What follows belongs to an exercise in optimizing a design on an open flow for small area and a short achievable clock period; a production flow would make more cautious choices.
At most, simulation tests tie the RTL to the original design; equivalence was not proved.
Some runs may be left out. An edit can pass the tests and still lose a function that they never use.
No functional check of the RTL was part of runs 6 to 8.

Figure 1. Full-chip view from the flow's report step (run 1).
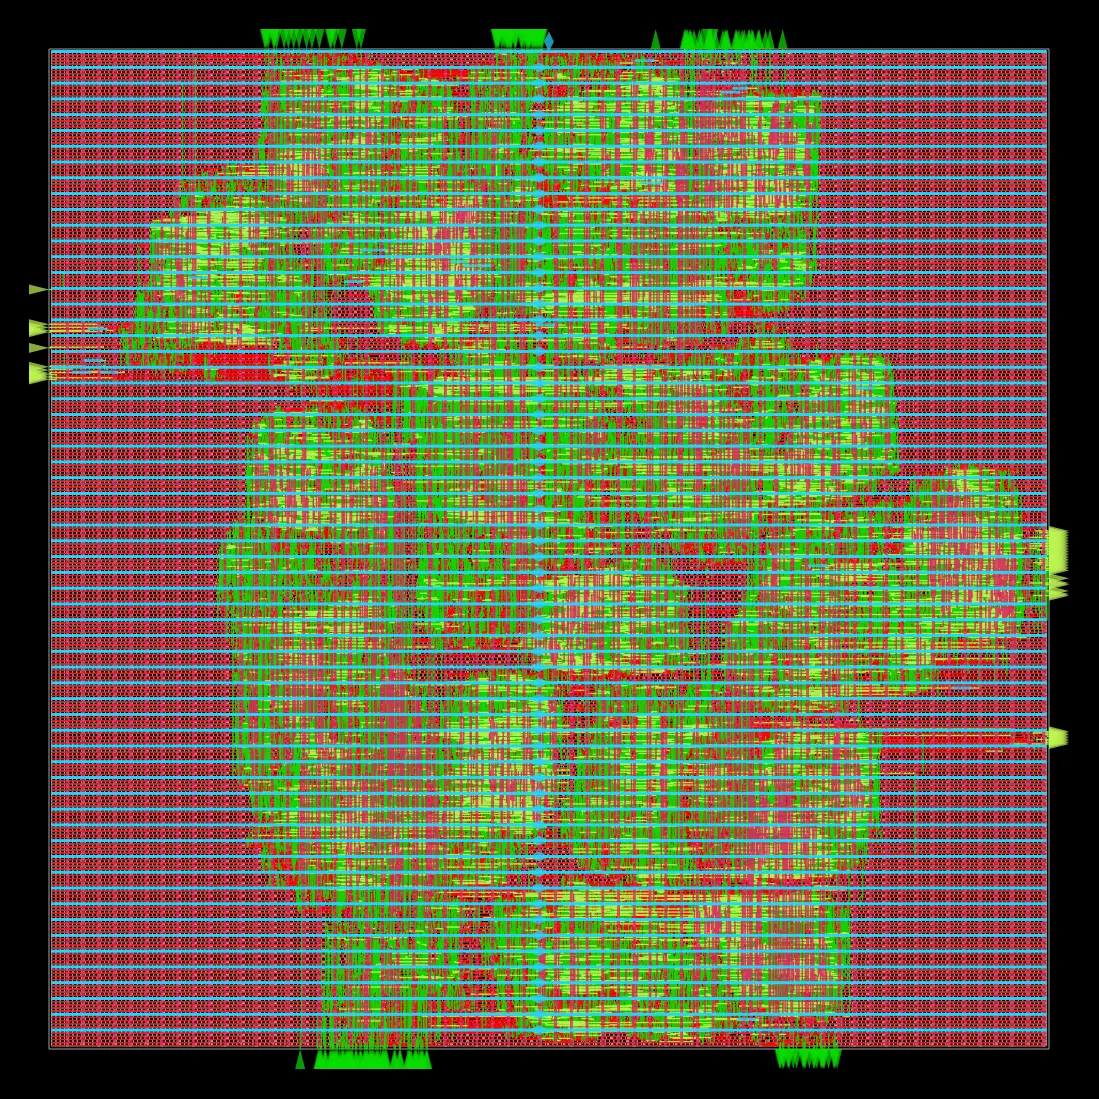
Figure 2. Power grid (run 1).
Drawn at 0.5 px/um. Pins as bars on the die edge. Tap cells in gray.
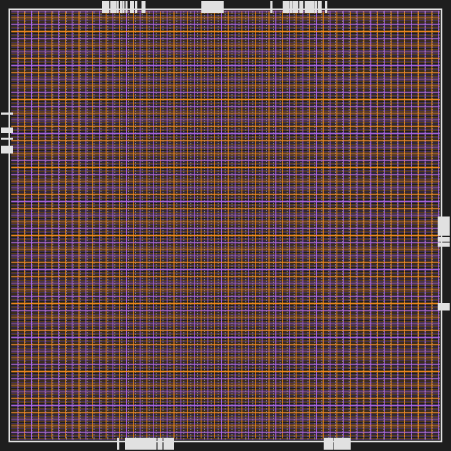
Figure 3. Nets reached from selected ports (run 1).
Drawn at 1 px/um.
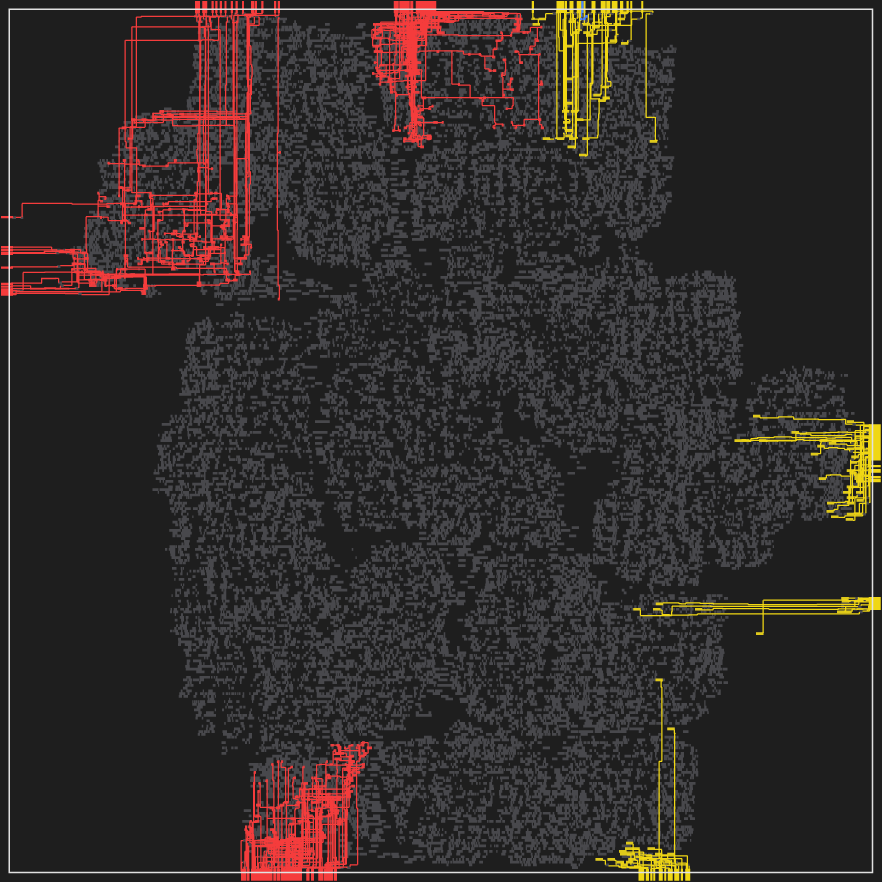
### constraint.sdc
create_clock -name core_clock -period 13.0 [get_ports {clk}]
set_input_delay 2.6000 -clock core_clock [delete_from_list [all_inputs] [get_ports {clk}]]
set_output_delay 2.6000 -clock core_clock [all_outputs]
set_load 0.01 [all_outputs]
### config.mk
export PLATFORM = sky130hd
export DESIGN_NAME = matrix_multi
export DESIGN_NICKNAME = matrix_multi
export VERILOG_FILES = /design/flow/design.v
export SDC_FILE = /design/flow/constraint.sdc
export NUM_CORES = 8
export LEC_CHECK = 0
export CAP_MARGIN = 20
export CORE_MARGIN = 2
export CORE_UTILIZATION = 25
export SLEW_MARGIN = 20
### design.v
`timescale 1ns / 1ps
module floating_multiplication(input clk,
input wire [31:0]a,
input wire [31:0]b,
output reg [31:0]product
);
reg [31:0]p;                  
wire [47:0] buff;   
wire [23:0]temp_a; 
wire [23:0]temp_b; 
assign temp_a={1'b1,a[22:0]};
assign temp_b={1'b1,b[22:0]};
assign buff=temp_a*temp_b;      
always@(*)
begin
if(a[30:23]==0)
p=0;
else if(b[30:23]==0)
p=0;
else if(a[30:23]==8'hff)
p=32'h7f800000;
else if(b[30:23]==8'hff)
p=32'h7f800000;
else
begin
p[31] = a[31]^b[31];                
p[30:23] = a[30:23]+b[30:23]-127;  
if(buff[47]==1)
begin
p[22:0] = buff[46:24];
p[30:23] = a[30:23]+b[30:23]-127+1;
end
else if(buff[46]==1)
begin
p[22:0] = buff[45:23];
p[30:23] = a[30:23]+b[30:23]-127;
end
else if(buff[45]==1)
begin
p[22:0] = buff[44:22];
p[30:23] = a[30:23]+b[30:23]-127-1;
end
else if(buff[44]==1)
begin
p[22:0] = buff[43:21];
p[30:23] = a[30:23]+b[30:23]-127-2;
end
else if(buff[43]==1)
begin
p[22:0] = buff[42:20];
p[30:23] = a[30:23]+b[30:23]-127-3;
end
else if(buff[42]==1)
begin
p[22:0] = buff[41:19];
p[30:23] = a[30:23]+b[30:23]-127-4;
end
else if(buff[41]==1)
begin
p[22:0] = buff[40:18];
p[30:23] = a[30:23]+b[30:23]-127-5;
end
else if(buff[40]==1)
begin
p[22:0] = buff[39:17];
p[30:23] = a[30:23]+b[30:23]-127-6;
end
else if(buff[39]==1)
begin
p[22:0] = buff[38:16];
p[30:23] = a[30:23]+b[30:23]-127-7;
end
else if(buff[38]==1)
begin
p[22:0] = buff[37:15];
p[30:23] = a[30:23]+b[30:23]-127-8;
end
else if(buff[37]==1)
begin
p[22:0] = buff[36:14];
p[30:23] = a[30:23]+b[30:23]-127-9;
end
else if(buff[36]==1)
begin
p[22:0] = buff[35:13];
p[30:23] = a[30:23]+b[30:23]-127-10;
end
else if(buff[35]==1)
begin
p[22:0] = buff[34:12];
p[30:23] = a[30:23]+b[30:23]-127-11;
end
else if(buff[34]==1)
begin
p[22:0] = buff[33:11];
p[30:23] = a[30:23]+b[30:23]-127-12;
end
else if(buff[33]==1)
begin
p[22:0] = buff[32:10];
p[30:23] = a[30:23]+b[30:23]-127-13;
end
else if(buff[32]==1)
begin
p[22:0] = buff[31:9];
p[30:23] = a[30:23]+b[30:23]-127-14;
end
else if(buff[31]==1)
begin
p[22:0] = buff[30:8];
p[30:23] = a[30:23]+b[30:23]-127-15;
end
else if(buff[30]==1)
begin
p[22:0] = buff[29:7];
p[30:23] = a[30:23]+b[30:23]-127-16;
end
else if(buff[29]==1)
begin
p[22:0] = buff[28:6];
p[30:23] = a[30:23]+b[30:23]-127-17;
end
else if(buff[28]==1)
begin
p[22:0] = buff[27:5];
p[30:23] = a[30:23]+b[30:23]-127-18;
end
else if(buff[27]==1)
begin
p[22:0] = buff[26:4];
p[30:23] = a[30:23]+b[30:23]-127-19;
end
else if(buff[26]==1)
begin
p[22:0] = buff[25:3];
p[30:23] = a[30:23]+b[30:23]-127-20;
end
else if(buff[25]==1)
begin
p[22:0] = buff[24:2];
p[30:23] = a[30:23]+b[30:23]-127-21;
end
else if(buff[24]==1)
begin
p[22:0] = buff[23:1];
p[30:23] = a[30:23]+b[30:23]-127-22;
end
else
begin
p[22:0] = buff[22:0];
p[30:23] = a[30:23]+b[30:23]-127-23;
end
end
end
always@(posedge clk)
begin
product <= p;
end
endmodule
`timescale 1ns / 1ps
module floating_adder(input clk,
input wire [31:0]a,
input wire [31:0]b,
output reg [31:0]sum
);
reg [31:0]s;                  
reg control;   
reg [24:0]buffer_sum;
reg [23:0]a_buff_m;                    
reg [23:0]b_buff_m;                    
reg [7:0]a_buff_e;                    
reg [7:0]b_buff_e;                    
reg [7:0]expo_compare_agb;          
reg [7:0]expo_compare_bga;          
reg sub_sign_compare_buffer;     
always@(*)
begin
if(a[31]+b[31]==0)
begin
control=0;
end
else if (a[31]+b[31] ==2'b10)
begin
control=0;
end
else
begin
control=1;
end
end
always@(*)
begin
buffer_sum = 0;
s = 0;
expo_compare_agb = a[30:23]-b[30:23];    
expo_compare_bga = b[30:23]-a[30:23];    
a_buff_m = {1'b1,a[22:0]};
b_buff_m = {1'b1,b[22:0]};
a_buff_e = a[30:23];
b_buff_e = b[30:23];
if(control==0)   
begin
s[31]=a[31];           
if(a[30:23]==b[30:23])   
begin
buffer_sum[24:0]=a_buff_m[23:0]+b_buff_m[23:0];
    if(buffer_sum[24]==1)
	begin
	s[22:0]=buffer_sum[23:1];
    s[30:23]=a[30:23]+1;
    end
	else
	begin
    s[22:0]=buffer_sum[22:0];
	s[30:23]=a[30:23];
	end
end
else if(a[30:23]>b[30:23])    
begin
    b_buff_m = b_buff_m>>expo_compare_agb;
    b_buff_e[7:0] = b_buff_e[7:0]+expo_compare_agb;
    buffer_sum[24:0]=a_buff_m[23:0]+b_buff_m[23:0];
	if(buffer_sum[24]==1)
	begin
	s[22:0]=buffer_sum[23:1];
	s[30:23]=a[30:23]+1;
	end
	else
	begin
	s[22:0]=buffer_sum[22:0];
	s[30:23]=a[30:23];
	end
end
else                     
begin
   a_buff_m = a_buff_m>>expo_compare_bga;
   a_buff_e[7:0] = a_buff_e[7:0]+expo_compare_bga;
    buffer_sum[24:0]=a_buff_m[23:0]+b_buff_m[23:0];
    if(buffer_sum[24]==1)
	begin
	s[22:0]=buffer_sum[23:1];
    s[30:23]=b[30:23]+1;
    end
	else
	begin
    s[22:0]=buffer_sum[22:0];
	s[30:23]=b[30:23];
	end
end
end
else         
begin
if(b[30:23]==a[30:23])
	begin
		s[31]=a[31];
	end	
else if(a[30:23]>b[30:23])   		 
	begin
		b_buff_m = b_buff_m>>expo_compare_agb;
		b_buff_e[7:0] = b_buff_e[7:0]+expo_compare_agb;
		s[31]=a[31];
	end
else if(b[30:23]>a[30:23])		 
	begin
		a_buff_m = a_buff_m>>expo_compare_bga;
		a_buff_e[7:0] = a_buff_e[7:0]+expo_compare_bga;
		s[31]=b[31];
   end
	if(a_buff_m>b_buff_m)
	begin
		buffer_sum[23:0]=a_buff_m[23:0]-b_buff_m[23:0];
	end
	else
	begin
		s[31]=b[31];
		buffer_sum[23:0]=b_buff_m[23:0]-a_buff_m[23:0];
	end
	if(buffer_sum[23]==1)
	begin
	s[22:0]=buffer_sum[22:0];
	s[30:23]=b_buff_e[7:0];
	end
	else if (buffer_sum[22]==1)
	begin
	s[30:23]=b_buff_e[7:0]-1;
	s[22:0]=buffer_sum<<1;
	end
	else if (buffer_sum[21]==1)
	begin
	s[30:23]=b_buff_e[7:0]-2;
	s[22:0]=buffer_sum<<2;
	end
	else if (buffer_sum[20]==1)
	begin
	s[30:23]=b_buff_e[7:0]-3;
	s[22:0]=buffer_sum<<3;
	end
	else if (buffer_sum[19]==1)
	begin
	s[30:23]=b_buff_e[7:0]-4;
	s[22:0]=buffer_sum<<4;
	end
	else if (buffer_sum[18]==1)
	begin
	s[30:23]=b_buff_e[7:0]-5;
	s[22:0]=buffer_sum<<5;
	end
	else if (buffer_sum[17]==1)
	begin
	s[30:23]=b_buff_e[7:0]-6;
	s[22:0]=buffer_sum<<6;
	end
	else if (buffer_sum[16]==1)
	begin
	s[30:23]=b_buff_e[7:0]-7;
	s[22:0]=buffer_sum<<7;
	end
	else if (buffer_sum[15]==1)
	begin
	s[30:23]=b_buff_e[7:0]-8;
	s[22:0]=buffer_sum<<8;
	end
	else if (buffer_sum[14]==1)
	begin
	s[30:23]=b_buff_e[7:0]-9;
	s[22:0]=buffer_sum<<9;
	end
	else if (buffer_sum[13]==1)
	begin
	s[30:23]=b_buff_e[7:0]-10;
	s[22:0]=buffer_sum<<10;
	end
	else if (buffer_sum[12]==1)
	begin
	s[30:23]=b_buff_e[7:0]-11;
	s[22:0]=buffer_sum<<11;
	end
	else if (buffer_sum[11]==1)
	begin
	s[30:23]=b_buff_e[7:0]-12;
	s[22:0]=buffer_sum<<12;
	end
	else if (buffer_sum[10]==1)
	begin
	s[30:23]=b_buff_e[7:0]-13;
	s[22:0]=buffer_sum<<13;
	end
	else if (buffer_sum[9]==1)
	begin
	s[30:23]=b_buff_e[7:0]-14;
	s[22:0]=buffer_sum<<14;
	end
	else if (buffer_sum[8]==1)
	begin
	s[30:23]=b_buff_e[7:0]-15;
	s[22:0]=buffer_sum<<15;
	end
	else if (buffer_sum[7]==1)
	begin
	s[30:23]=b_buff_e[7:0]-16;
	s[22:0]=buffer_sum<<16;
	end
	else if (buffer_sum[6]==1)
	begin
	s[30:23]=b_buff_e[7:0]-17;
	s[22:0]=buffer_sum<<17;
	end
	else if (buffer_sum[5]==1)
	begin
	s[30:23]=b_buff_e[7:0]-18;
	s[22:0]=buffer_sum<<18;
	end
	else if (buffer_sum[4]==1)
	begin
	s[30:23]=b_buff_e[7:0]-19;
	s[22:0]=buffer_sum<<19;
	end
	else if (buffer_sum[3]==1)
	begin
	s[30:23]=b_buff_e[7:0]-20;
	s[22:0]=buffer_sum<<20;
	end
	else if (buffer_sum[2]==1)
	begin
	s[30:23]=b_buff_e[7:0]-21;
	s[22:0]=buffer_sum<<21;
	end
	else if (buffer_sum[1]==1)
	begin
	s[30:23]=b_buff_e[7:0]-20;
	s[22:0]=buffer_sum<<20;
	end
	else
	begin
	s[30:23]=b_buff_e[7:0]-21;
	s[22:0]=buffer_sum<<21;
	end
end
end
always@(posedge clk)
begin
sum <= s;
end
endmodule
`timescale 1ns / 1ps
module matrix_multi(input clk,
input wire rst,                  
input wire in_valid,             
input wire[127:0] buff_x,
output wire out_valid,           
output wire[95:0] buff_y);
wire [31:0]A[0:2][0:3];			 
assign A[0][0] = 32'h3f000000;	 
assign A[0][1] = 32'hbfc00000;	 
assign A[0][2] = 32'hbf400000;	 
assign A[0][3] = 32'hbf600000;	 
assign A[1][0] = 32'h3f400000;	 
assign A[1][1] = 32'h3f000000;	 
assign A[1][2] = 32'hbf400000;	 
assign A[1][3] = 32'hbfa00000;	 
assign A[2][0] = 32'h3f400000;	 
assign A[2][1] = 32'hbe000000;	 
assign A[2][2] = 32'h3fb00000;	 
assign A[2][3] = 32'h3e800000;	 
wire [31:0]x1;
wire [31:0]x2;
wire [31:0]x3;
wire [31:0]x4;
assign x1 = buff_x[127:96];
assign x2 = buff_x[95:64];
assign x3 = buff_x[63:32];
assign x4 = buff_x[31:0];
wire [31:0]add00;
wire [31:0]add01;
wire [31:0]add02;
wire [31:0]add10;
wire [31:0]add11;
wire [31:0]add12;
wire [31:0]add20;
wire [31:0]add21;
wire [31:0]add22;
wire [31:0]mul00;
wire [31:0]mul01;
wire [31:0]mul02;
wire [31:0]mul03;
wire [31:0]mul10;
wire [31:0]mul11;
wire [31:0]mul12;
wire [31:0]mul13;
wire [31:0]mul20;
wire [31:0]mul21;
wire [31:0]mul22;
wire [31:0]mul23;
floating_multiplication mult00(clk,A[0][0],x1,mul00);
floating_multiplication mult01(clk,A[0][1],x2,mul01);
floating_multiplication mult02(clk,A[0][2],x3,mul02);
floating_multiplication mult03(clk,A[0][3],x4,mul03);
floating_multiplication mult10(clk,A[1][0],x1,mul10);
floating_multiplication mult11(clk,A[1][1],x2,mul11);
floating_multiplication mult12(clk,A[1][2],x3,mul12);
floating_multiplication mult13(clk,A[1][3],x4,mul13);
floating_multiplication mult20(clk,A[2][0],x1,mul20);
floating_multiplication mult21(clk,A[2][1],x2,mul21);
floating_multiplication mult22(clk,A[2][2],x3,mul22);
floating_multiplication mult23(clk,A[2][3],x4,mul23);
floating_adder ad00(clk,mul00,mul01,add00);
floating_adder ad01(clk,mul02,mul03,add01);
floating_adder ad02(clk,add00,add01,add02);
floating_adder ad10(clk,mul10,mul11,add10);
floating_adder ad11(clk,mul12,mul13,add11);
floating_adder ad12(clk,add10,add11,add12);
floating_adder ad20(clk,mul20,mul21,add20);
floating_adder ad21(clk,mul22,mul23,add21);
floating_adder ad22(clk,add20,add21,add22);
assign buff_y[95:64]=add02;
assign buff_y[63:32]=add12;
assign buff_y[31:0]=add22;
reg [2:0] valid_pipe;
always@(posedge clk)
begin
if(rst)
valid_pipe <= 3'b000;
else
valid_pipe <= {valid_pipe[1:0],in_valid};
end
assign out_valid=valid_pipe[2];
endmodule
### run.sh
#!/bin/bash
# synth_recipe.tcl (not shown) runs the flow's synth.tcl, then flattens the netlist and writes it again
# the make line also repeats each setting of config.mk as NAME=value (left out here)
make -C /OpenROAD-flow-scripts/flow DESIGN_CONFIG=/design/flow/config.mk WORK_HOME=/design/flow/orfs CLKGATE_MAP_FILE= SYNTH_SCRIPT=/design/flow/synth_recipe.tcl finish
==> reports/results.tsv, run 1 <==
stage	metric	value	unit
status	status	complete, no violations	
floorplanning	Die Width	862	um
cts	worst skew pair latency	0.99	ns
placed_design	Post-DP Area	0.199	mm^2
yosys	sequential element share of the synthesized area	0.0636	
layout	multi-input logic area	0.162	mm^2
layout	most frequent cells in the layout	3,050 x nand2_1, 2,795 x a21oi_1, 2,482 x nor2_1	
placed_design	Final Wtd Congestion	1.04	
layout	final non-filler cell total	36900	
yosys	Synth area leader	ha_1	
layout	multi-input gate share of the layout cell area	0.799	
setup_path	slowest CP cell	a2111oi_0	
cts	maximum root-to-sink buffer count	4	
worst_hold_path	Hold Path Stages	1	
setup_path	CP Max Fanout	22	
timing	clock skew	0.124	ns
global_route	gr usage total	0.256	
route	DRC viols	0	
setup_path	RR Endpoint	ad01.sum[16]	
timing	Fmax	91.7	MHz
yosys	Netlist cell types	130	
timing	setup_tns	0	ns
route	DR WL/cell	27.6	um
timing	Slew @ Worst Pin	1.33	ns
yosys	Synth Area in Simple Gates	0.228	
global_route	pin count of the biggest net entering global routing	64	
yosys	Async SR Flop Fraction	0	
worst_hold_path	Hold Path End	valid_pipe[1]	
setup_path	Crit path required time	13.84	ns
yosys	most frequent cell after synthesis	nand2_1	
layout	nets@finish	28800	
layout	post-route design area	0.202	mm^2
setup_path	RR Startpoint	mult12.product[23]	
setup_path	slowest stage delay, CP	0.81	ns
timing	Setup WS post-layout	2.10	ns
layout	share of cells above drive strength 1	0.0761	
setup_path	Buf/Inv on CP	1	
floorplanning	Core ar.	0.734	mm^2
cts	CTS Buf Count	91	
global_route	gr busiest metal	met2	
setup_path	CP Launch Type	flip-flop	
yosys	top cells by area, synth	ha_1 11%, a21oi_1 7.6%, dfxtp_1 6.4%	
setup_path	CP dominant cell by count	a21oi_1	
timing	fin crit period	10.90	ns
layout	top cell category	multi-input combinational cells	
placed_design	Placed Instances	36600	
global_route	GR Util met2	0.384	
layout	Non-clk bufs	1100	
cts	Root Driver	clkbuf_16	
floorplanning	TAP cells	9827	
placed_design	HPWL after detailed placement	772000	um
yosys	Synth Instances	28000	
cts	clock sink total	584	
route	drt first pass iters	10	
route	DR WL met2	423000	um
layout	Fill cells	81200	
cts	Hold Buf Count CTS	0	
yosys	number of synthesized register bits	584	
layout	comb_multi_in	23900	
layout	nonclk inv count	1244	
setup_path	CP Depth	30	
cts	H-tree depth	3	
layout	Seq area share	0.0578	
setup_path	Critical Path End Type	flip-flop	
floorplanning	Die ar.	0.743	mm^2
About Figure 1:
row count: 315
die height: 862 um

About Figure 2:
Key: orange = VDD; purple = VSS
The core has 315 rows. 9,827 tap cells. 63 straps on met5. 63 straps on met4.

About Figure 3:
Key: yellow = buff_y [bits 96, direction output, edge 41 right, 32 top, 23 bottom, end cells 96, buffers 96, wire 6,800 um]; blue = rst [bits 1, direction input, edge top, end cells 3, buffers 1, wire 16.1 um]; red = buff_x [bits 128, direction input, edge 64 bottom, 51 top, 13 left, end cells 546, buffers 141, wire 23.1 mm]
IO Count: 228
port bufs: 227

## Run 2: files that changed since run 1, shown whole
removed: run.sh
==> design.v <==
module fmulc #(parameter [31:0] A = 32'h3f800000, parameter R = 0) (
input  wire clk,
input  wire [31:0] x,
output wire [31:0] p
);
localparam [7:0]  EA = A[30:23];
localparam integer CM  = (A[22:20] == 3'b000) ? 1 :
                         (A[22:20] == 3'b010) ? 5 :
                         (A[22:20] == 3'b100) ? 3 :
                         (A[22:20] == 3'b011) ? 11 : 7;
localparam integer TOP = (CM == 1) ? 24 : (CM == 3) ? 25 : (CM == 11) ? 27 : 26;
localparam [24:0] K = ((64'd1 << TOP) + CM - 1) / CM;
wire [23:0] mx = {1'b1, x[22:0]};
wire [27:0] prod = (CM == 1)  ? {4'd0, mx} :
                   (CM == 3)  ? {3'd0, mx, 1'b0} + {4'd0, mx} :
                   (CM == 5)  ? {2'd0, mx, 2'd0} + {4'd0, mx} :
                   (CM == 11) ? {1'd0, mx, 3'd0} + {3'd0, mx, 1'b0} + {4'd0, mx} :
                                {1'd0, mx, 3'd0} - {4'd0, mx};
wire ovf = ({1'b0, mx} >= K);
wire [22:0] m = ovf ? prod[TOP-1 -: 23] : prod[TOP-2 -: 23];
wire [7:0] e = x[30:23] + (EA - 8'd127) + {7'd0, ovf};
wire [31:0] pp = (x[30:23] == 8'd0) ? 32'd0 :
                 (x[30:23] == 8'hff) ? 32'h7f800000 :
                 {A[31] ^ x[31], e, m};
pipe #(.W(32), .EN(R)) pr(clk, pp, p);
endmodule
module pipe #(parameter W = 1, parameter EN = 1) (
input  wire clk,
input  wire [W-1:0] d,
output wire [W-1:0] q
);
generate
  if (EN) begin : g_reg
    reg [W-1:0] r;
    always @(posedge clk) r <= d;
    assign q = r;
  end else begin : g_wire
    assign q = d;
  end
endgenerate
endmodule
module fadd #(parameter RA = 0, parameter RB = 0, parameter RC = 0, parameter RD = 1) (
input  wire clk,
input  wire [31:0] a,
input  wire [31:0] b,
output wire [31:0] s
);
wire agt = a[30:0] > b[30:0];
wire [7:0] dab = a[30:23] - b[30:23];
wire [7:0] dba = b[30:23] - a[30:23];
wire [7:0] d = agt ? dab : dba;
wire [7:0]  a_emax = agt ? a[30:23] : b[30:23];
wire [22:0] a_mbig = agt ? a[22:0] : b[22:0];
wire [22:0] a_msml = agt ? b[22:0] : a[22:0];
wire a_sgn = agt ? a[31] : b[31];
wire a_sub = a[31] ^ b[31];
wire a_kill = |d[7:5];
wire [4:0] a_sh = d[4:0];
wire [7:0]  b_emax;
wire [22:0] b_mbig, b_msml;
wire b_sgn, b_sub, b_kill;
wire [4:0] b_sh;
pipe #(.W(8+23+23+1+1+1+5), .EN(RA)) pa(clk,
  {a_emax, a_mbig, a_msml, a_sgn, a_sub, a_kill, a_sh},
  {b_emax, b_mbig, b_msml, b_sgn, b_sub, b_kill, b_sh});
wire [23:0] b_msh = (b_kill ? 24'd0 : ({1'b1, b_msml} >> b_sh)) ^ {24{b_sub}};
wire [7:0]  c_emax;
wire [22:0] c_mbig;
wire [23:0] c_msh;
wire c_sgn, c_sub;
pipe #(.W(8+23+24+1+1), .EN(RB)) pb(clk,
  {b_emax, b_mbig, b_msh, b_sgn, b_sub},
  {c_emax, c_mbig, c_msh, c_sgn, c_sub});
wire [24:0] c_r = {2'b01, c_mbig} + {1'b0, c_msh} + {24'd0, c_sub};
wire [7:0]  d_emax;
wire [24:0] d_r;
wire d_sgn, d_sub;
pipe #(.W(8+25+1+1), .EN(RC)) pc(clk,
  {c_emax, c_r, c_sgn, c_sub},
  {d_emax, d_r, d_sgn, d_sub});
wire [22:0] m_add = d_r[24] ? d_r[23:1] : d_r[22:0];
wire [7:0]  e_add = d_emax + {7'd0, d_r[24]};
wire [23:0] r0 = d_r[23:0];
function [4:0] lzc32(input [31:0] v);
  reg [15:0] z1v; reg [15:0] z1c;
  reg [7:0] z2v; reg [15:0] z2c;
  reg [3:0] z3v; reg [11:0] z3c;
  reg [1:0] z4v; reg [7:0] z4c;
  integer k;
  begin
    for (k = 0; k < 16; k = k + 1) begin
      z1v[k] = v[2*k+1] | v[2*k];
      z1c[k] = ~v[2*k+1];
    end
    for (k = 0; k < 8; k = k + 1) begin
      z2v[k] = z1v[2*k+1] | z1v[2*k];
      z2c[2*k+1 -: 2] = z1v[2*k+1] ? {1'b0, z1c[2*k+1]} : {1'b1, z1c[2*k]};
    end
    for (k = 0; k < 4; k = k + 1) begin
      z3v[k] = z2v[2*k+1] | z2v[2*k];
      z3c[3*k+2 -: 3] = z2v[2*k+1] ? {1'b0, z2c[4*k+3 -: 2]} : {1'b1, z2c[4*k+1 -: 2]};
    end
    for (k = 0; k < 2; k = k + 1) begin
      z4v[k] = z3v[2*k+1] | z3v[2*k];
      z4c[4*k+3 -: 4] = z3v[2*k+1] ? {1'b0, z3c[6*k+5 -: 3]} : {1'b1, z3c[6*k+2 -: 3]};
    end
    lzc32 = z4v[1] ? {1'b0, z4c[7:4]} : {1'b1, z4c[3:0]};
  end
endfunction
wire [4:0] lz = lzc32({r0, 8'd0});
wire [23:0] r1 = lz[4] ? {r0[7:0], 16'd0} : r0;
wire [23:0] r2 = lz[3] ? {r1[15:0], 8'd0} : r1;
wire [23:0] r3 = lz[2] ? {r2[19:0], 4'd0} : r2;
wire [23:0] r4 = lz[1] ? {r3[21:0], 2'd0} : r3;
wire [23:0] r5 = lz[0] ? {r4[22:0], 1'b0} : r4;
wire tiny = ~|r0[23:2];
wire [22:0] m_sub = tiny ? (r0[1] ? {1'b0, r0[1:0], 20'd0} : {1'b0, r0[0], 21'd0}) : r5[22:0];
wire [7:0]  e_sub = d_emax - (tiny ? (r0[1] ? 8'd20 : 8'd21) : {3'd0, lz});
wire [31:0] d_s = d_sub ? {d_sgn, e_sub, m_sub} : {d_sgn, e_add, m_add};
pipe #(.W(32), .EN(RD)) pd(clk, d_s, s);
endmodule
module matrix_multi(input clk,
input wire rst,                  
input wire in_valid,             
input wire[127:0] buff_x,
output wire out_valid,           
output wire[95:0] buff_y);
localparam MR = 1;
localparam A1 = 1, B1 = 1, C1 = 1, D1 = 1;
localparam A2 = 1, B2 = 1, C2 = 1, D2 = 1;
localparam LAT = 1 + MR + A1 + B1 + C1 + D1 + A2 + B2 + C2 + D2;
reg [127:0] xr;
always @(posedge clk) xr <= buff_x;
wire [31:0] x1 = xr[127:96];
wire [31:0] x2 = xr[95:64];
wire [31:0] x3 = xr[63:32];
wire [31:0] x4 = xr[31:0];
wire [31:0] mul00, mul01, mul02, mul03;
wire [31:0] mul10, mul11, mul12, mul13;
wire [31:0] mul20, mul21, mul22, mul23;
fmulc #(32'h3f000000, MR) mult00(clk, x1, mul00);   
fmulc #(32'hbfc00000, MR) mult01(clk, x2, mul01);   
fmulc #(32'hbf400000, MR) mult02(clk, x3, mul02);   
fmulc #(32'hbf600000, MR) mult03(clk, x4, mul03);   
fmulc #(32'h3f400000, MR) mult10(clk, x1, mul10);   
fmulc #(32'h3f000000, MR) mult11(clk, x2, mul11);   
assign mul12 = mul02;                                    
fmulc #(32'hbfa00000, MR) mult13(clk, x4, mul13);   
assign mul20 = mul10;                                    
fmulc #(32'hbe000000, MR) mult21(clk, x2, mul21);   
fmulc #(32'h3fb00000, MR) mult22(clk, x3, mul22);   
fmulc #(32'h3e800000, MR) mult23(clk, x4, mul23);   
wire [31:0] s00, s01, s10, s11, s20, s21;
fadd #(A1, B1, C1, D1) ad00(clk, mul00, mul01, s00);
fadd #(A1, B1, C1, D1) ad01(clk, mul02, mul03, s01);
fadd #(A1, B1, C1, D1) ad10(clk, mul10, mul11, s10);
fadd #(A1, B1, C1, D1) ad11(clk, mul12, mul13, s11);
fadd #(A1, B1, C1, D1) ad20(clk, mul20, mul21, s20);
fadd #(A1, B1, C1, D1) ad21(clk, mul22, mul23, s21);
fadd #(A2, B2, C2, D2) ad02(clk, s00, s01, buff_y[95:64]);
fadd #(A2, B2, C2, D2) ad12(clk, s10, s11, buff_y[63:32]);
fadd #(A2, B2, C2, D2) ad22(clk, s20, s21, buff_y[31:0]);
reg [LAT-1:0] valid_pipe;
always @(posedge clk)
  if (rst) valid_pipe <= {LAT{1'b0}};
  else     valid_pipe <= {valid_pipe[LAT-2:0], in_valid};
assign out_valid = valid_pipe[LAT-1];
endmodule
==> flow/run.sh <==
#!/bin/bash
# Own layout flow: the standard ORFS layout (standard.sh), with port
# buffers of a stronger drive and timing repair aimed below the clock period.
set -euo pipefail
export BUFFER_PORTS_ARGS="-buffer_cell sky130_fd_sc_hd__buf_4"
export SETUP_SLACK_MARGIN=9.2
bash standard.sh > standard.log 2>&1
==> standard.sh <==
#!/bin/bash
# synth_recipe.tcl (not shown) runs the flow's synth.tcl, then flattens the netlist and writes it again
# the make line also repeats each setting of config.mk as NAME=value (left out here)
make -C /OpenROAD-flow-scripts/flow DESIGN_CONFIG=/design/flow/config.mk WORK_HOME=/design/flow/orfs CLKGATE_MAP_FILE= SYNTH_SCRIPT=/design/flow/synth_recipe.tcl "${@:-finish}"
==> config.mk <==
export PLATFORM = sky130hd
export DESIGN_NAME = matrix_multi
export DESIGN_NICKNAME = matrix_multi
export VERILOG_FILES = /design/flow/design.v
export SDC_FILE = /design/flow/constraint.sdc
export NUM_CORES = 8
export LEC_CHECK = 0
export ABC_AREA = 1
export CAP_MARGIN = 20
export CORE_MARGIN = 2
export CORE_UTILIZATION = 40
export SLEW_MARGIN = 20
Figure 4. Full-chip view from the flow's report step (run 2).
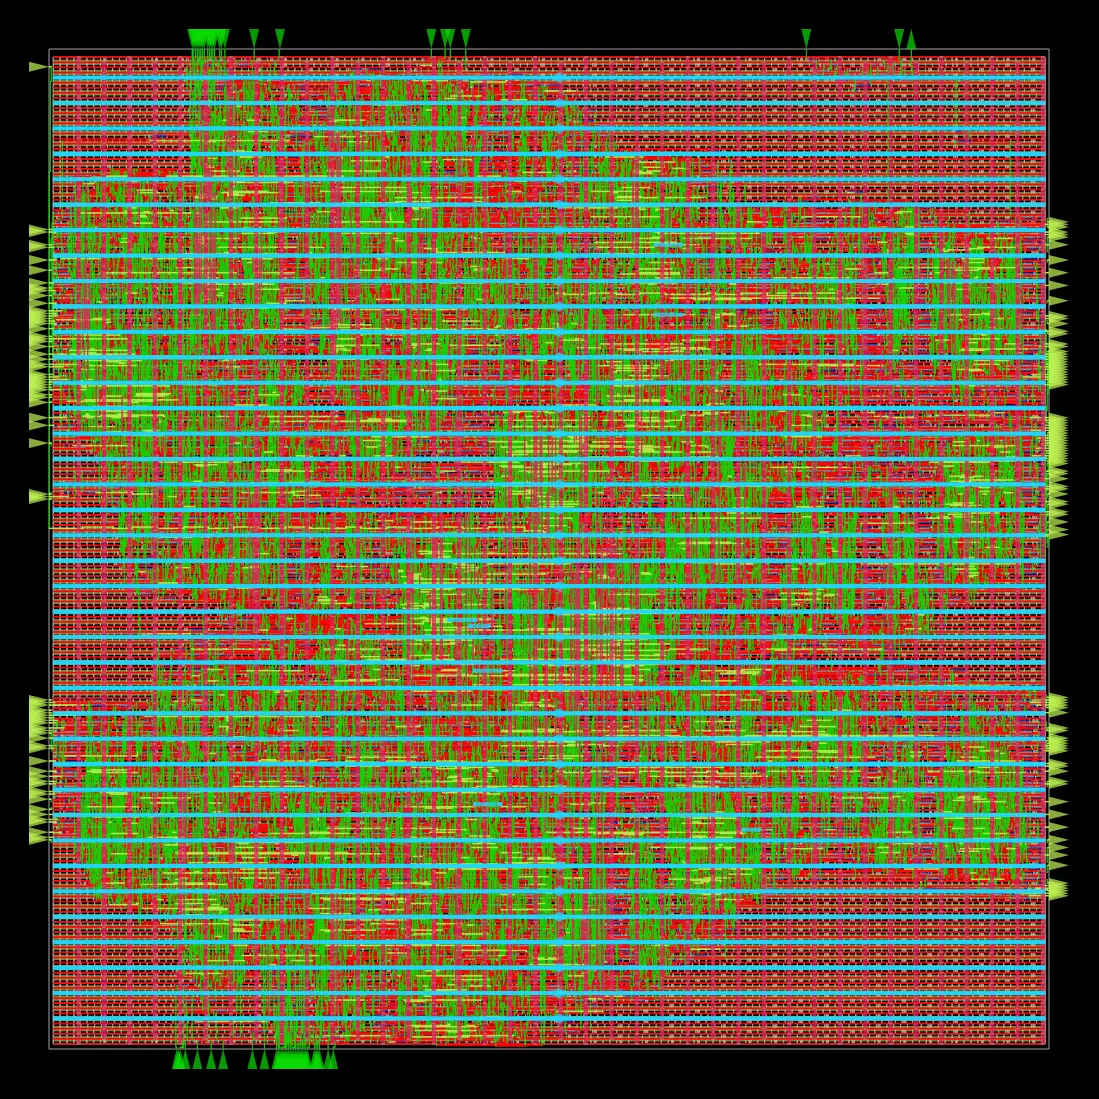
Die Width: 535 um
Detailed Route WL: 343,000 um
Finished Core Util: 0.447
die height: 535 um
post-route design area: 0.125 mm^2

Figure 5. Nets reached from selected ports (run 2).
Drawn at 1 px/um.
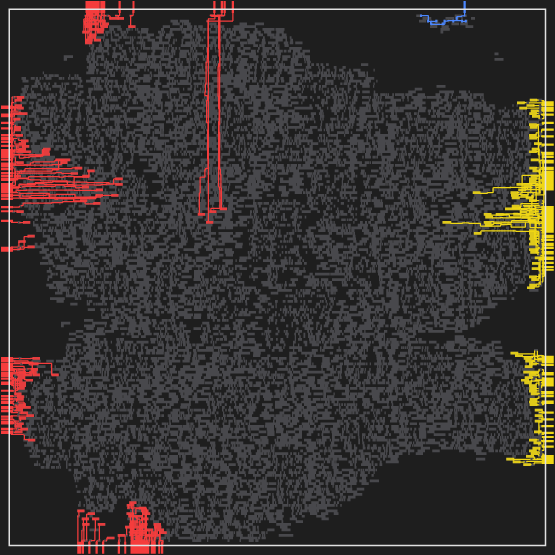
Key: red = buff_x [bits 128, direction input, edge 72 left, 34 bottom, 22 top, end cells 128, buffers 128, wire 4,650 um]; blue = rst [bits 1, direction input, edge top, end cells 10, buffers 1, wire 84.1 um]; yellow = buff_y [bits 96, direction output, edge right, end cells 96, buffers 96, wire 2,070 um]

Figure 6. Power grid (run 2).
Drawn at 1 px/um. Pins as bars on the die edge. Tap cells in gray.
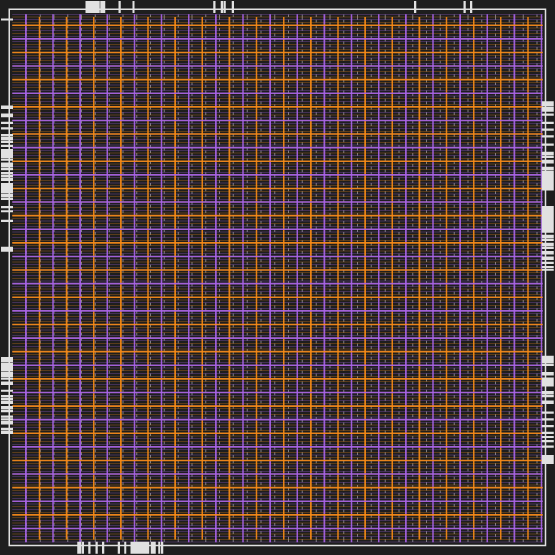
Key: purple = VSS; orange = VDD
195 met1 rails follow the rows. 38 straps on met5. The core has 194 rows. 3,724 tap cells. 228 signal pins sit on the boundary.

==> reports/results.tsv, run 2 <==
stage	metric	value	unit	change
yosys	most frequent cell after synthesis	nand2_1		
yosys	Synth area leader	dfxtp_1		
timing	WHS	0.288	ns	
route	DR WL met2	149000	um	-65%
worst_hold_path	HP Start	ad00.pa.g_reg.r[32]		
route	Top Metal Used	met5		
floorplanning	Core ar.	0.280	mm^2	-62%
yosys	sequential element share of the synthesized area	0.373		+0.309
timing	# setup viols final	0		
setup_path	CP cell instances	buf_6		
global_route	met1 Use GR	0.330		
timing	ratio of final minimum period to clock period	0.308		
placed_design	Post-Place Worst Slack	8.97	ns	
yosys	top cell type's share of synthesized area	0.373		
layout	share of cells above drive strength 1	0.0680		-0.00805
setup_path	Crit path required time	10.40	ns	-3.44 ns
layout	Signal buf overhead	0.0197		
route	met1 wire length	163000	um	
setup_path	capture point of the worst path	buff_y[95]		
setup_path	RR Startpoint	ad10.pc.g_reg.r[20]		
cts	CTS Buf Count	229		+150%
worst_hold_path	worst min path class	flip-flop to flip-flop		
yosys	multiplexer area fraction after synthesis	0.00249		
cts	Hold Buf Count CTS	0		unchanged
route	DR WL/cell	17.9	um	-35%
timing	fin crit period	4.00	ns	-6.90 ns
setup_path	CP Depth	1		-97%
layout	commonest non-fill, non-tap cell in the layout	nand2_1		
global_route	GRT overflow	0		
global_route	gr busiest metal	met2		
floorplanning	TAP cells	3724		-62%
layout	clkbuf count	278		
timing	Slew @ Worst Pin	1.09	ns	-0.240 ns
layout	most frequent cells in the layout	3,663 x nand2_1, 2,011 x dfxtp_1, 1,363 x inv_1		
placed_design	port bufs	227		unchanged
layout	Area Growth Syn to Fin	11.0	%	
global_route	routing usage on met3	0.0275		
timing	setup_tns	0	ns	unchanged
setup_path	Crit. Startpoint	ad02.pd.g_reg.r[31]		
yosys	Post-Synth Adder-Cell Area	0.0981		
cts	clock transition at the registers of the reported paths	0.06	ns	
setup_path	CP Data Arrival Time	1.40	ns	
layout	top cell category	multi-input combinational cells		
cts	CTS tree	yes		
layout	nonclk inv count	1427		+15%
yosys	Most used DFF post-synth	dfxtp_1		
setup_path	Crit path max-delay family	flip-flops		
global_route	global-route wire length before repair	531000	um	
setup_path	Critical Path End Type	primary output		
layout	multi-input logic area	0.0625	mm^2	-61%
timing	RSZ-0062 raised after global routing	true		
worst_hold_path	Hold Path End	ad00.pb.g_reg.r[27]		
floorplanning	IO Count	228		unchanged
cts	maximum root-to-sink buffer count	4		unchanged
flow_run	maxcap violations	0		
yosys	number of flops mapped to enable cells by yosys	0		
yosys	number of synthesized register bits	2098		+260%
layout	comb_multi_in	11200		-53%
setup_path	CP Launch Type	flip-flop		
timing	Max Transition Viols Final	0		
layout	antenna fix cells	4		
placed_design	HPWL after detailed placement	275000	um	-64%
floorplanning	initial core utilization	0.403		
layout	register area	0.0421	mm^2	
route	detailed router's first-iteration violation count	8104		
yosys	xor-xnor portion of the synthesized cell area	0.0516		
yosys	Synth Instances	15300		-45%
timing	Fmax	250	MHz	+170%
layout	Fill cells	28500		-65%
setup_path	critical path class	flip-flop to primary output		
setup_path	RR Endpoint	ad10.pd.g_reg.r[29]		
yosys	compound-gate portion of the synthesized area	0.150		
yosys	Post-Syn Nets	16300		
cts	Root Driver	clkbuf_16		
global_route	vias in the first global route	92400		
global_route	initial antenna violation count	28		
global_route	GR Util met2	0.365		-0.0194
yosys	Synth Area in Simple Gates	0.251		+0.0229
yosys	largest family of logic cells by synthesized area	simple AND/OR/NAND/NOR gates		
timing	Setup WS post-layout	9.00	ns	+6.90 ns
setup_path	slowest CP cell	dfxtp_4		
setup_path	CP Max Fanout	1		-95%
route	Vias/cell	5.16		
floorplanning	Die ar.	0.286	mm^2	-61%
layout	number of flip-flops in the largest register	128		
cts	worst skew pair latency	0.95	ns	-0.04 ns
yosys	mean area per synthesized cell	7.34	um^2	
yosys	Netlist cell types	67		-48%
route	via count	99100		
setup_path	worst reg-to-reg path cell count	16		
cts	post_cts resized	151		
yosys	synth warn	6		
layout	multi-input gate share of the layout cell area	0.500		-0.299
placed_design	Final Wtd Congestion	0.988		-4.8%
timing	clock skew	0.0757	ns	-0.0488 ns
cts	post-CTS setup buffers	0		
layout	Non-clk bufs	279		-75%
placed_design	Post-DP Area	0.117	mm^2	-41%
route	drt first pass iters	6		-4
route	met3 WL post-DR	19300	um	
global_route	pin count of the biggest net entering global routing	121		+89%
cts	H-tree depth	4		+1
setup_path	register-to-register setup slack	9.43	ns	
layout	Clock buf/inv share	0.0635		
yosys	commonest cells in the netlist	3,669 x nand2_1, 2,098 x dfxtp_1, 1,366 x inv_1, 1,341 x nand3_1, 1,184 x o21ai_0		
setup_path	Buf/Inv on CP	1		unchanged
cts	clock sink total	2098		+260%
layout	largest register by flop count	xr		
layout	final non-filler cell total	19200		-48%
global_route	gr usage total	0.232		-0.0237
setup_path	slowest stage delay, CP	0.36	ns	-0.45 ns
status	status	complete, no violations		
layout	nets@finish	16300		-44%
route	DRC viols	0		unchanged
timing	Final Hold Viols	0		
yosys	Async SR Flop Fraction	0		unchanged
placed_design	Placed Instances	18800		-49%
yosys	Syn Std Cell Area	0.113	mm^2	
layout	Seq area share	0.337		+0.279
layout	Seq Cell Count	2098		
floorplanning	row count	194		-38%
timing	slew margin rel.	0.271		
route	DRT antenna net count	0		
worst_hold_path	Hold Path Stages	0		-1
yosys	top cells by area, synth	dfxtp_1 37%, nand2_1 12%, ha_1 8.6%		
==> inputs of run 3 (changes only) <==
==> run.sh (new file) <==
#!/bin/bash
# synth_recipe.tcl (not shown) runs the flow's synth.tcl, then flattens the netlist and writes it again
# the make line also repeats each setting of config.mk as NAME=value (left out here)
make -C /OpenROAD-flow-scripts/flow DESIGN_CONFIG=/design/flow/config.mk WORK_HOME=/design/flow/orfs CLKGATE_MAP_FILE= SYNTH_SCRIPT=/design/flow/synth_recipe.tcl finish
removed: flow/run.sh
removed: standard.sh
Figure 7. Full-chip view from the flow's report step (run 3).
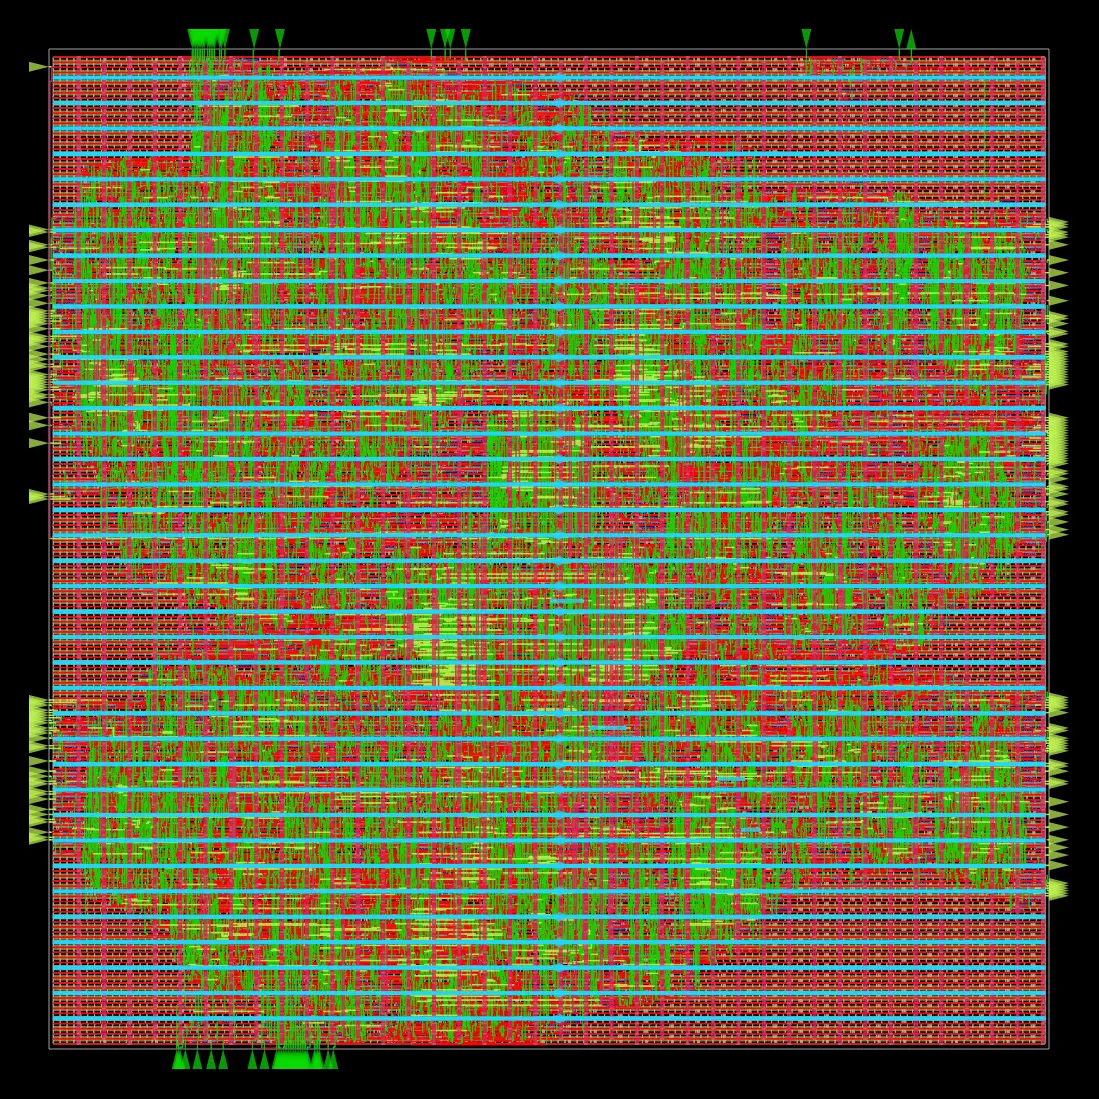
Die ar.: 0.286 mm^2
Detailed Route WL: 347,000 um
final non-filler cell total: 19,200

Figure 8. Nets reached from selected ports (run 3).
Drawn at 1 px/um.
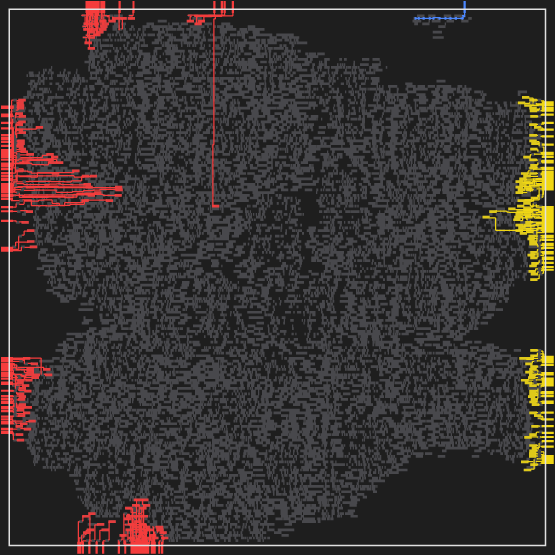
Key: yellow = buff_y [bits 96, direction output, edge right, end cells 96, buffers 96, wire 1,260 um]; red = buff_x [bits 128, direction input, edge 72 left, 34 bottom, 22 top, end cells 128, buffers 128, wire 3,910 um]; blue = rst [bits 1, direction input, edge top, end cells 10, buffers 1, wire 64.1 um]

==> reports/results.tsv, run 3 <==
stage	metric	value	unit	change
status	status	complete, no violations		
yosys	Async SR Flop Fraction	0		unchanged
timing	RSZ-0062 raised after global routing	false		
worst_hold_path	worst min path class	flip-flop to flip-flop		
global_route	GRT overflow	0		unchanged
layout	largest register by flop count	xr		
yosys	most frequent cell after synthesis	nand2_1		
yosys	Synth area leader	dfxtp_1		
cts	maximum root-to-sink buffer count	4		unchanged
yosys	Netlist cell types	67		unchanged
yosys	Post-Synth Adder-Cell Area	0.0981		unchanged
layout	Clock buf/inv share	0.0644		+0.000852
layout	Seq Cell Count	2098		unchanged
global_route	gr usage total	0.236		+0.00360
cts	clock sink total	2098		unchanged
yosys	xor-xnor portion of the synthesized cell area	0.0516		unchanged
layout	nonclk inv count	1426		-0.070%
setup_path	Critical Path End Type	primary output		
cts	post-CTS setup buffers	0		unchanged
setup_path	RR Startpoint	ad10.pc.g_reg.r[22]		
yosys	number of synthesized register bits	2098		unchanged
yosys	Post-Syn Nets	16300		unchanged
setup_path	register-to-register setup slack	8.82	ns	-0.61 ns
route	DR WL met2	151000	um	+0.91%
timing	Fmax	226	MHz	-9.5%
route	DR WL/cell	18.0	um	+0.96%
setup_path	Crit. Startpoint	ad02.pd.g_reg.r[30]		
yosys	Synth Area in Simple Gates	0.251		unchanged
floorplanning	row count	194		unchanged
setup_path	CP Launch Type	flip-flop		
global_route	gr busiest metal	met2		
layout	Fill cells	28700		+0.66%
layout	Seq area share	0.335		-0.00124
timing	fin crit period	4.42	ns	+0.423 ns
cts	worst skew pair latency	0.93	ns	-0.02 ns
layout	number of flip-flops in the largest register	128		unchanged
setup_path	Crit path max-delay family	buffers and inverters		
yosys	compound-gate portion of the synthesized area	0.150		unchanged
global_route	initial antenna violation count	31		+11%
placed_design	Final Wtd Congestion	0.987		about the same
route	drt first pass iters	7		+1
layout	most frequent cells in the layout	3,667 x nand2_1, 2,098 x dfxtp_1, 1,364 x inv_1		
layout	Signal buf overhead	0.0213		+0.00161
setup_path	slowest CP cell	clkdlybuf4s50_1		
timing	clock skew	0.0703	ns	-0.00545 ns
cts	post_cts resized	0		-100%
route	DRC viols	0		unchanged
layout	commonest non-fill, non-tap cell in the layout	nand2_1		
placed_design	HPWL after detailed placement	278000	um	+1.0%
route	detailed router's first-iteration violation count	8208		+1.3%
global_route	met1 Use GR	0.333		+0.00271
yosys	top cells by area, synth	dfxtp_1 37%, nand2_1 12%, ha_1 8.6%		
yosys	synth warn	6		unchanged
layout	nets@finish	16200		-0.062%
layout	multi-input gate share of the layout cell area	0.499		-0.00114
route	DRT antenna net count	0		unchanged
layout	register area	0.0420	mm^2	-0.26%
setup_path	Buf/Inv on CP	1		unchanged
timing	# setup viols final	0		unchanged
layout	share of cells above drive strength 1	0.0466		-0.0214
cts	CTS Buf Count	227		-0.87%
cts	clock transition at the registers of the reported paths	0.06	ns	about the same
worst_hold_path	Hold Path End	ad00.pb.g_reg.r[29]		
setup_path	RR Endpoint	ad10.pd.g_reg.r[29]		
global_route	global-route wire length before repair	539000	um	+1.6%
layout	post-route design area	0.125	mm^2	+0.11%
cts	Root Driver	clkbuf_16		
yosys	sequential element share of the synthesized area	0.373		unchanged
layout	antenna fix cells	9		+5
yosys	commonest cells in the netlist	3,669 x nand2_1, 2,098 x dfxtp_1, 1,366 x inv_1, 1,341 x nand3_1, 1,184 x o21ai_0		
timing	Setup WS post-layout	8.58	ns	-0.423 ns
==> inputs of run 4 (changes only) <==
--- a/design.v
+++ b/design.v
@@ -20,3 +20,5 @@
 wire [22:0] m = ovf ? prod[TOP-1 -: 23] : prod[TOP-2 -: 23];
-wire [7:0] e = x[30:23] + (EA - 8'd127) + {7'd0, ovf};
+wire [7:0] e0 = x[30:23] + (EA - 8'd127);
+wire [7:0] e1 = x[30:23] + (EA - 8'd126);
+wire [7:0] e = ovf ? e1 : e0;
 wire [31:0] pp = (x[30:23] == 8'd0) ? 32'd0 :
@@ -73,12 +75,11 @@
   {c_emax, c_mbig, c_msh, c_sgn, c_sub});
-wire [24:0] c_r = {2'b01, c_mbig} + {1'b0, c_msh} + {24'd0, c_sub};
-wire [7:0]  d_emax;
+wire [25:0] c_rx = {2'b01, c_mbig, 1'b1} + {c_sub, c_msh, c_sub};
+wire [24:0] c_r = c_rx[25:1];
+wire [7:0]  c_emax1 = c_emax + 8'd1;
+wire [7:0]  d_emax1;
 wire [24:0] d_r;
-wire d_sgn, d_sub;
-pipe #(.W(8+25+1+1), .EN(RC)) pc(clk,
-  {c_emax, c_r, c_sgn, c_sub},
-  {d_emax, d_r, d_sgn, d_sub});
-wire [22:0] m_add = d_r[24] ? d_r[23:1] : d_r[22:0];
-wire [7:0]  e_add = d_emax + {7'd0, d_r[24]};
-wire [23:0] r0 = d_r[23:0];
+wire d_sgn;
+pipe #(.W(8+25+1), .EN(RC)) pc(clk,
+  {c_emax1, c_r, c_sgn},
+  {d_emax1, d_r, d_sgn});
 function [4:0] lzc32(input [31:0] v);
@@ -109,12 +110,11 @@
 endfunction
-wire [4:0] lz = lzc32({r0, 8'd0});
-wire [23:0] r1 = lz[4] ? {r0[7:0], 16'd0} : r0;
-wire [23:0] r2 = lz[3] ? {r1[15:0], 8'd0} : r1;
-wire [23:0] r3 = lz[2] ? {r2[19:0], 4'd0} : r2;
-wire [23:0] r4 = lz[1] ? {r3[21:0], 2'd0} : r3;
-wire [23:0] r5 = lz[0] ? {r4[22:0], 1'b0} : r4;
-wire tiny = ~|r0[23:2];
-wire [22:0] m_sub = tiny ? (r0[1] ? {1'b0, r0[1:0], 20'd0} : {1'b0, r0[0], 21'd0}) : r5[22:0];
-wire [7:0]  e_sub = d_emax - (tiny ? (r0[1] ? 8'd20 : 8'd21) : {3'd0, lz});
-wire [31:0] d_s = d_sub ? {d_sgn, e_sub, m_sub} : {d_sgn, e_add, m_add};
+wire tiny = ~|d_r[24:2];
+wire [4:0] lz = tiny ? (d_r[1] ? 5'd21 : 5'd22) : lzc32({d_r, 7'd0});
+wire [24:0] r1 = lz[4] ? {d_r[8:0], 16'd0} : d_r;
+wire [24:0] r2 = lz[3] ? {r1[16:0], 8'd0} : r1;
+wire [24:0] r3 = lz[2] ? {r2[20:0], 4'd0} : r2;
+wire [24:0] r4 = lz[1] ? {r3[22:0], 2'd0} : r3;
+wire [24:0] r5 = lz[0] ? {r4[23:0], 1'b0} : r4;
+wire [7:0] e_n = d_emax1 - {3'd0, lz};
+wire [31:0] d_s = {d_sgn, e_n, r5[23:1]};
 pipe #(.W(32), .EN(RD)) pd(clk, d_s, s);
@@ -128,4 +128,4 @@
 localparam MR = 1;
-localparam A1 = 1, B1 = 1, C1 = 1, D1 = 1;
-localparam A2 = 1, B2 = 1, C2 = 1, D2 = 1;
+localparam A1 = 0, B1 = 1, C1 = 1, D1 = 1;
+localparam A2 = 0, B2 = 1, C2 = 1, D2 = 1;
 localparam LAT = 1 + MR + A1 + B1 + C1 + D1 + A2 + B2 + C2 + D2;
==> flow/run.sh (new file) <==
#!/bin/bash
# Own layout flow: the standard ORFS layout (standard.sh), with port
# buffers of a stronger drive and timing repair aimed below the clock period.
set -euo pipefail
export BUFFER_PORTS_ARGS="-buffer_cell sky130_fd_sc_hd__buf_4"
export SETUP_SLACK_MARGIN=9.2
bash standard.sh > standard.log 2>&1
==> standard.sh (new file) <==
#!/bin/bash
# synth_recipe.tcl (not shown) runs the flow's synth.tcl, then flattens the netlist and writes it again
# the make line also repeats each setting of config.mk as NAME=value (left out here)
make -C /OpenROAD-flow-scripts/flow DESIGN_CONFIG=/design/flow/config.mk WORK_HOME=/design/flow/orfs CLKGATE_MAP_FILE= SYNTH_SCRIPT=/design/flow/synth_recipe.tcl "${@:-finish}"
--- a/config.mk
+++ b/config.mk
@@ -10,3 +10,5 @@
 export CORE_MARGIN = 2
-export CORE_UTILIZATION = 40
+export CORE_UTILIZATION = 55
+export CTS_CLUSTER_DIAMETER = 100
+export CTS_CLUSTER_SIZE = 30
 export SLEW_MARGIN = 20
removed: run.sh
Figure 9. Cells by drive strength (run 4).
Drawn at 1.5 px/um.
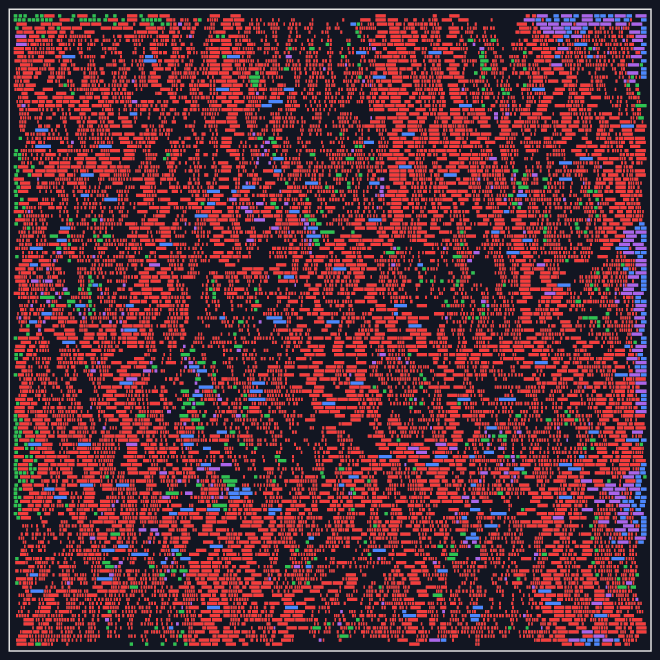
Key: blue = _6 and larger [cells 253, share 1.8%]; purple = _2 cells [cells 344, share 2.4%]; green = _3 and _4 cells [cells 437, share 3.0%]; red = _0 and _1 cells [cells 13,374, share 93%]

Figure 10. Nets reached from selected ports (run 4).
Drawn at 1 px/um.
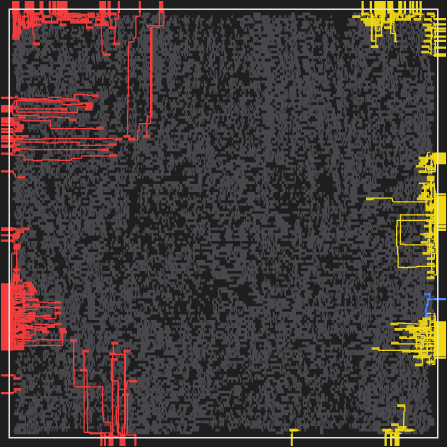
Key: yellow = buff_y [bits 96, direction output, edge 67 right, 22 top, 7 bottom, end cells 96, buffers 96, wire 2,480 um]; blue = rst [bits 1, direction input, edge right, end cells 8, buffers 1, wire 42.8 um]; red = buff_x [bits 128, direction input, edge 76 left, 43 top, 9 bottom, end cells 128, buffers 128, wire 4,720 um]

Figure 11. Power grid (run 4).
Drawn at 1 px/um. Pins as bars on the die edge. Tap cells in gray.
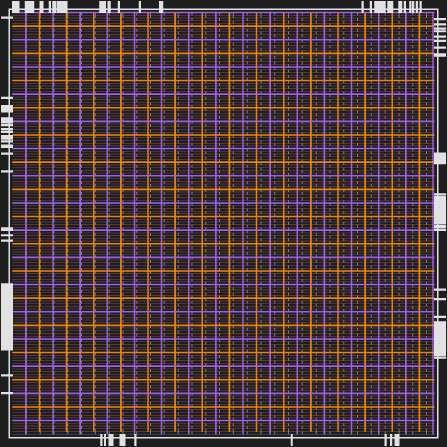
Core ar.: 0.178 mm^2
Die Width: 427 um

==> reports/results.tsv, run 4 <==
stage	metric	value	unit	change
layout	commonest non-fill, non-tap cell in the layout	nand2_1		
yosys	Async SR Flop Fraction	0		unchanged
setup_path	RR Endpoint	ad00.pb.g_reg.r[6]		
timing	clock skew	0.0482	ns	-0.0221 ns
layout	most frequent cells in the layout	3,332 x nand2_1, 2,054 x nand3_1, 1,428 x dfxtp_1		
layout	nets@finish	15300		-5.6%
layout	Seq area share	0.287		-0.0480
layout	post-route design area	0.107	mm^2	-14%
cts	Root Driver	clkbuf_16		
layout	Fill cells	16900		-41%
yosys	Synth Area in Simple Gates	0.295		+0.0437
route	via count	98500		
layout	top cell category	multi-input combinational cells		
yosys	Netlist cell types	70		+4.5%
timing	fin crit period	3.82	ns	-0.600 ns
route	Vias/cell	5.87		
layout	share of cells above drive strength 1	0.0718		+0.0252
yosys	xor-xnor portion of the synthesized cell area	0.0581		+0.00645
flow_run	maxcap violations	0		
yosys	Synth Instances	14400		
route	DRC viols	0		unchanged
setup_path	register-to-register setup slack	9.31	ns	+0.49 ns
timing	WHS	0.329	ns	
cts	maximum root-to-sink buffer count	3		-1
layout	multi-input logic area	0.0616	mm^2	
layout	Seq Cell Count	1534		-27%
timing	slew margin rel.	0.291		
cts	worst skew pair latency	0.76	ns	-0.17 ns
layout	Signal buf overhead	0.0353		+0.0140
route	DR WL met2	149000	um	-1.2%
layout	Non-clk bufs	409		
global_route	routing usage on met3	0.0522		
yosys	synth warn	5		-1
route	met3 WL post-DR	29500	um	
route	Detailed Route WL	336000	um	-2.9%
layout	Clock buf/inv share	0.0202		-0.0442
global_route	global-route wire length before repair	506000	um	-6.1%
setup_path	Critical Path End Type	primary output		
cts	CTS tree	yes		
yosys	largest family of logic cells by synthesized area	simple AND/OR/NAND/NOR gates		
yosys	multiplexer area fraction after synthesis	0.00702		
yosys	Synth area leader	dfxtp_1		
cts	post_cts resized	365		+365
route	DRT antenna net count	0		unchanged
cts	clock transition at the registers of the reported paths	0.11	ns	+0.05 ns
route	drt first pass iters	9		+2
cts	clock sink total	1534		-27%
global_route	vias in the first global route	89500		
placed_design	Final Wtd Congestion	1.04		+5.6%
timing	ratio of final minimum period to clock period	0.294		
timing	setup_tns	0	ns	
cts	Hold Buf Count CTS	0		
floorplanning	TAP cells	2355		
yosys	mean area per synthesized cell	6.85	um^2	
placed_design	Post-DP Area	0.101	mm^2	
layout	register area	0.0308	mm^2	-27%
cts	CTS Buf Count	69		-70%
layout	largest register by flop count	xr		
yosys	commonest cells in the netlist	3,385 x nand2_1, 2,072 x nand3_1, 1,534 x dfxtp_1, 1,429 x inv_1, 1,182 x o21ai_0		
global_route	gr busiest metal	met2		
yosys	most frequent cell after synthesis	nand2_1		
setup_path	Crit path max-delay family	flip-flops		
layout	nonclk inv count	1521		+6.7%
layout	number of flip-flops in the largest register	128		unchanged
worst_hold_path	Hold Path End	ad01.pd.g_reg.r[31]		
yosys	top cells by area, synth	dfxtp_1 31%, nand2_1 13%, nand3_1 11%		
global_route	gr usage total	0.349		+0.113
timing	Max Transition Viols Final	0		
timing	RSZ-0062 raised after global routing	true		
layout	antenna fix cells	5		-4
timing	Final Hold Viols	0		
yosys	sequential element share of the synthesized area	0.312		-0.0605
cts	H-tree depth	3		
global_route	met1 Use GR	0.482		+0.150
route	detailed router's first-iteration violation count	10900		+33%
yosys	compound-gate portion of the synthesized area	0.139		-0.0115
placed_design	HPWL after detailed placement	261000	um	-5.9%
yosys	Most used DFF post-synth	dfxtp_1		
setup_path	slowest CP cell	dfxtp_2		
layout	Finished Core Util	0.603		
setup_path	Buf/Inv on CP	1		unchanged
setup_path	worst reg-to-reg path cell count	22		
timing	Fmax	261	MHz	+16%
placed_design	port bufs	227		
global_route	GR Util met2	0.554		
floorplanning	row count	155		-20%
placed_design	Post-Place Worst Slack	6.79	ns	
setup_path	CP cell instances	buf_6		
setup_path	Crit. Startpoint	ad12.pd.g_reg.r[31]		
worst_hold_path	worst min path class	flip-flop to flip-flop		
yosys	Syn Std Cell Area	0.0984	mm^2	
yosys	Post-Syn Nets	15300		-6.1%
global_route	initial antenna violation count	25		-19%
layout	Area Growth Syn to Fin	9.10	%	
layout	multi-input gate share of the layout cell area	0.574		+0.0751
global_route	GRT overflow	0		unchanged
floorplanning	IO Count	228		
timing	# setup viols final	0		unchanged
setup_path	RR Startpoint	mult01.pr.g_reg.r[23]		
route	DR WL/cell	20.1	um	+11%
route	met1 wire length	144000	um	
setup_path	slowest stage delay, CP	0.38	ns	
layout	final non-filler cell total	16800		-13%
layout	comb_multi_in	10800		
timing	Setup WS post-layout	9.18	ns	+0.600 ns
floorplanning	initial core utilization	0.552		
cts	post-CTS setup buffers	16		+16
layout	clkbuf count	74		
yosys	Post-Synth Adder-Cell Area	0.110		+0.0116
setup_path	CP Launch Type	flip-flop		
yosys	number of synthesized register bits	1534		-27%
status	status	complete, no violations		
global_route	pin count of the biggest net entering global routing	95		
floorplanning	Die ar.	0.182	mm^2	-36%
Figure 12. Full-chip view from the flow's report step (run 4).
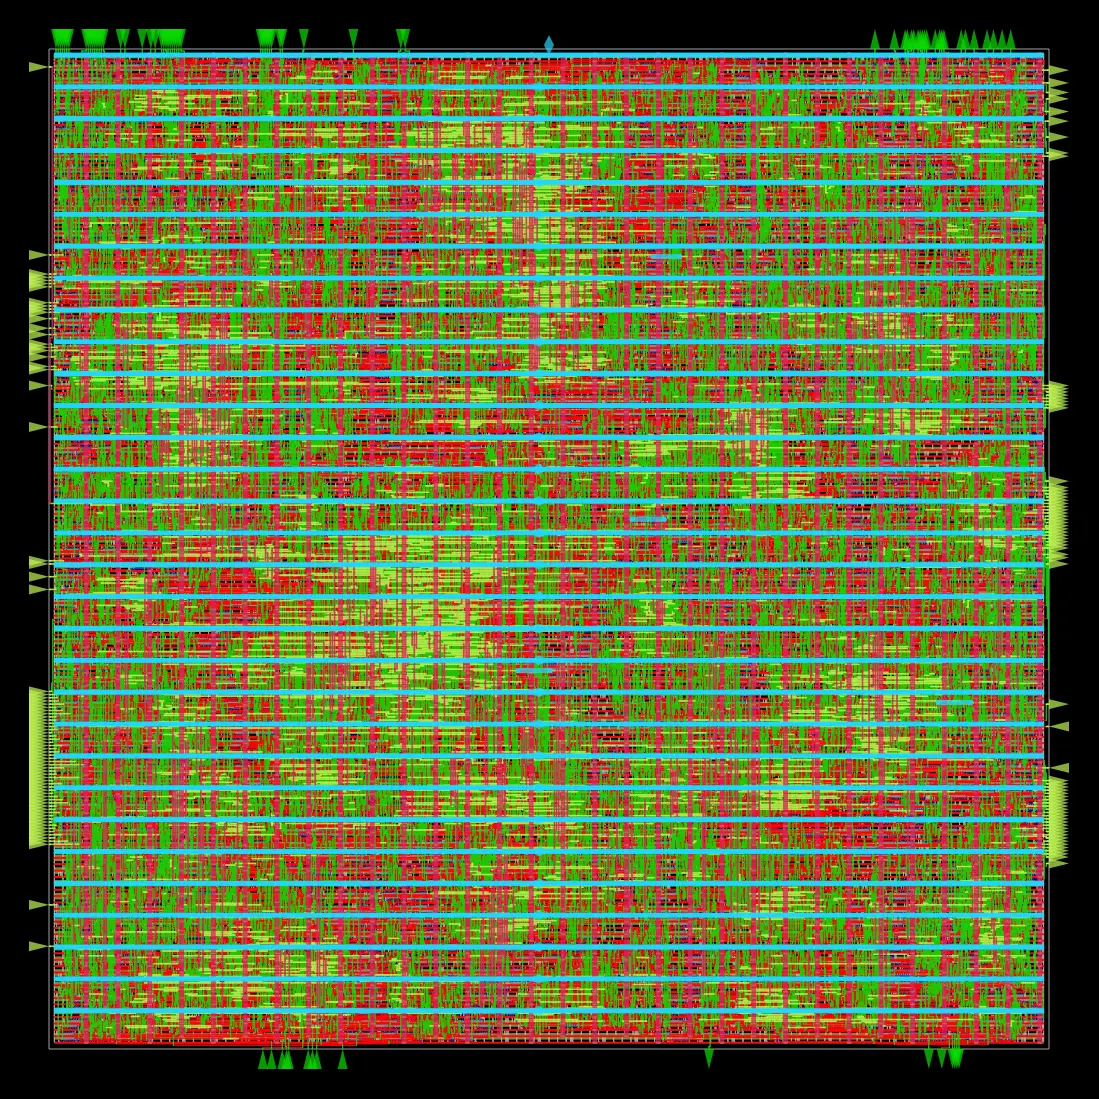

==> inputs of run 5 (changes only) <==
--- a/config.mk
+++ b/config.mk
@@ -12,3 +12,3 @@
 export CTS_CLUSTER_DIAMETER = 100
-export CTS_CLUSTER_SIZE = 30
+export CTS_CLUSTER_SIZE = 24
 export SLEW_MARGIN = 20
Figure 13. Full-chip view from the flow's report step (run 5).
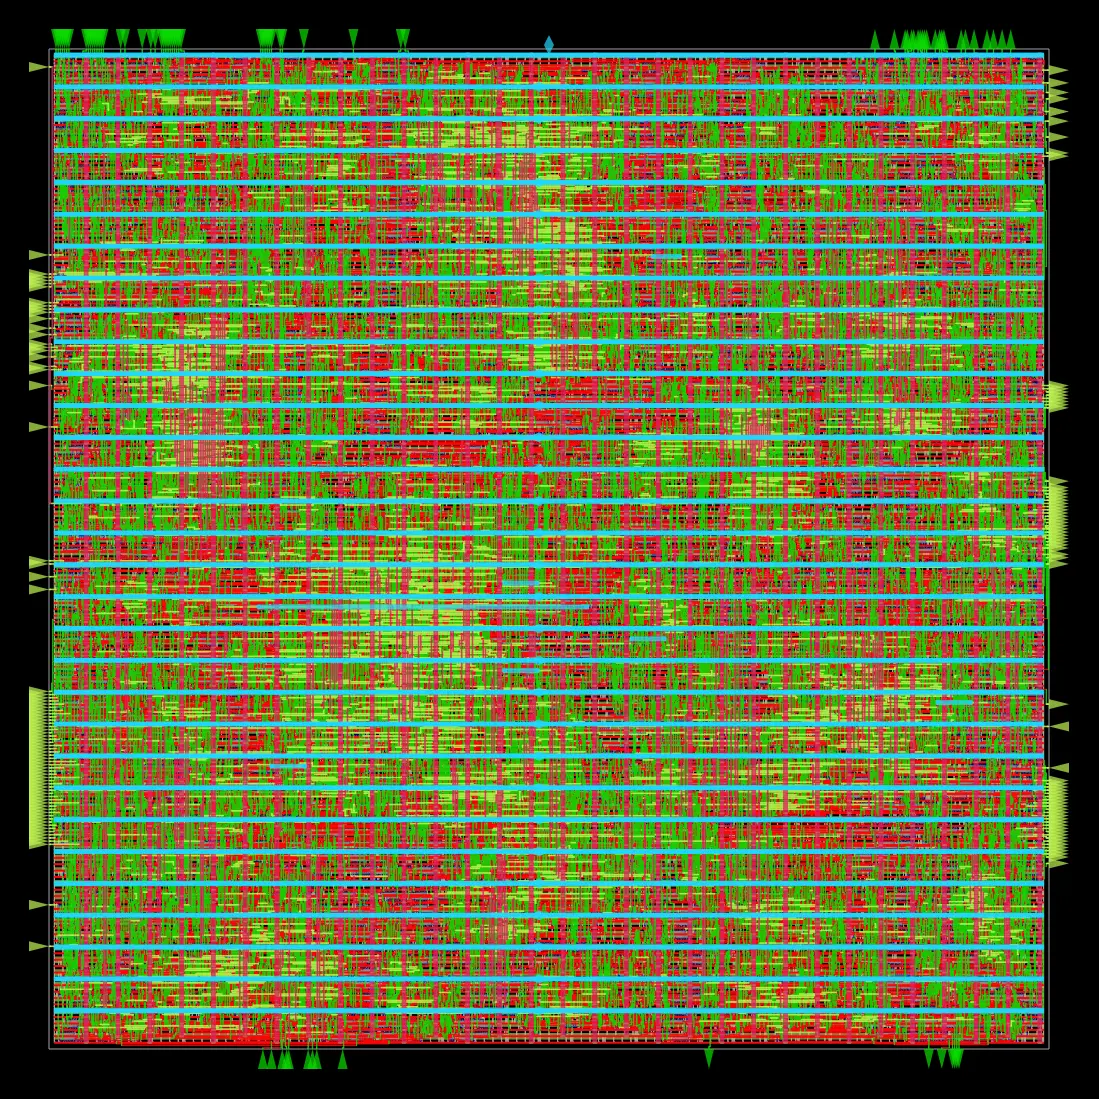
die height: 427 um
Die ar.: 0.182 mm^2
Finished Core Util: 0.604
final non-filler cell total: 16,800
post-route design area: 0.108 mm^2

Figure 14. Nets reached from selected ports (run 5).
Drawn at 1 px/um.
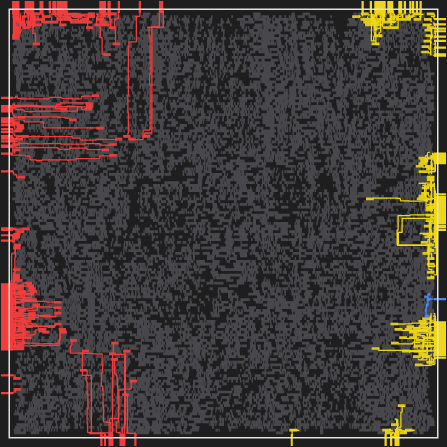

==> reports/results.tsv, run 5 <==
stage	metric	value	unit	change
status	status	complete, no violations		
route	DR WL met2	149000	um	+0.45%
setup_path	slowest stage delay, CP	0.37	ns	about the same
layout	clkbuf count	89		+20%
yosys	Synth Instances	14400		unchanged
setup_path	worst reg-to-reg path cell count	12		-45%
cts	CTS tree	yes		
floorplanning	Core ar.	0.178	mm^2	unchanged
layout	top cell category	multi-input combinational cells		
cts	post_cts resized	366		+0.27%
yosys	mean area per synthesized cell	6.85	um^2	unchanged
setup_path	register-to-register setup slack	9.33	ns	+0.02 ns
yosys	Post-Synth Adder-Cell Area	0.110		unchanged
placed_design	Post-DP Area	0.101	mm^2	unchanged
cts	CTS Buf Count	77		+12%
yosys	Async SR Flop Fraction	0		unchanged
yosys	top cells by area, synth	dfxtp_1 31%, nand2_1 13%, nand3_1 11%		
yosys	Netlist cell types	70		unchanged
timing	Max Transition Viols Final	0		unchanged
yosys	sequential element share of the synthesized area	0.312		unchanged
cts	Root Driver	clkbuf_16		
cts	post-CTS setup buffers	16		unchanged
route	Vias/cell	5.88		about the same
layout	Seq Cell Count	1534		unchanged
yosys	Synth area leader	dfxtp_1		
route	Detailed Route WL	338000	um	+0.40%
placed_design	Post-Place Worst Slack	6.79	ns	unchanged
yosys	most frequent cell after synthesis	nand2_1		
global_route	vias in the first global route	89700		+0.26%
timing	setup_tns	0	ns	unchanged
layout	Signal buf overhead	0.0366		+0.00132
layout	share of cells above drive strength 1	0.0727		+0.000886
yosys	Synth Area in Simple Gates	0.295		unchanged
layout	most frequent cells in the layout	3,333 x nand2_1, 2,051 x nand3_1, 1,430 x dfxtp_1		
global_route	GR Util met2	0.556		+0.00200
layout	comb_multi_in	10800		unchanged
setup_path	CP cell instances	buf_6		
route	via count	98700		+0.18%
route	met1 wire length	146000	um	+0.70%
timing	Fmax	262	MHz	+0.14%
layout	number of flip-flops in the largest register	128		unchanged
placed_design	HPWL after detailed placement	261000	um	unchanged
global_route	gr busiest metal	met2		
global_route	met1 Use GR	0.484		+0.00157
cts	maximum root-to-sink buffer count	3		unchanged
setup_path	slowest CP cell	dfxtp_2		
setup_path	CP Launch Type	flip-flop		
worst_hold_path	worst min path class	flip-flop to flip-flop		
setup_path	RR Endpoint	ad01.pd.g_reg.r[29]		
layout	multi-input gate share of the layout cell area	0.573		-0.00131
layout	largest register by flop count	xr		
setup_path	RR Startpoint	ad01.pc.g_reg.r[8]		
layout	nets@finish	15400		+0.14%
layout	commonest non-fill, non-tap cell in the layout	nand2_1		
route	DRT antenna net count	0		unchanged
yosys	multiplexer area fraction after synthesis	0.00702		unchanged
floorplanning	row count	155		unchanged
cts	Hold Buf Count CTS	0		unchanged
timing	RSZ-0062 raised after global routing	true		
route	DRC viols	0		unchanged
floorplanning	IO Count	228		unchanged
global_route	initial antenna violation count	26		+4.0%
layout	Clock buf/inv share	0.0212		+0.00100
placed_design	port bufs	227		unchanged
timing	clock skew	0.0447	ns	-0.00342 ns
setup_path	Crit. Startpoint	ad22.pd.g_reg.r[31]		
yosys	largest family of logic cells by synthesized area	simple AND/OR/NAND/NOR gates		
layout	Seq area share	0.287		-0.000798
global_route	routing usage on met3	0.0507		-0.00156
layout	Fill cells	16900		-0.22%
cts	clock sink total	1534		unchanged
floorplanning	TAP cells	2355		unchanged
floorplanning	initial core utilization	0.552		unchanged
timing	fin crit period	3.82	ns	-0.00525 ns
route	DR WL/cell	20.1	um	+0.30%
layout	nonclk inv count	1521		unchanged
layout	antenna fix cells	4		-1
yosys	Most used DFF post-synth	dfxtp_1		
timing	ratio of final minimum period to clock period	0.294		-0.000404
route	met3 WL post-DR	29100	um	-1.5%
setup_path	Crit path max-delay family	flip-flops		
cts	H-tree depth	3		unchanged
route	drt first pass iters	10		+1
route	detailed router's first-iteration violation count	11100		+1.7%
timing	WHS	0.331	ns	+0.00203 ns
yosys	Post-Syn Nets	15300		unchanged
timing	Final Hold Viols	0		unchanged
yosys	Syn Std Cell Area	0.0984	mm^2	unchanged
global_route	pin count of the biggest net entering global routing	95		unchanged
global_route	global-route wire length before repair	507000	um	+0.26%
Figure 15. Cells by drive strength (run 5).
Drawn at 1.5 px/um.
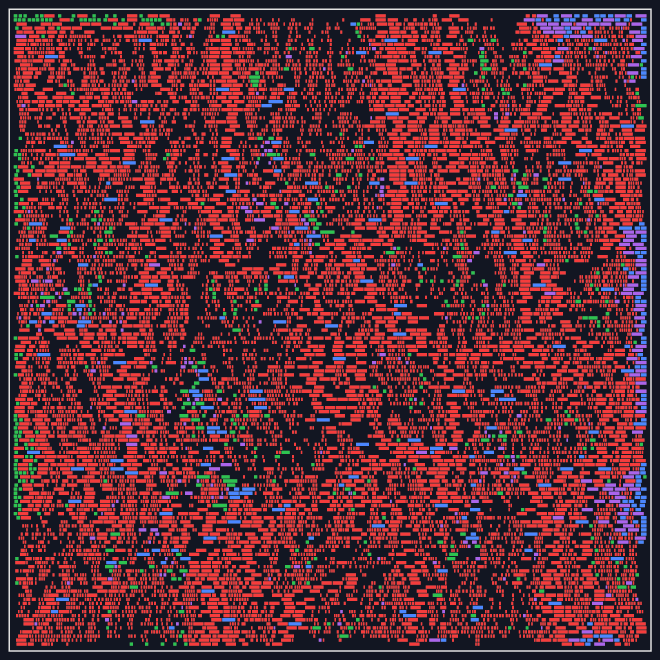
Non-clk bufs: 423
Area Growth Syn to Fin: 9.39%
Setup WS post-layout: 9.18 ns

==> inputs of run 6 (changes only) <==
--- a/design.v
+++ b/design.v
@@ -130,5 +130,6 @@
 localparam A2 = 0, B2 = 1, C2 = 1, D2 = 1;
-localparam LAT = 1 + MR + A1 + B1 + C1 + D1 + A2 + B2 + C2 + D2;
-reg [127:0] xr;
-always @(posedge clk) xr <= buff_x;
+localparam XR = 0;
+localparam LAT = XR + MR + A1 + B1 + C1 + D1 + A2 + B2 + C2 + D2;
+wire [127:0] xr;
+pipe #(.W(128), .EN(XR)) px(clk, buff_x, xr);
 wire [31:0] x1 = xr[127:96];
--- a/config.mk
+++ b/config.mk
@@ -12,3 +12,3 @@
 export CTS_CLUSTER_DIAMETER = 100
-export CTS_CLUSTER_SIZE = 24
+export CTS_CLUSTER_SIZE = 30
 export SLEW_MARGIN = 20
Figure 16. Full-chip view from the flow's report step (run 6).
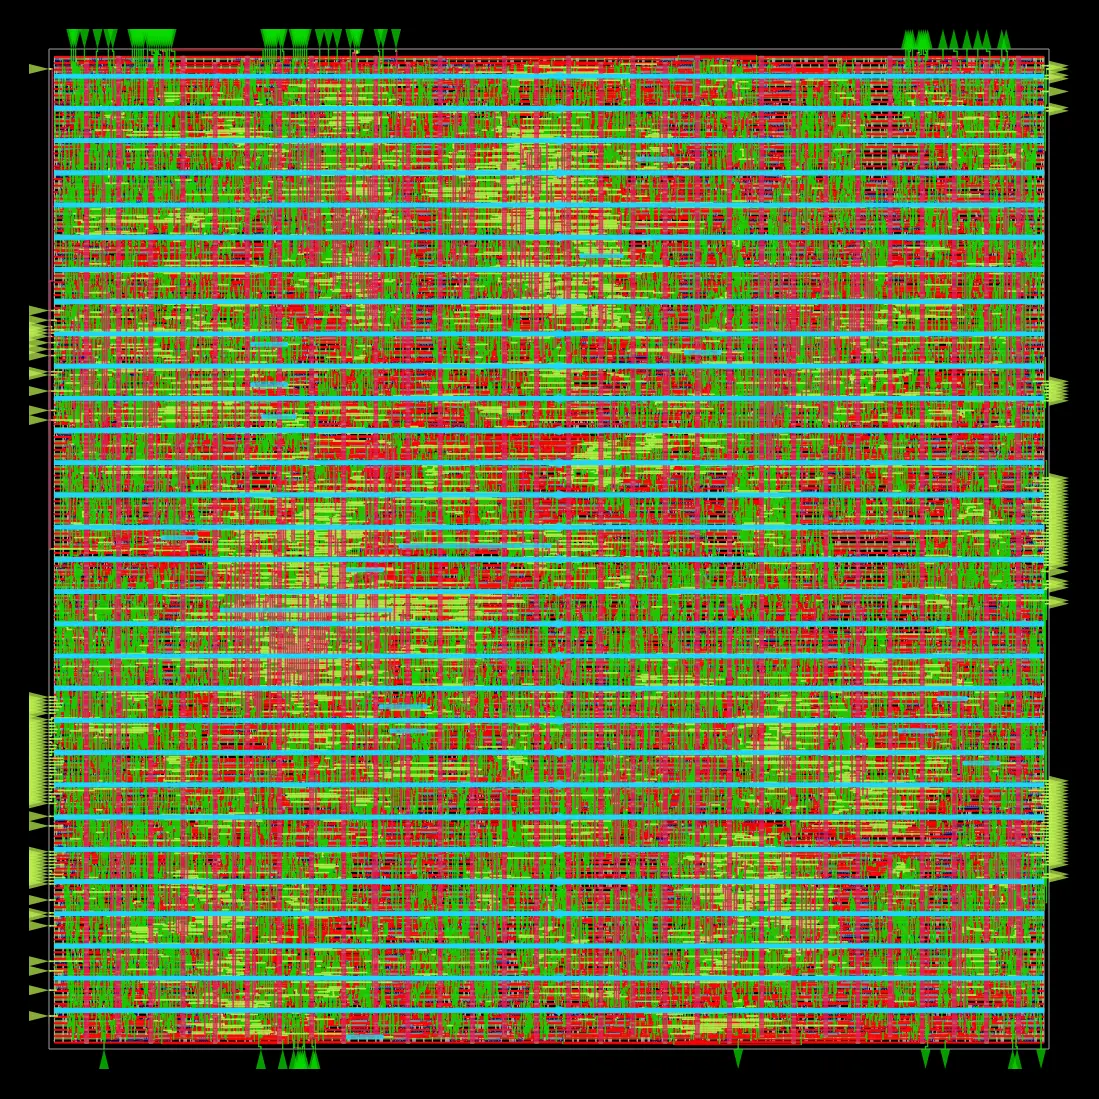
post-route design area: 0.110 mm^2
final non-filler cell total: 16,800
die height: 422 um
Die Width: 422 um
Detailed Route WL: 341,000 um

Figure 17. Power grid (run 6).
Drawn at 1 px/um. Pins as bars on the die edge. Tap cells in gray.
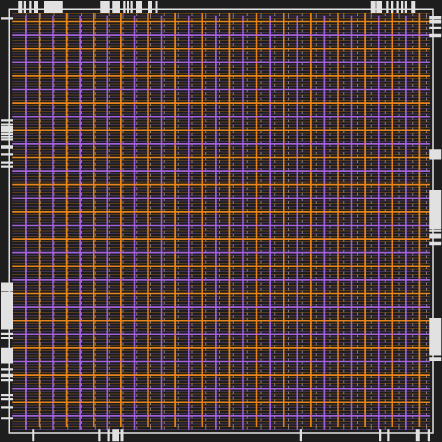
Key: orange = VDD; purple = VSS
228 signal pins sit on the boundary. 2,325 tap cells. 30 straps on met5.
Core ar.: 0.174 mm^2

==> reports/results.tsv, run 6 <==
stage	metric	value	unit	change
placed_design	Final Wtd Congestion	1.04		
yosys	Post-Syn Nets	15200		-0.72%
layout	clkbuf count	65		-27%
global_route	gr busiest metal	met2		
setup_path	Crit path max-delay family	adder cells		
timing	clock skew	0.0487	ns	+0.00401 ns
floorplanning	TAP cells	2325		-1.3%
yosys	Netlist cell types	74		+5.7%
floorplanning	initial core utilization	0.553		+0.000890
setup_path	CP cell instances	buf_4 > fa_1 > ha_4 > nand2_1 > inv_1 > nand4_1 > o21ai_2 > a21oi_2 > o21ai_4 > a21boi_2 > or2_4 > nand3_2 > nand2_2 > nor2_1		
timing	RSZ-0062 raised after global routing	true		
timing	slew margin rel.	0.297		
cts	worst skew pair latency	0.80	ns	
layout	multi-input logic area	0.0650	mm^2	
global_route	routing usage on met3	0.0557		+0.00501
layout	nonclk inv count	1582		+4.0%
layout	antenna fix cells	13		+9
timing	Slew @ Worst Pin	1.05	ns	
timing	fin crit period	4.38	ns	+0.565 ns
setup_path	CP Max Fanout	6		
route	drt first pass iters	8		-2
layout	commonest non-fill, non-tap cell in the layout	nand2_1		
setup_path	Crit. Startpoint	buff_x[38]		
cts	post-CTS setup buffers	98		+82
timing	Max Transition Viols Final	0		unchanged
timing	setup_tns	0	ns	unchanged
floorplanning	Die ar.	0.178	mm^2	-2.2%
yosys	Synth Area in Simple Gates	0.301		+0.00607
flow_run	maxcap violations	0		
timing	ratio of final minimum period to clock period	0.337		+0.0435
layout	Non-clk bufs	559		+32%
yosys	Syn Std Cell Area	0.0962	mm^2	-2.2%
layout	Seq Cell Count	1405		-8.4%
setup_path	CP Launch Type	input pin		
setup_path	Buf/Inv on CP	2		
layout	nets@finish	15400		+0.14%
layout	Signal buf overhead	0.0495		+0.0130
yosys	Synth Instances	14300		-0.77%
layout	share of cells above drive strength 1	0.120		+0.0477
route	via count	99300		+0.68%
timing	WHS	0.330	ns	-0.00162 ns
layout	comb_multi_in	10800		-0.28%
cts	clock sink total	1405		-8.4%
cts	Hold Buf Count CTS	0		unchanged
setup_path	worst reg-to-reg path cell count	14		+2
placed_design	Post-DP Area	0.100	mm^2	-0.92%
layout	Finished Core Util	0.633		+0.0286
yosys	largest family of logic cells by synthesized area	simple AND/OR/NAND/NOR gates		
worst_hold_path	worst min path class	flip-flop to flip-flop		
layout	Seq area share	0.257		-0.0297
route	detailed router's first-iteration violation count	11700		+5.5%
placed_design	Post-Place Worst Slack	7.12	ns	+0.324 ns
layout	Area Growth Syn to Fin	14.4	%	
layout	Fill cells	15800		-6.7%
cts	Root Driver	clkbuf_16		
yosys	top cell type's share of synthesized area	0.292		
setup_path	critical path class	input pin to flip-flop		
timing	# setup viols final	0		
worst_hold_path	HP Start	ad12.pb.g_reg.r[1]		
cts	H-tree depth	2		-1
setup_path	register-to-register setup slack	9.25	ns	-0.08 ns
layout	most frequent cells in the layout	3,225 x nand2_1, 2,044 x nand3_1, 1,395 x inv_1		
floorplanning	row count	153		-1.3%
yosys	number of synthesized register bits	1405		
timing	Setup WS post-layout	8.62	ns	-0.565 ns
floorplanning	IO Count	228		unchanged
route	met3 WL post-DR	30300	um	+4.3%
cts	CTS Buf Count	61		-21%
setup_path	Critical Path End Type	flip-flop		
status	status	complete, no violations		
placed_design	Placed Instances	16300		
setup_path	slowest stage delay, CP	0.54	ns	+0.17 ns
setup_path	slowest CP cell	fa_1		
route	met1 wire length	144000	um	-0.93%
yosys	top cells by area, synth	dfxtp_1 29%, nand2_1 13%, nand3_1 11%		
yosys	multiplexer area fraction after synthesis	0.00905		+0.00203
layout	Clock buf/inv share	0.0178		-0.00340
setup_path	capture point of the worst path	mult22.pr.g_reg.r[21]		
route	DRT antenna net count	0		unchanged
timing	Fmax	228	MHz	-13%
yosys	synth warn	5		
global_route	pin count of the biggest net entering global routing	84		-12%
global_route	GR Util met2	0.565		+0.00872
route	DR WL met2	149000	um	about the same
worst_hold_path	Hold Path Stages	0		
yosys	most frequent cell after synthesis	nand2_1		
cts	CTS tree	yes		
route	DRC viols	0		unchanged
timing	Final Hold Viols	0		unchanged
global_route	vias in the first global route	90300		+0.67%
global_route	initial antenna violation count	36		+38%
route	Top Metal Used	met5		
cts	clock transition at the registers of the reported paths	0.12	ns	
layout	register area	0.0283	mm^2	
global_route	GRT overflow	0		
yosys	commonest cells in the netlist	3,331 x nand2_1, 2,092 x nand3_1, 1,490 x inv_1, 1,405 x dfxtp_1, 1,181 x o21ai_0		
setup_path	CP Depth	14		
yosys	Async SR Flop Fraction	0		unchanged
placed_design	port bufs	227		unchanged
global_route	global-route wire length before repair	512000	um	+0.82%
global_route	met1 Use GR	0.487		+0.00264
layout	top cell category	multi-input combinational cells		
setup_path	Crit path required time	13.72	ns	
route	DR WL/cell	20.3	um	+0.98%
yosys	Post-Synth Adder-Cell Area	0.112		+0.00248
cts	maximum root-to-sink buffer count	3		unchanged
cts	post_cts resized	592		+62%
yosys	number of flops mapped to enable cells by yosys	0		
setup_path	RR Endpoint	ad21.pd.g_reg.r[29]		
worst_hold_path	Hold Path End	ad12.pc.g_reg.r[0]		
global_route	gr usage total	0.356		
route	Vias/cell	5.92		+0.65%
yosys	Synth area leader	dfxtp_1		
setup_path	CP Data Arrival Time	5.10	ns	
yosys	sequential element share of the synthesized area	0.292		-0.0198
yosys	mean area per synthesized cell	6.75	um^2	-1.4%
yosys	Most used DFF post-synth	dfxtp_1		
placed_design	HPWL after detailed placement	257000	um	-1.6%
layout	multi-input gate share of the layout cell area	0.591		+0.0182
setup_path	RR Startpoint	ad21.pc.g_reg.r[24]		
Figure 18. Nets reached from selected ports (run 6).
Drawn at 1 px/um.
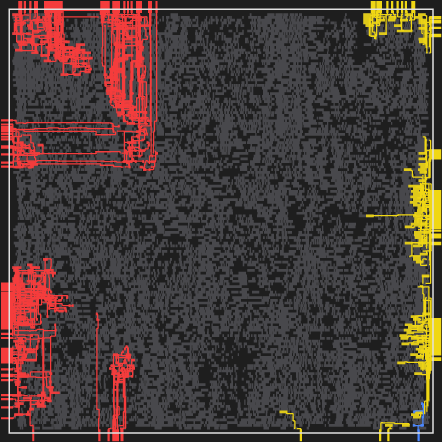
Key: red = buff_x [bits 128, direction input, edge 68 left, 50 top, 10 bottom, end cells 437, buffers 138, wire 11,800 um]; yellow = buff_y [bits 96, direction output, edge 77 right, 16 top, 3 bottom, end cells 96, buffers 96, wire 2,820 um]; blue = rst [bits 1, direction input, edge bottom, end cells 7, buffers 1, wire 50.5 um]

Figure 19. Cells by drive strength (run 6).
Drawn at 1.5 px/um.
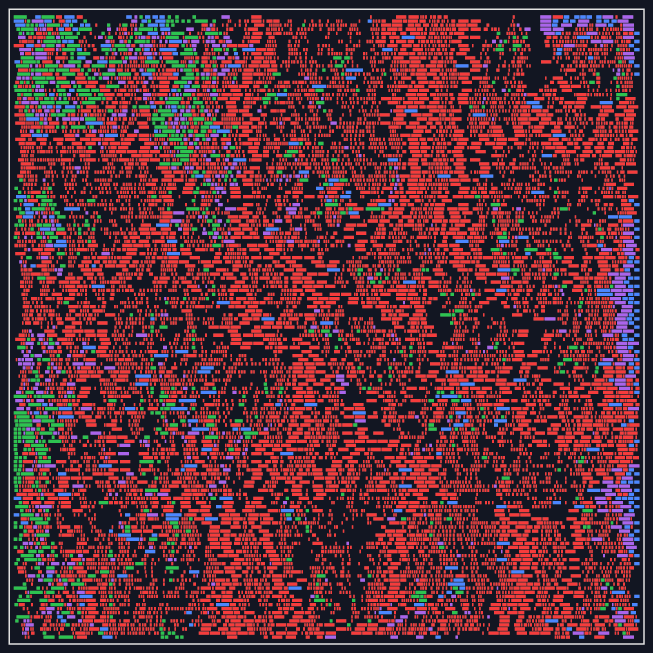

==> inputs of run 7 (changes only) <==
--- a/design.v
+++ b/design.v
@@ -43,2 +43,52 @@
 endmodule
+module bkadd #(parameter N = 26) (
+input  wire [N-1:0] a,
+input  wire [N-1:0] b,
+input  wire cin,
+output wire [N-1:0] s,
+output wire cout
+);
+reg [N:0] g, p;
+integer l, i;
+always @(*) begin
+  g = {a & b, cin};
+  p = {a ^ b, 1'b0};
+  for (l = 1; l < 8; l = l + 1) begin
+    for (i = (1 << l) - 1; i <= N; i = i + (1 << l)) begin
+      g[i] = g[i] | (p[i] & g[i - (1 << (l-1))]);
+      p[i] = p[i] & p[i - (1 << (l-1))];
+    end
+  end
+  for (l = 7; l >= 1; l = l - 1) begin
+    for (i = (1 << l) + (1 << (l-1)) - 1; i <= N; i = i + (1 << l)) begin
+      g[i] = g[i] | (p[i] & g[i - (1 << (l-1))]);
+      p[i] = p[i] & p[i - (1 << (l-1))];
+    end
+  end
+end
+assign s = (a ^ b) ^ g[N-1:0];
+assign cout = g[N];
+endmodule
+module cmpgt #(parameter N = 31) (
+input  wire [N-1:0] a,
+input  wire [N-1:0] b,
+output wire gt
+);
+reg [31:0] g, e;
+integer l, i;
+always @(*) begin
+  g = 32'd0;
+  e = {32{1'b1}};
+  for (i = 0; i < N; i = i + 1) begin
+    g[i] = a[i] & ~b[i];
+    e[i] = ~(a[i] ^ b[i]);
+  end
+  for (l = 0; l < 5; l = l + 1)
+    for (i = 0; i < (16 >> l); i = i + 1) begin
+      g[i] = g[2*i+1] | (e[2*i+1] & g[2*i]);
+      e[i] = e[2*i+1] & e[2*i];
+    end
+end
+assign gt = g[0];
+endmodule
 module fadd #(parameter RA = 0, parameter RB = 0, parameter RC = 0, parameter RD = 1) (
@@ -49,6 +99,10 @@
 );
-wire agt = a[30:0] > b[30:0];
-wire [7:0] dab = a[30:23] - b[30:23];
+wire [8:0] dab9 = {1'b0, a[30:23]} - {1'b0, b[30:23]};
 wire [7:0] dba = b[30:23] - a[30:23];
-wire [7:0] d = agt ? dab : dba;
+wire eeq = ~|dab9[7:0];
+wire egt = ~dab9[8] & ~eeq;
+wire mgt;
+cmpgt #(23) cm(a[22:0], b[22:0], mgt);
+wire agt = egt | (eeq & mgt);
+wire [7:0] d = egt ? dab9[7:0] : dba;
 wire [7:0]  a_emax = agt ? a[30:23] : b[30:23];
@@ -75,4 +129,5 @@
   {c_emax, c_mbig, c_msh, c_sgn, c_sub});
-wire [25:0] c_rx = {2'b01, c_mbig, 1'b1} + {c_sub, c_msh, c_sub};
-wire [24:0] c_r = c_rx[25:1];
+wire [24:0] c_r;
+wire c_co;
+bkadd #(25) cadd({1'b0, 1'b1, c_mbig}, {c_sub, c_msh}, c_sub, c_r, c_co);
 wire [7:0]  c_emax1 = c_emax + 8'd1;
@@ -130,3 +185,3 @@
 localparam A2 = 0, B2 = 1, C2 = 1, D2 = 1;
-localparam XR = 0;
+localparam XR = 1;
 localparam LAT = XR + MR + A1 + B1 + C1 + D1 + A2 + B2 + C2 + D2;
--- a/config.mk
+++ b/config.mk
@@ -12,3 +12,3 @@
 export CTS_CLUSTER_DIAMETER = 100
-export CTS_CLUSTER_SIZE = 30
+export CTS_CLUSTER_SIZE = 24
 export SLEW_MARGIN = 20
Figure 20. Cells by drive strength (run 7).
Drawn at 1.5 px/um.
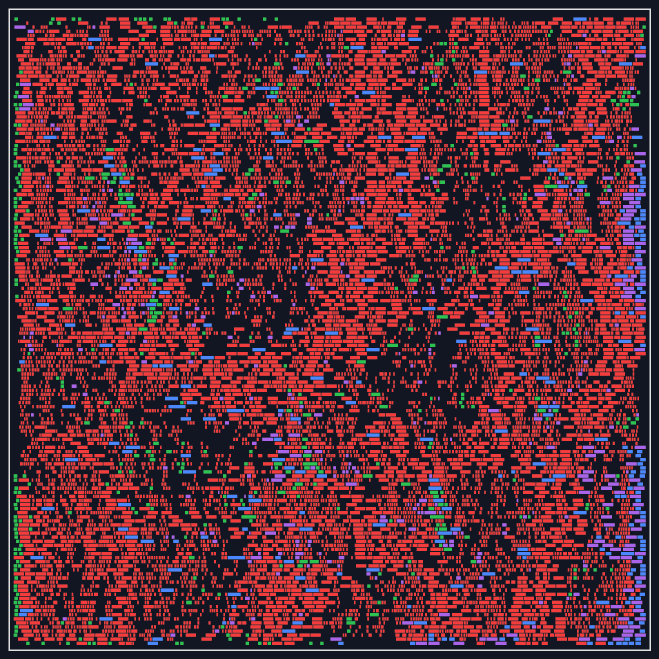
Key: purple = _2 cells [cells 444, share 3.2%]; red = _0 and _1 cells [cells 12,570, share 91%]; blue = _6 and larger [cells 296, share 2.2%]; green = _3 and _4 cells [cells 456, share 3.3%]
Area Growth Syn to Fin: 9.24%
Setup WS post-layout: 9.16 ns
Non-clk bufs: 446
post-route design area: 0.107 mm^2

Figure 21. Nets reached from selected ports (run 7).
Drawn at 1 px/um.
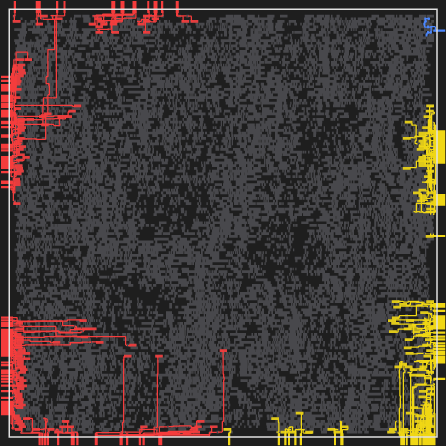
Key: red = buff_x [bits 128, direction input, edge 88 left, 22 top, 18 bottom, end cells 128, buffers 128, wire 4,210 um]; blue = rst [bits 1, direction input, edge right, end cells 8, buffers 1, wire 42.9 um]; yellow = buff_y [bits 96, direction output, edge 62 right, 34 bottom, end cells 96, buffers 96, wire 3,100 um]

Figure 22. Full-chip view from the flow's report step (run 7).
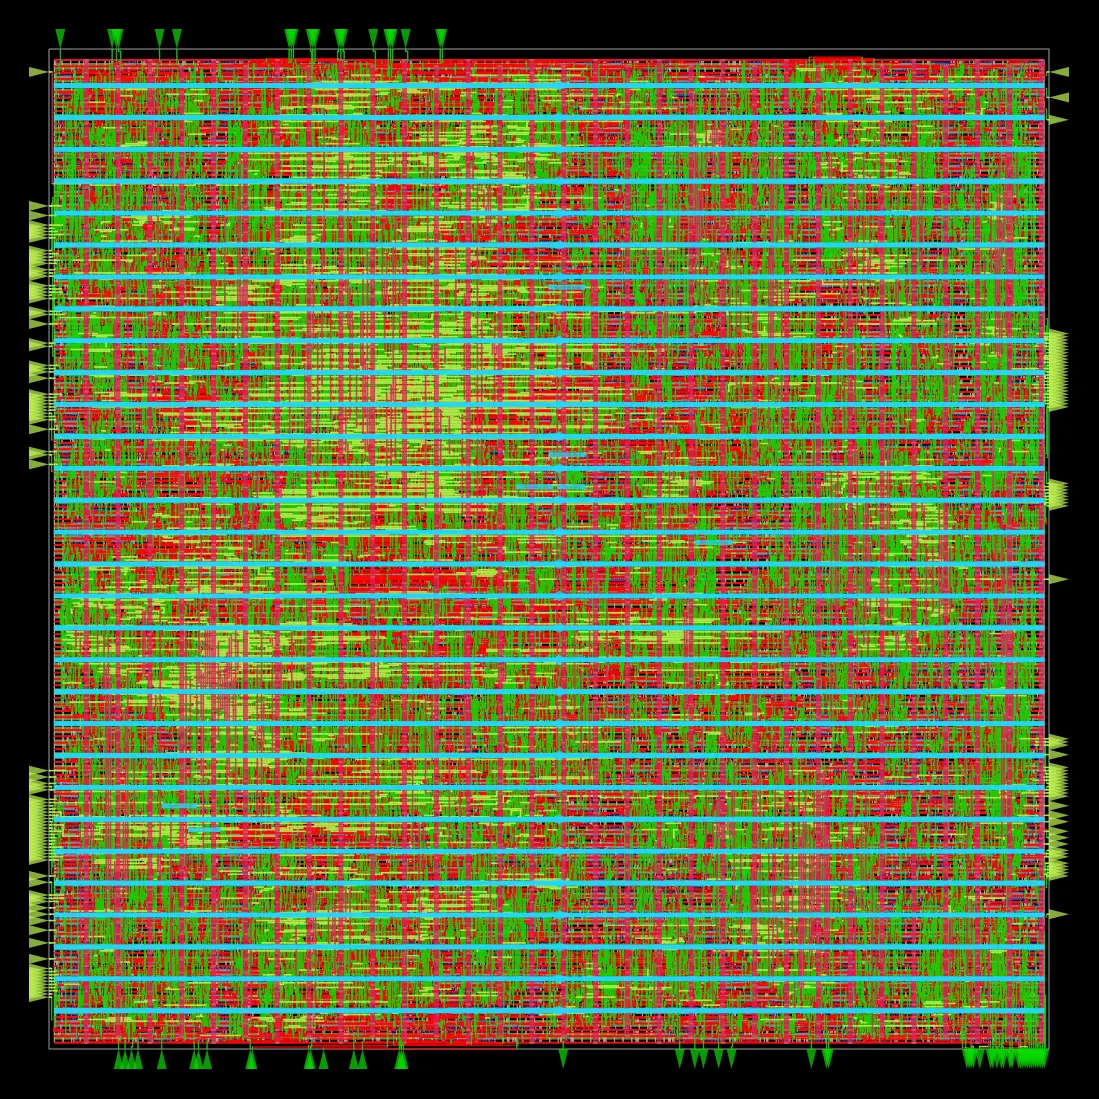
die height: 426 um
final non-filler cell total: 16,100

==> reports/results.tsv, run 7 <==
stage	metric	value	unit	change
route	met3 WL post-DR	30400	um	+0.16%
route	DRT antenna net count	0		unchanged
yosys	Most used DFF post-synth	dfxtp_1		
cts	post_cts resized	354		-40%
yosys	compound-gate portion of the synthesized area	0.118		
global_route	routing usage on met3	0.0538		-0.00184
layout	nets@finish	14800		-3.9%
layout	Fill cells	16400		+3.9%
placed_design	Final Wtd Congestion	1.01		-2.3%
timing	ratio of final minimum period to clock period	0.295		-0.0423
setup_path	critical path class	flip-flop to primary output		
global_route	global-route wire length before repair	494000	um	-3.4%
worst_hold_path	Hold Path End	ad02.pc.g_reg.r[0]		
cts	Hold Buf Count CTS	0		unchanged
yosys	Synth Instances	13700		-3.9%
cts	Root Driver	clkbuf_16		
yosys	top cells by area, synth	dfxtp_1 31%, nand2_1 11%, nand3_1 11%		
setup_path	RR Endpoint	ad10.pb.g_reg.r[16]		
timing	Fmax	261	MHz	+14%
layout	multi-input logic area	0.0607	mm^2	-6.7%
cts	CTS Buf Count	79		+30%
global_route	met1 Use GR	0.484		-0.00266
setup_path	register-to-register setup slack	9.28	ns	+0.03 ns
setup_path	CP cell instances	buf_6		
timing	Final Hold Viols	0		unchanged
yosys	xor-xnor portion of the synthesized cell area	0.0501		
layout	Clock buf/inv share	0.0221		+0.00430
timing	fin crit period	3.84	ns	-0.550 ns
setup_path	CP Depth	1		-13
yosys	commonest cells in the netlist	2,967 x nand2_1, 2,145 x nand3_1, 1,534 x dfxtp_1, 1,409 x inv_1, 989 x o21ai_0		
placed_design	HPWL after detailed placement	253000	um	-1.6%
timing	clock skew	0.0431	ns	-0.00568 ns
layout	most frequent cells in the layout	2,935 x nand2_1, 2,119 x nand3_1, 1,419 x dfxtp_1		
timing	WHS	0.332	ns	+0.00246 ns
setup_path	Crit path required time	10.40	ns	-3.32 ns
layout	clkbuf count	88		+35%
layout	number of flip-flops in the largest register	128		
layout	share of cells above drive strength 1	0.0869		-0.0335
timing	RSZ-0062 raised after global routing	true		
route	Vias/cell	5.85		-1.1%
setup_path	Crit. Startpoint	ad12.pd.g_reg.r[12]		
timing	Max Transition Viols Final	0		unchanged
timing	# setup viols final	0		unchanged
yosys	Post-Syn Nets	14700		-3.1%
floorplanning	IO Count	228		unchanged
cts	H-tree depth	3		+1
layout	nonclk inv count	1509		-4.6%
layout	largest register by flop count	px.g_reg.r		
global_route	initial antenna violation count	25		-31%
floorplanning	row count	154		+0.65%
floorplanning	TAP cells	2340		+0.65%
layout	multi-input gate share of the layout cell area	0.566		-0.0245
yosys	largest family of logic cells by synthesized area	simple AND/OR/NAND/NOR gates		
global_route	pin count of the biggest net entering global routing	77		-8.3%
layout	top cell category	multi-input combinational cells		
setup_path	CP Data Arrival Time	1.24	ns	-3.86 ns
placed_design	Placed Instances	15800		-3.4%
route	detailed router's first-iteration violation count	10400		-12%
setup_path	capture point of the worst path	buff_y[44]		
layout	Seq Cell Count	1534		+9.2%
layout	commonest non-fill, non-tap cell in the layout	nand2_1		
route	met1 wire length	145000	um	+0.38%
setup_path	Crit path max-delay family	flip-flops		
global_route	gr usage total	0.345		-0.0116
setup_path	slowest stage delay, CP	0.34	ns	-0.20 ns
timing	slew margin rel.	0.201		-0.0959
setup_path	RR Startpoint	mult10.pr.g_reg.r[23]		
cts	post-CTS setup buffers	30		-69%
status	status	complete, no violations		
flow_run	maxcap violations	0		unchanged
yosys	sequential element share of the synthesized area	0.313		+0.0207
yosys	multiplexer area fraction after synthesis	0.0154		+0.00632
yosys	Async SR Flop Fraction	0		unchanged
setup_path	Critical Path End Type	primary output		
timing	Slew @ Worst Pin	1.19	ns	+0.132 ns
layout	Finished Core Util	0.606		-0.0266
yosys	synth warn	8		+3
layout	register area	0.0309	mm^2	+9.1%
yosys	top cell type's share of synthesized area	0.313		+0.0207
yosys	most frequent cell after synthesis	nand2_1		
floorplanning	initial core utilization	0.555		+0.00169
global_route	gr busiest metal	met2		
route	Detailed Route WL	333000	um	-2.4%
placed_design	Post-Place Worst Slack	7.72	ns	+0.602 ns
route	DR WL/cell	20.7	um	+1.7%
setup_path	slowest CP cell	dfxtp_2		
worst_hold_path	HP Start	ad02.pb.g_reg.r[1]		
worst_hold_path	Hold Path Stages	0		unchanged
layout	antenna fix cells	6		-7
placed_design	port bufs	227		unchanged
timing	setup_tns	0	ns	unchanged
route	drt first pass iters	9		+1
global_route	GRT overflow	0		unchanged
worst_hold_path	worst min path class	flip-flop to flip-flop		
layout	Signal buf overhead	0.0413		-0.00828
setup_path	Buf/Inv on CP	1		-1
global_route	vias in the first global route	86200		-4.6%
floorplanning	Core ar.	0.177	mm^2	+1.7%
layout	comb_multi_in	10200		-6.0%
route	DR WL met2	144000	um	-3.3%
route	Top Metal Used	met5		
cts	maximum root-to-sink buffer count	3		unchanged
yosys	number of flops mapped to enable cells by yosys	0		unchanged
cts	CTS tree	yes		
yosys	Post-Synth Adder-Cell Area	0.128		+0.0160
setup_path	worst reg-to-reg path cell count	16		+2
cts	worst skew pair latency	0.78	ns	-0.02 ns
floorplanning	Die ar.	0.182	mm^2	+1.9%
yosys	number of synthesized register bits	1534		+9.2%
cts	clock transition at the registers of the reported paths	0.10	ns	-0.02 ns
yosys	Synth area leader	dfxtp_1		
layout	Seq area share	0.288		+0.0310
route	via count	94300		-5.1%
global_route	GR Util met2	0.537		-0.0276
yosys	Synth Area in Simple Gates	0.288		-0.0133
setup_path	CP Max Fanout	1		-5
route	DRC viols	0		unchanged
cts	clock sink total	1534		+9.2%
floorplanning	Die Width	426	um	+0.97%
yosys	mean area per synthesized cell	7.16	um^2	+6.1%
setup_path	CP Launch Type	flip-flop		
yosys	Syn Std Cell Area	0.0981	mm^2	+2.0%
placed_design	Post-DP Area	0.100	mm^2	about the same
yosys	Netlist cell types	80		+8.1%
Figure 23. Power grid (run 7).
Drawn at 1 px/um. Pins as bars on the die edge. Tap cells in gray.
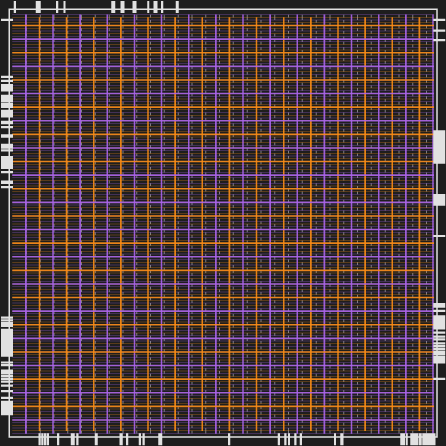

==> inputs of run 8 (changes only) <==
==> flow/run.sh (replaced) <==
#!/bin/bash
# Own layout flow: the standard ORFS layout (standard.sh) with
#  - ABC mapping aimed at a 2.5 ns logic delay (flow/abc_area.script in a
#    copy of the ORFS scripts) instead of minimum delay everywhere,
#  - port buffers of a stronger drive,
#  - timing repair aimed below the clock period.
set -euo pipefail
cp -r "$FLOW_HOME/scripts" scripts
cp flow/abc_area.script scripts/abc_area.script
export SCRIPTS_DIR="$PWD/scripts"
export BUFFER_PORTS_ARGS="-buffer_cell sky130_fd_sc_hd__buf_4"
export SETUP_SLACK_MARGIN=9.2
bash standard.sh > standard.log 2>&1
==> flow/abc_area.script (new file) <==
strash
dch
map -D 2500
topo
stime -c
buffer -c
upsize -D 2500
dnsize -D 2500
Figure 24. Power grid (run 8).
Drawn at 1 px/um. Pins as bars on the die edge. Tap cells in gray.
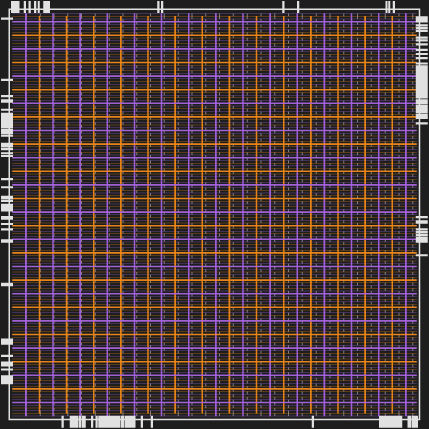
Die Width: 409 um
die height: 409 um
Core ar.: 0.163 mm^2

Figure 25. Nets reached from selected ports (run 8).
Drawn at 1 px/um.
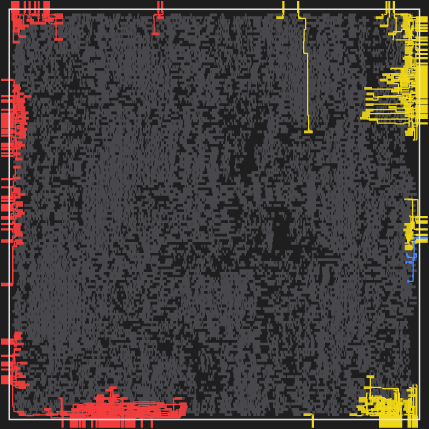

==> reports/results.tsv, run 8 <==
stage	metric	value	unit	change
cts	post_cts resized	1190		+240%
layout	register area	0.0310	mm^2	+0.32%
layout	top cell category	multi-input combinational cells		
cts	clock transition at the registers of the reported paths	0.11	ns	about the same
worst_hold_path	HP Start	ad21.pc.g_reg.r[0]		
global_route	GR Util met2	0.516		-0.0218
flow_run	maxcap violations	0		unchanged
route	drt first pass iters	8		-1
timing	# setup viols final	0		unchanged
setup_path	critical path class	flip-flop to flip-flop		
cts	Hold Buf Count CTS	0		unchanged
timing	slew margin rel.	0.127		-0.0741
cts	post-CTS setup buffers	247		+720%
route	DRC viols	0		unchanged
timing	ratio of final minimum period to clock period	0.322		+0.0269
setup_path	worst reg-to-reg path cell count	26		+10
yosys	sequential element share of the synthesized area	0.341		+0.0276
setup_path	Buf/Inv on CP	6		+5
yosys	Async SR Flop Fraction	0		unchanged
global_route	pin count of the biggest net entering global routing	56		-27%
setup_path	RR Startpoint	mult10.pr.g_reg.r[23]		
timing	Final Hold Viols	0		unchanged
timing	fin crit period	4.18	ns	+0.350 ns
yosys	Synth Instances	12100		-12%
layout	Seq area share	0.283		-0.00476
setup_path	capture point of the worst path	ad10.pb.g_reg.r[7]		
yosys	top cell type's share of synthesized area	0.341		+0.0276
setup_path	CP Launch Type	flip-flop		
layout	nonclk inv count	1370		-9.2%
layout	commonest non-fill, non-tap cell in the layout	nand2_1		
layout	share of cells above drive strength 1	0.198		+0.112
floorplanning	Die ar.	0.167	mm^2	-8.0%
route	met1 wire length	131000	um	-9.6%
setup_path	Crit path max-delay family	compound AO/OA/AOI/OAI gates		
layout	number of flip-flops in the largest register	128		unchanged
cts	CTS tree	yes		
route	met3 WL post-DR	24700	um	-19%
layout	multi-input logic area	0.0589	mm^2	-2.9%
layout	Seq Cell Count	1534		unchanged
timing	Slew @ Worst Pin	1.31	ns	+0.122 ns
route	detailed router's first-iteration violation count	9235		-11%
placed_design	HPWL after detailed placement	216000	um	-15%
layout	final non-filler cell total	14800		-8.0%
route	DR WL met2	132000	um	-8.5%
worst_hold_path	worst min path class	flip-flop to flip-flop		
status	status	complete, no violations		
yosys	Netlist cell types	69		-14%
yosys	number of synthesized register bits	1534		unchanged
layout	Fill cells	13400		-18%
placed_design	Post-Place Worst Slack	7.75	ns	+0.0322 ns
cts	CTS Buf Count	78		-1.3%
layout	comb_multi_in	8771		-14%
cts	worst skew pair latency	0.74	ns	-0.04 ns
layout	most frequent cells in the layout	2,079 x nand2_1, 1,379 x dfxtp_1, 1,215 x inv_1		
yosys	Post-Syn Nets	13100		-11%
cts	H-tree depth	3		unchanged
layout	nets@finish	13700		-7.5%
yosys	number of flops mapped to enable cells by yosys	0		unchanged
Figure 26. Cells by drive strength (run 8).
Drawn at 1.5 px/um.
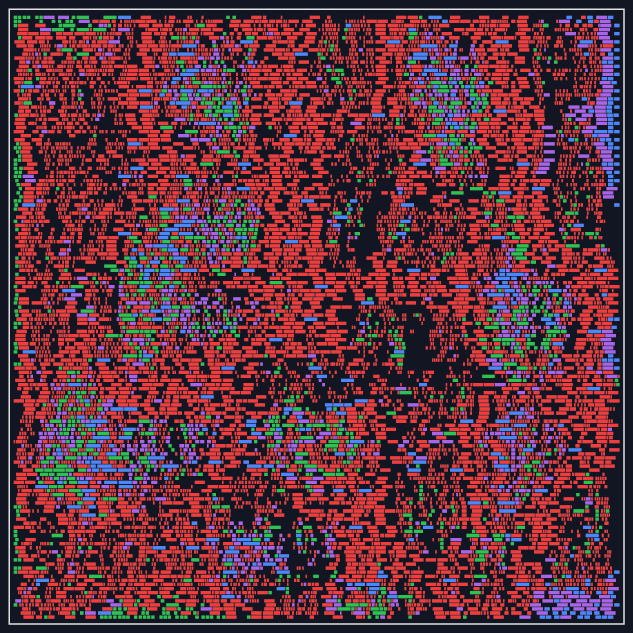
post-route design area: 0.109 mm^2
Setup WS post-layout: 8.82 ns
Area Growth Syn to Fin: 21.3%

[port drivers added, routing unchanged]
How much do the figures lean on ideal ports? The routed layouts below were timed once more, with nothing changed but the port constraints.
Step 1, drivers: a clkbuf_16 drives clk and a buf_2 each remaining input, both assumed.
Step 2 adds t to the input delays and takes it off the output delays; t is the mean of the earliest and latest rising clock arrival at the registers after step 1. Input paths then give back, and output paths get back, about the clock's delay inside the block.
Slacks: ideal / step 1 / step 2; pairs: ideal / step 1.
run | t, ns | setup WS [ns] | hold WS [ns] | worst setup path after step 2 | worst slew at a driven data input, ns
run 1 | 1.053 | 2.100 / 2.100 / 2.100 | 0.447 / 0.447 / 0.447 | register to register | 0.12
run 2 | 0.996 | 8.998 / 8.914 / 9.426 | 0.288 / 0.288 / 0.288 | register to register | 0.07
run 3 | 0.993 | 8.575 / 8.477 / 8.819 | 0.315 / 0.315 / 0.315 | register to register | 0.06
run 4 | 0.822 | 9.175 / 9.087 / 9.315 | 0.329 / 0.329 / 0.329 | register to register | 0.07
run 5 | 0.824 | 9.180 / 9.093 / 9.327 | 0.331 / 0.331 / 0.331 | register to register | 0.07
run 6 | 0.857 | 8.615 / 8.667 / 7.809 | 0.330 / 0.330 / 0.330 | input to register | 0.16
run 7 | 0.849 | 9.165 / 9.069 / 9.283 | 0.332 / 0.332 / 0.332 | register to register | 0.13
run 8 | 0.813 | 8.815 / 8.815 / 8.815 | 0.322 / 0.322 / 0.322 | register to register | 0.07
After both steps every run listed still meets setup and hold. For run 6, which loses most, drivers alone change the setup slack by +0.052 ns; drivers and shift together by -0.806 ns.
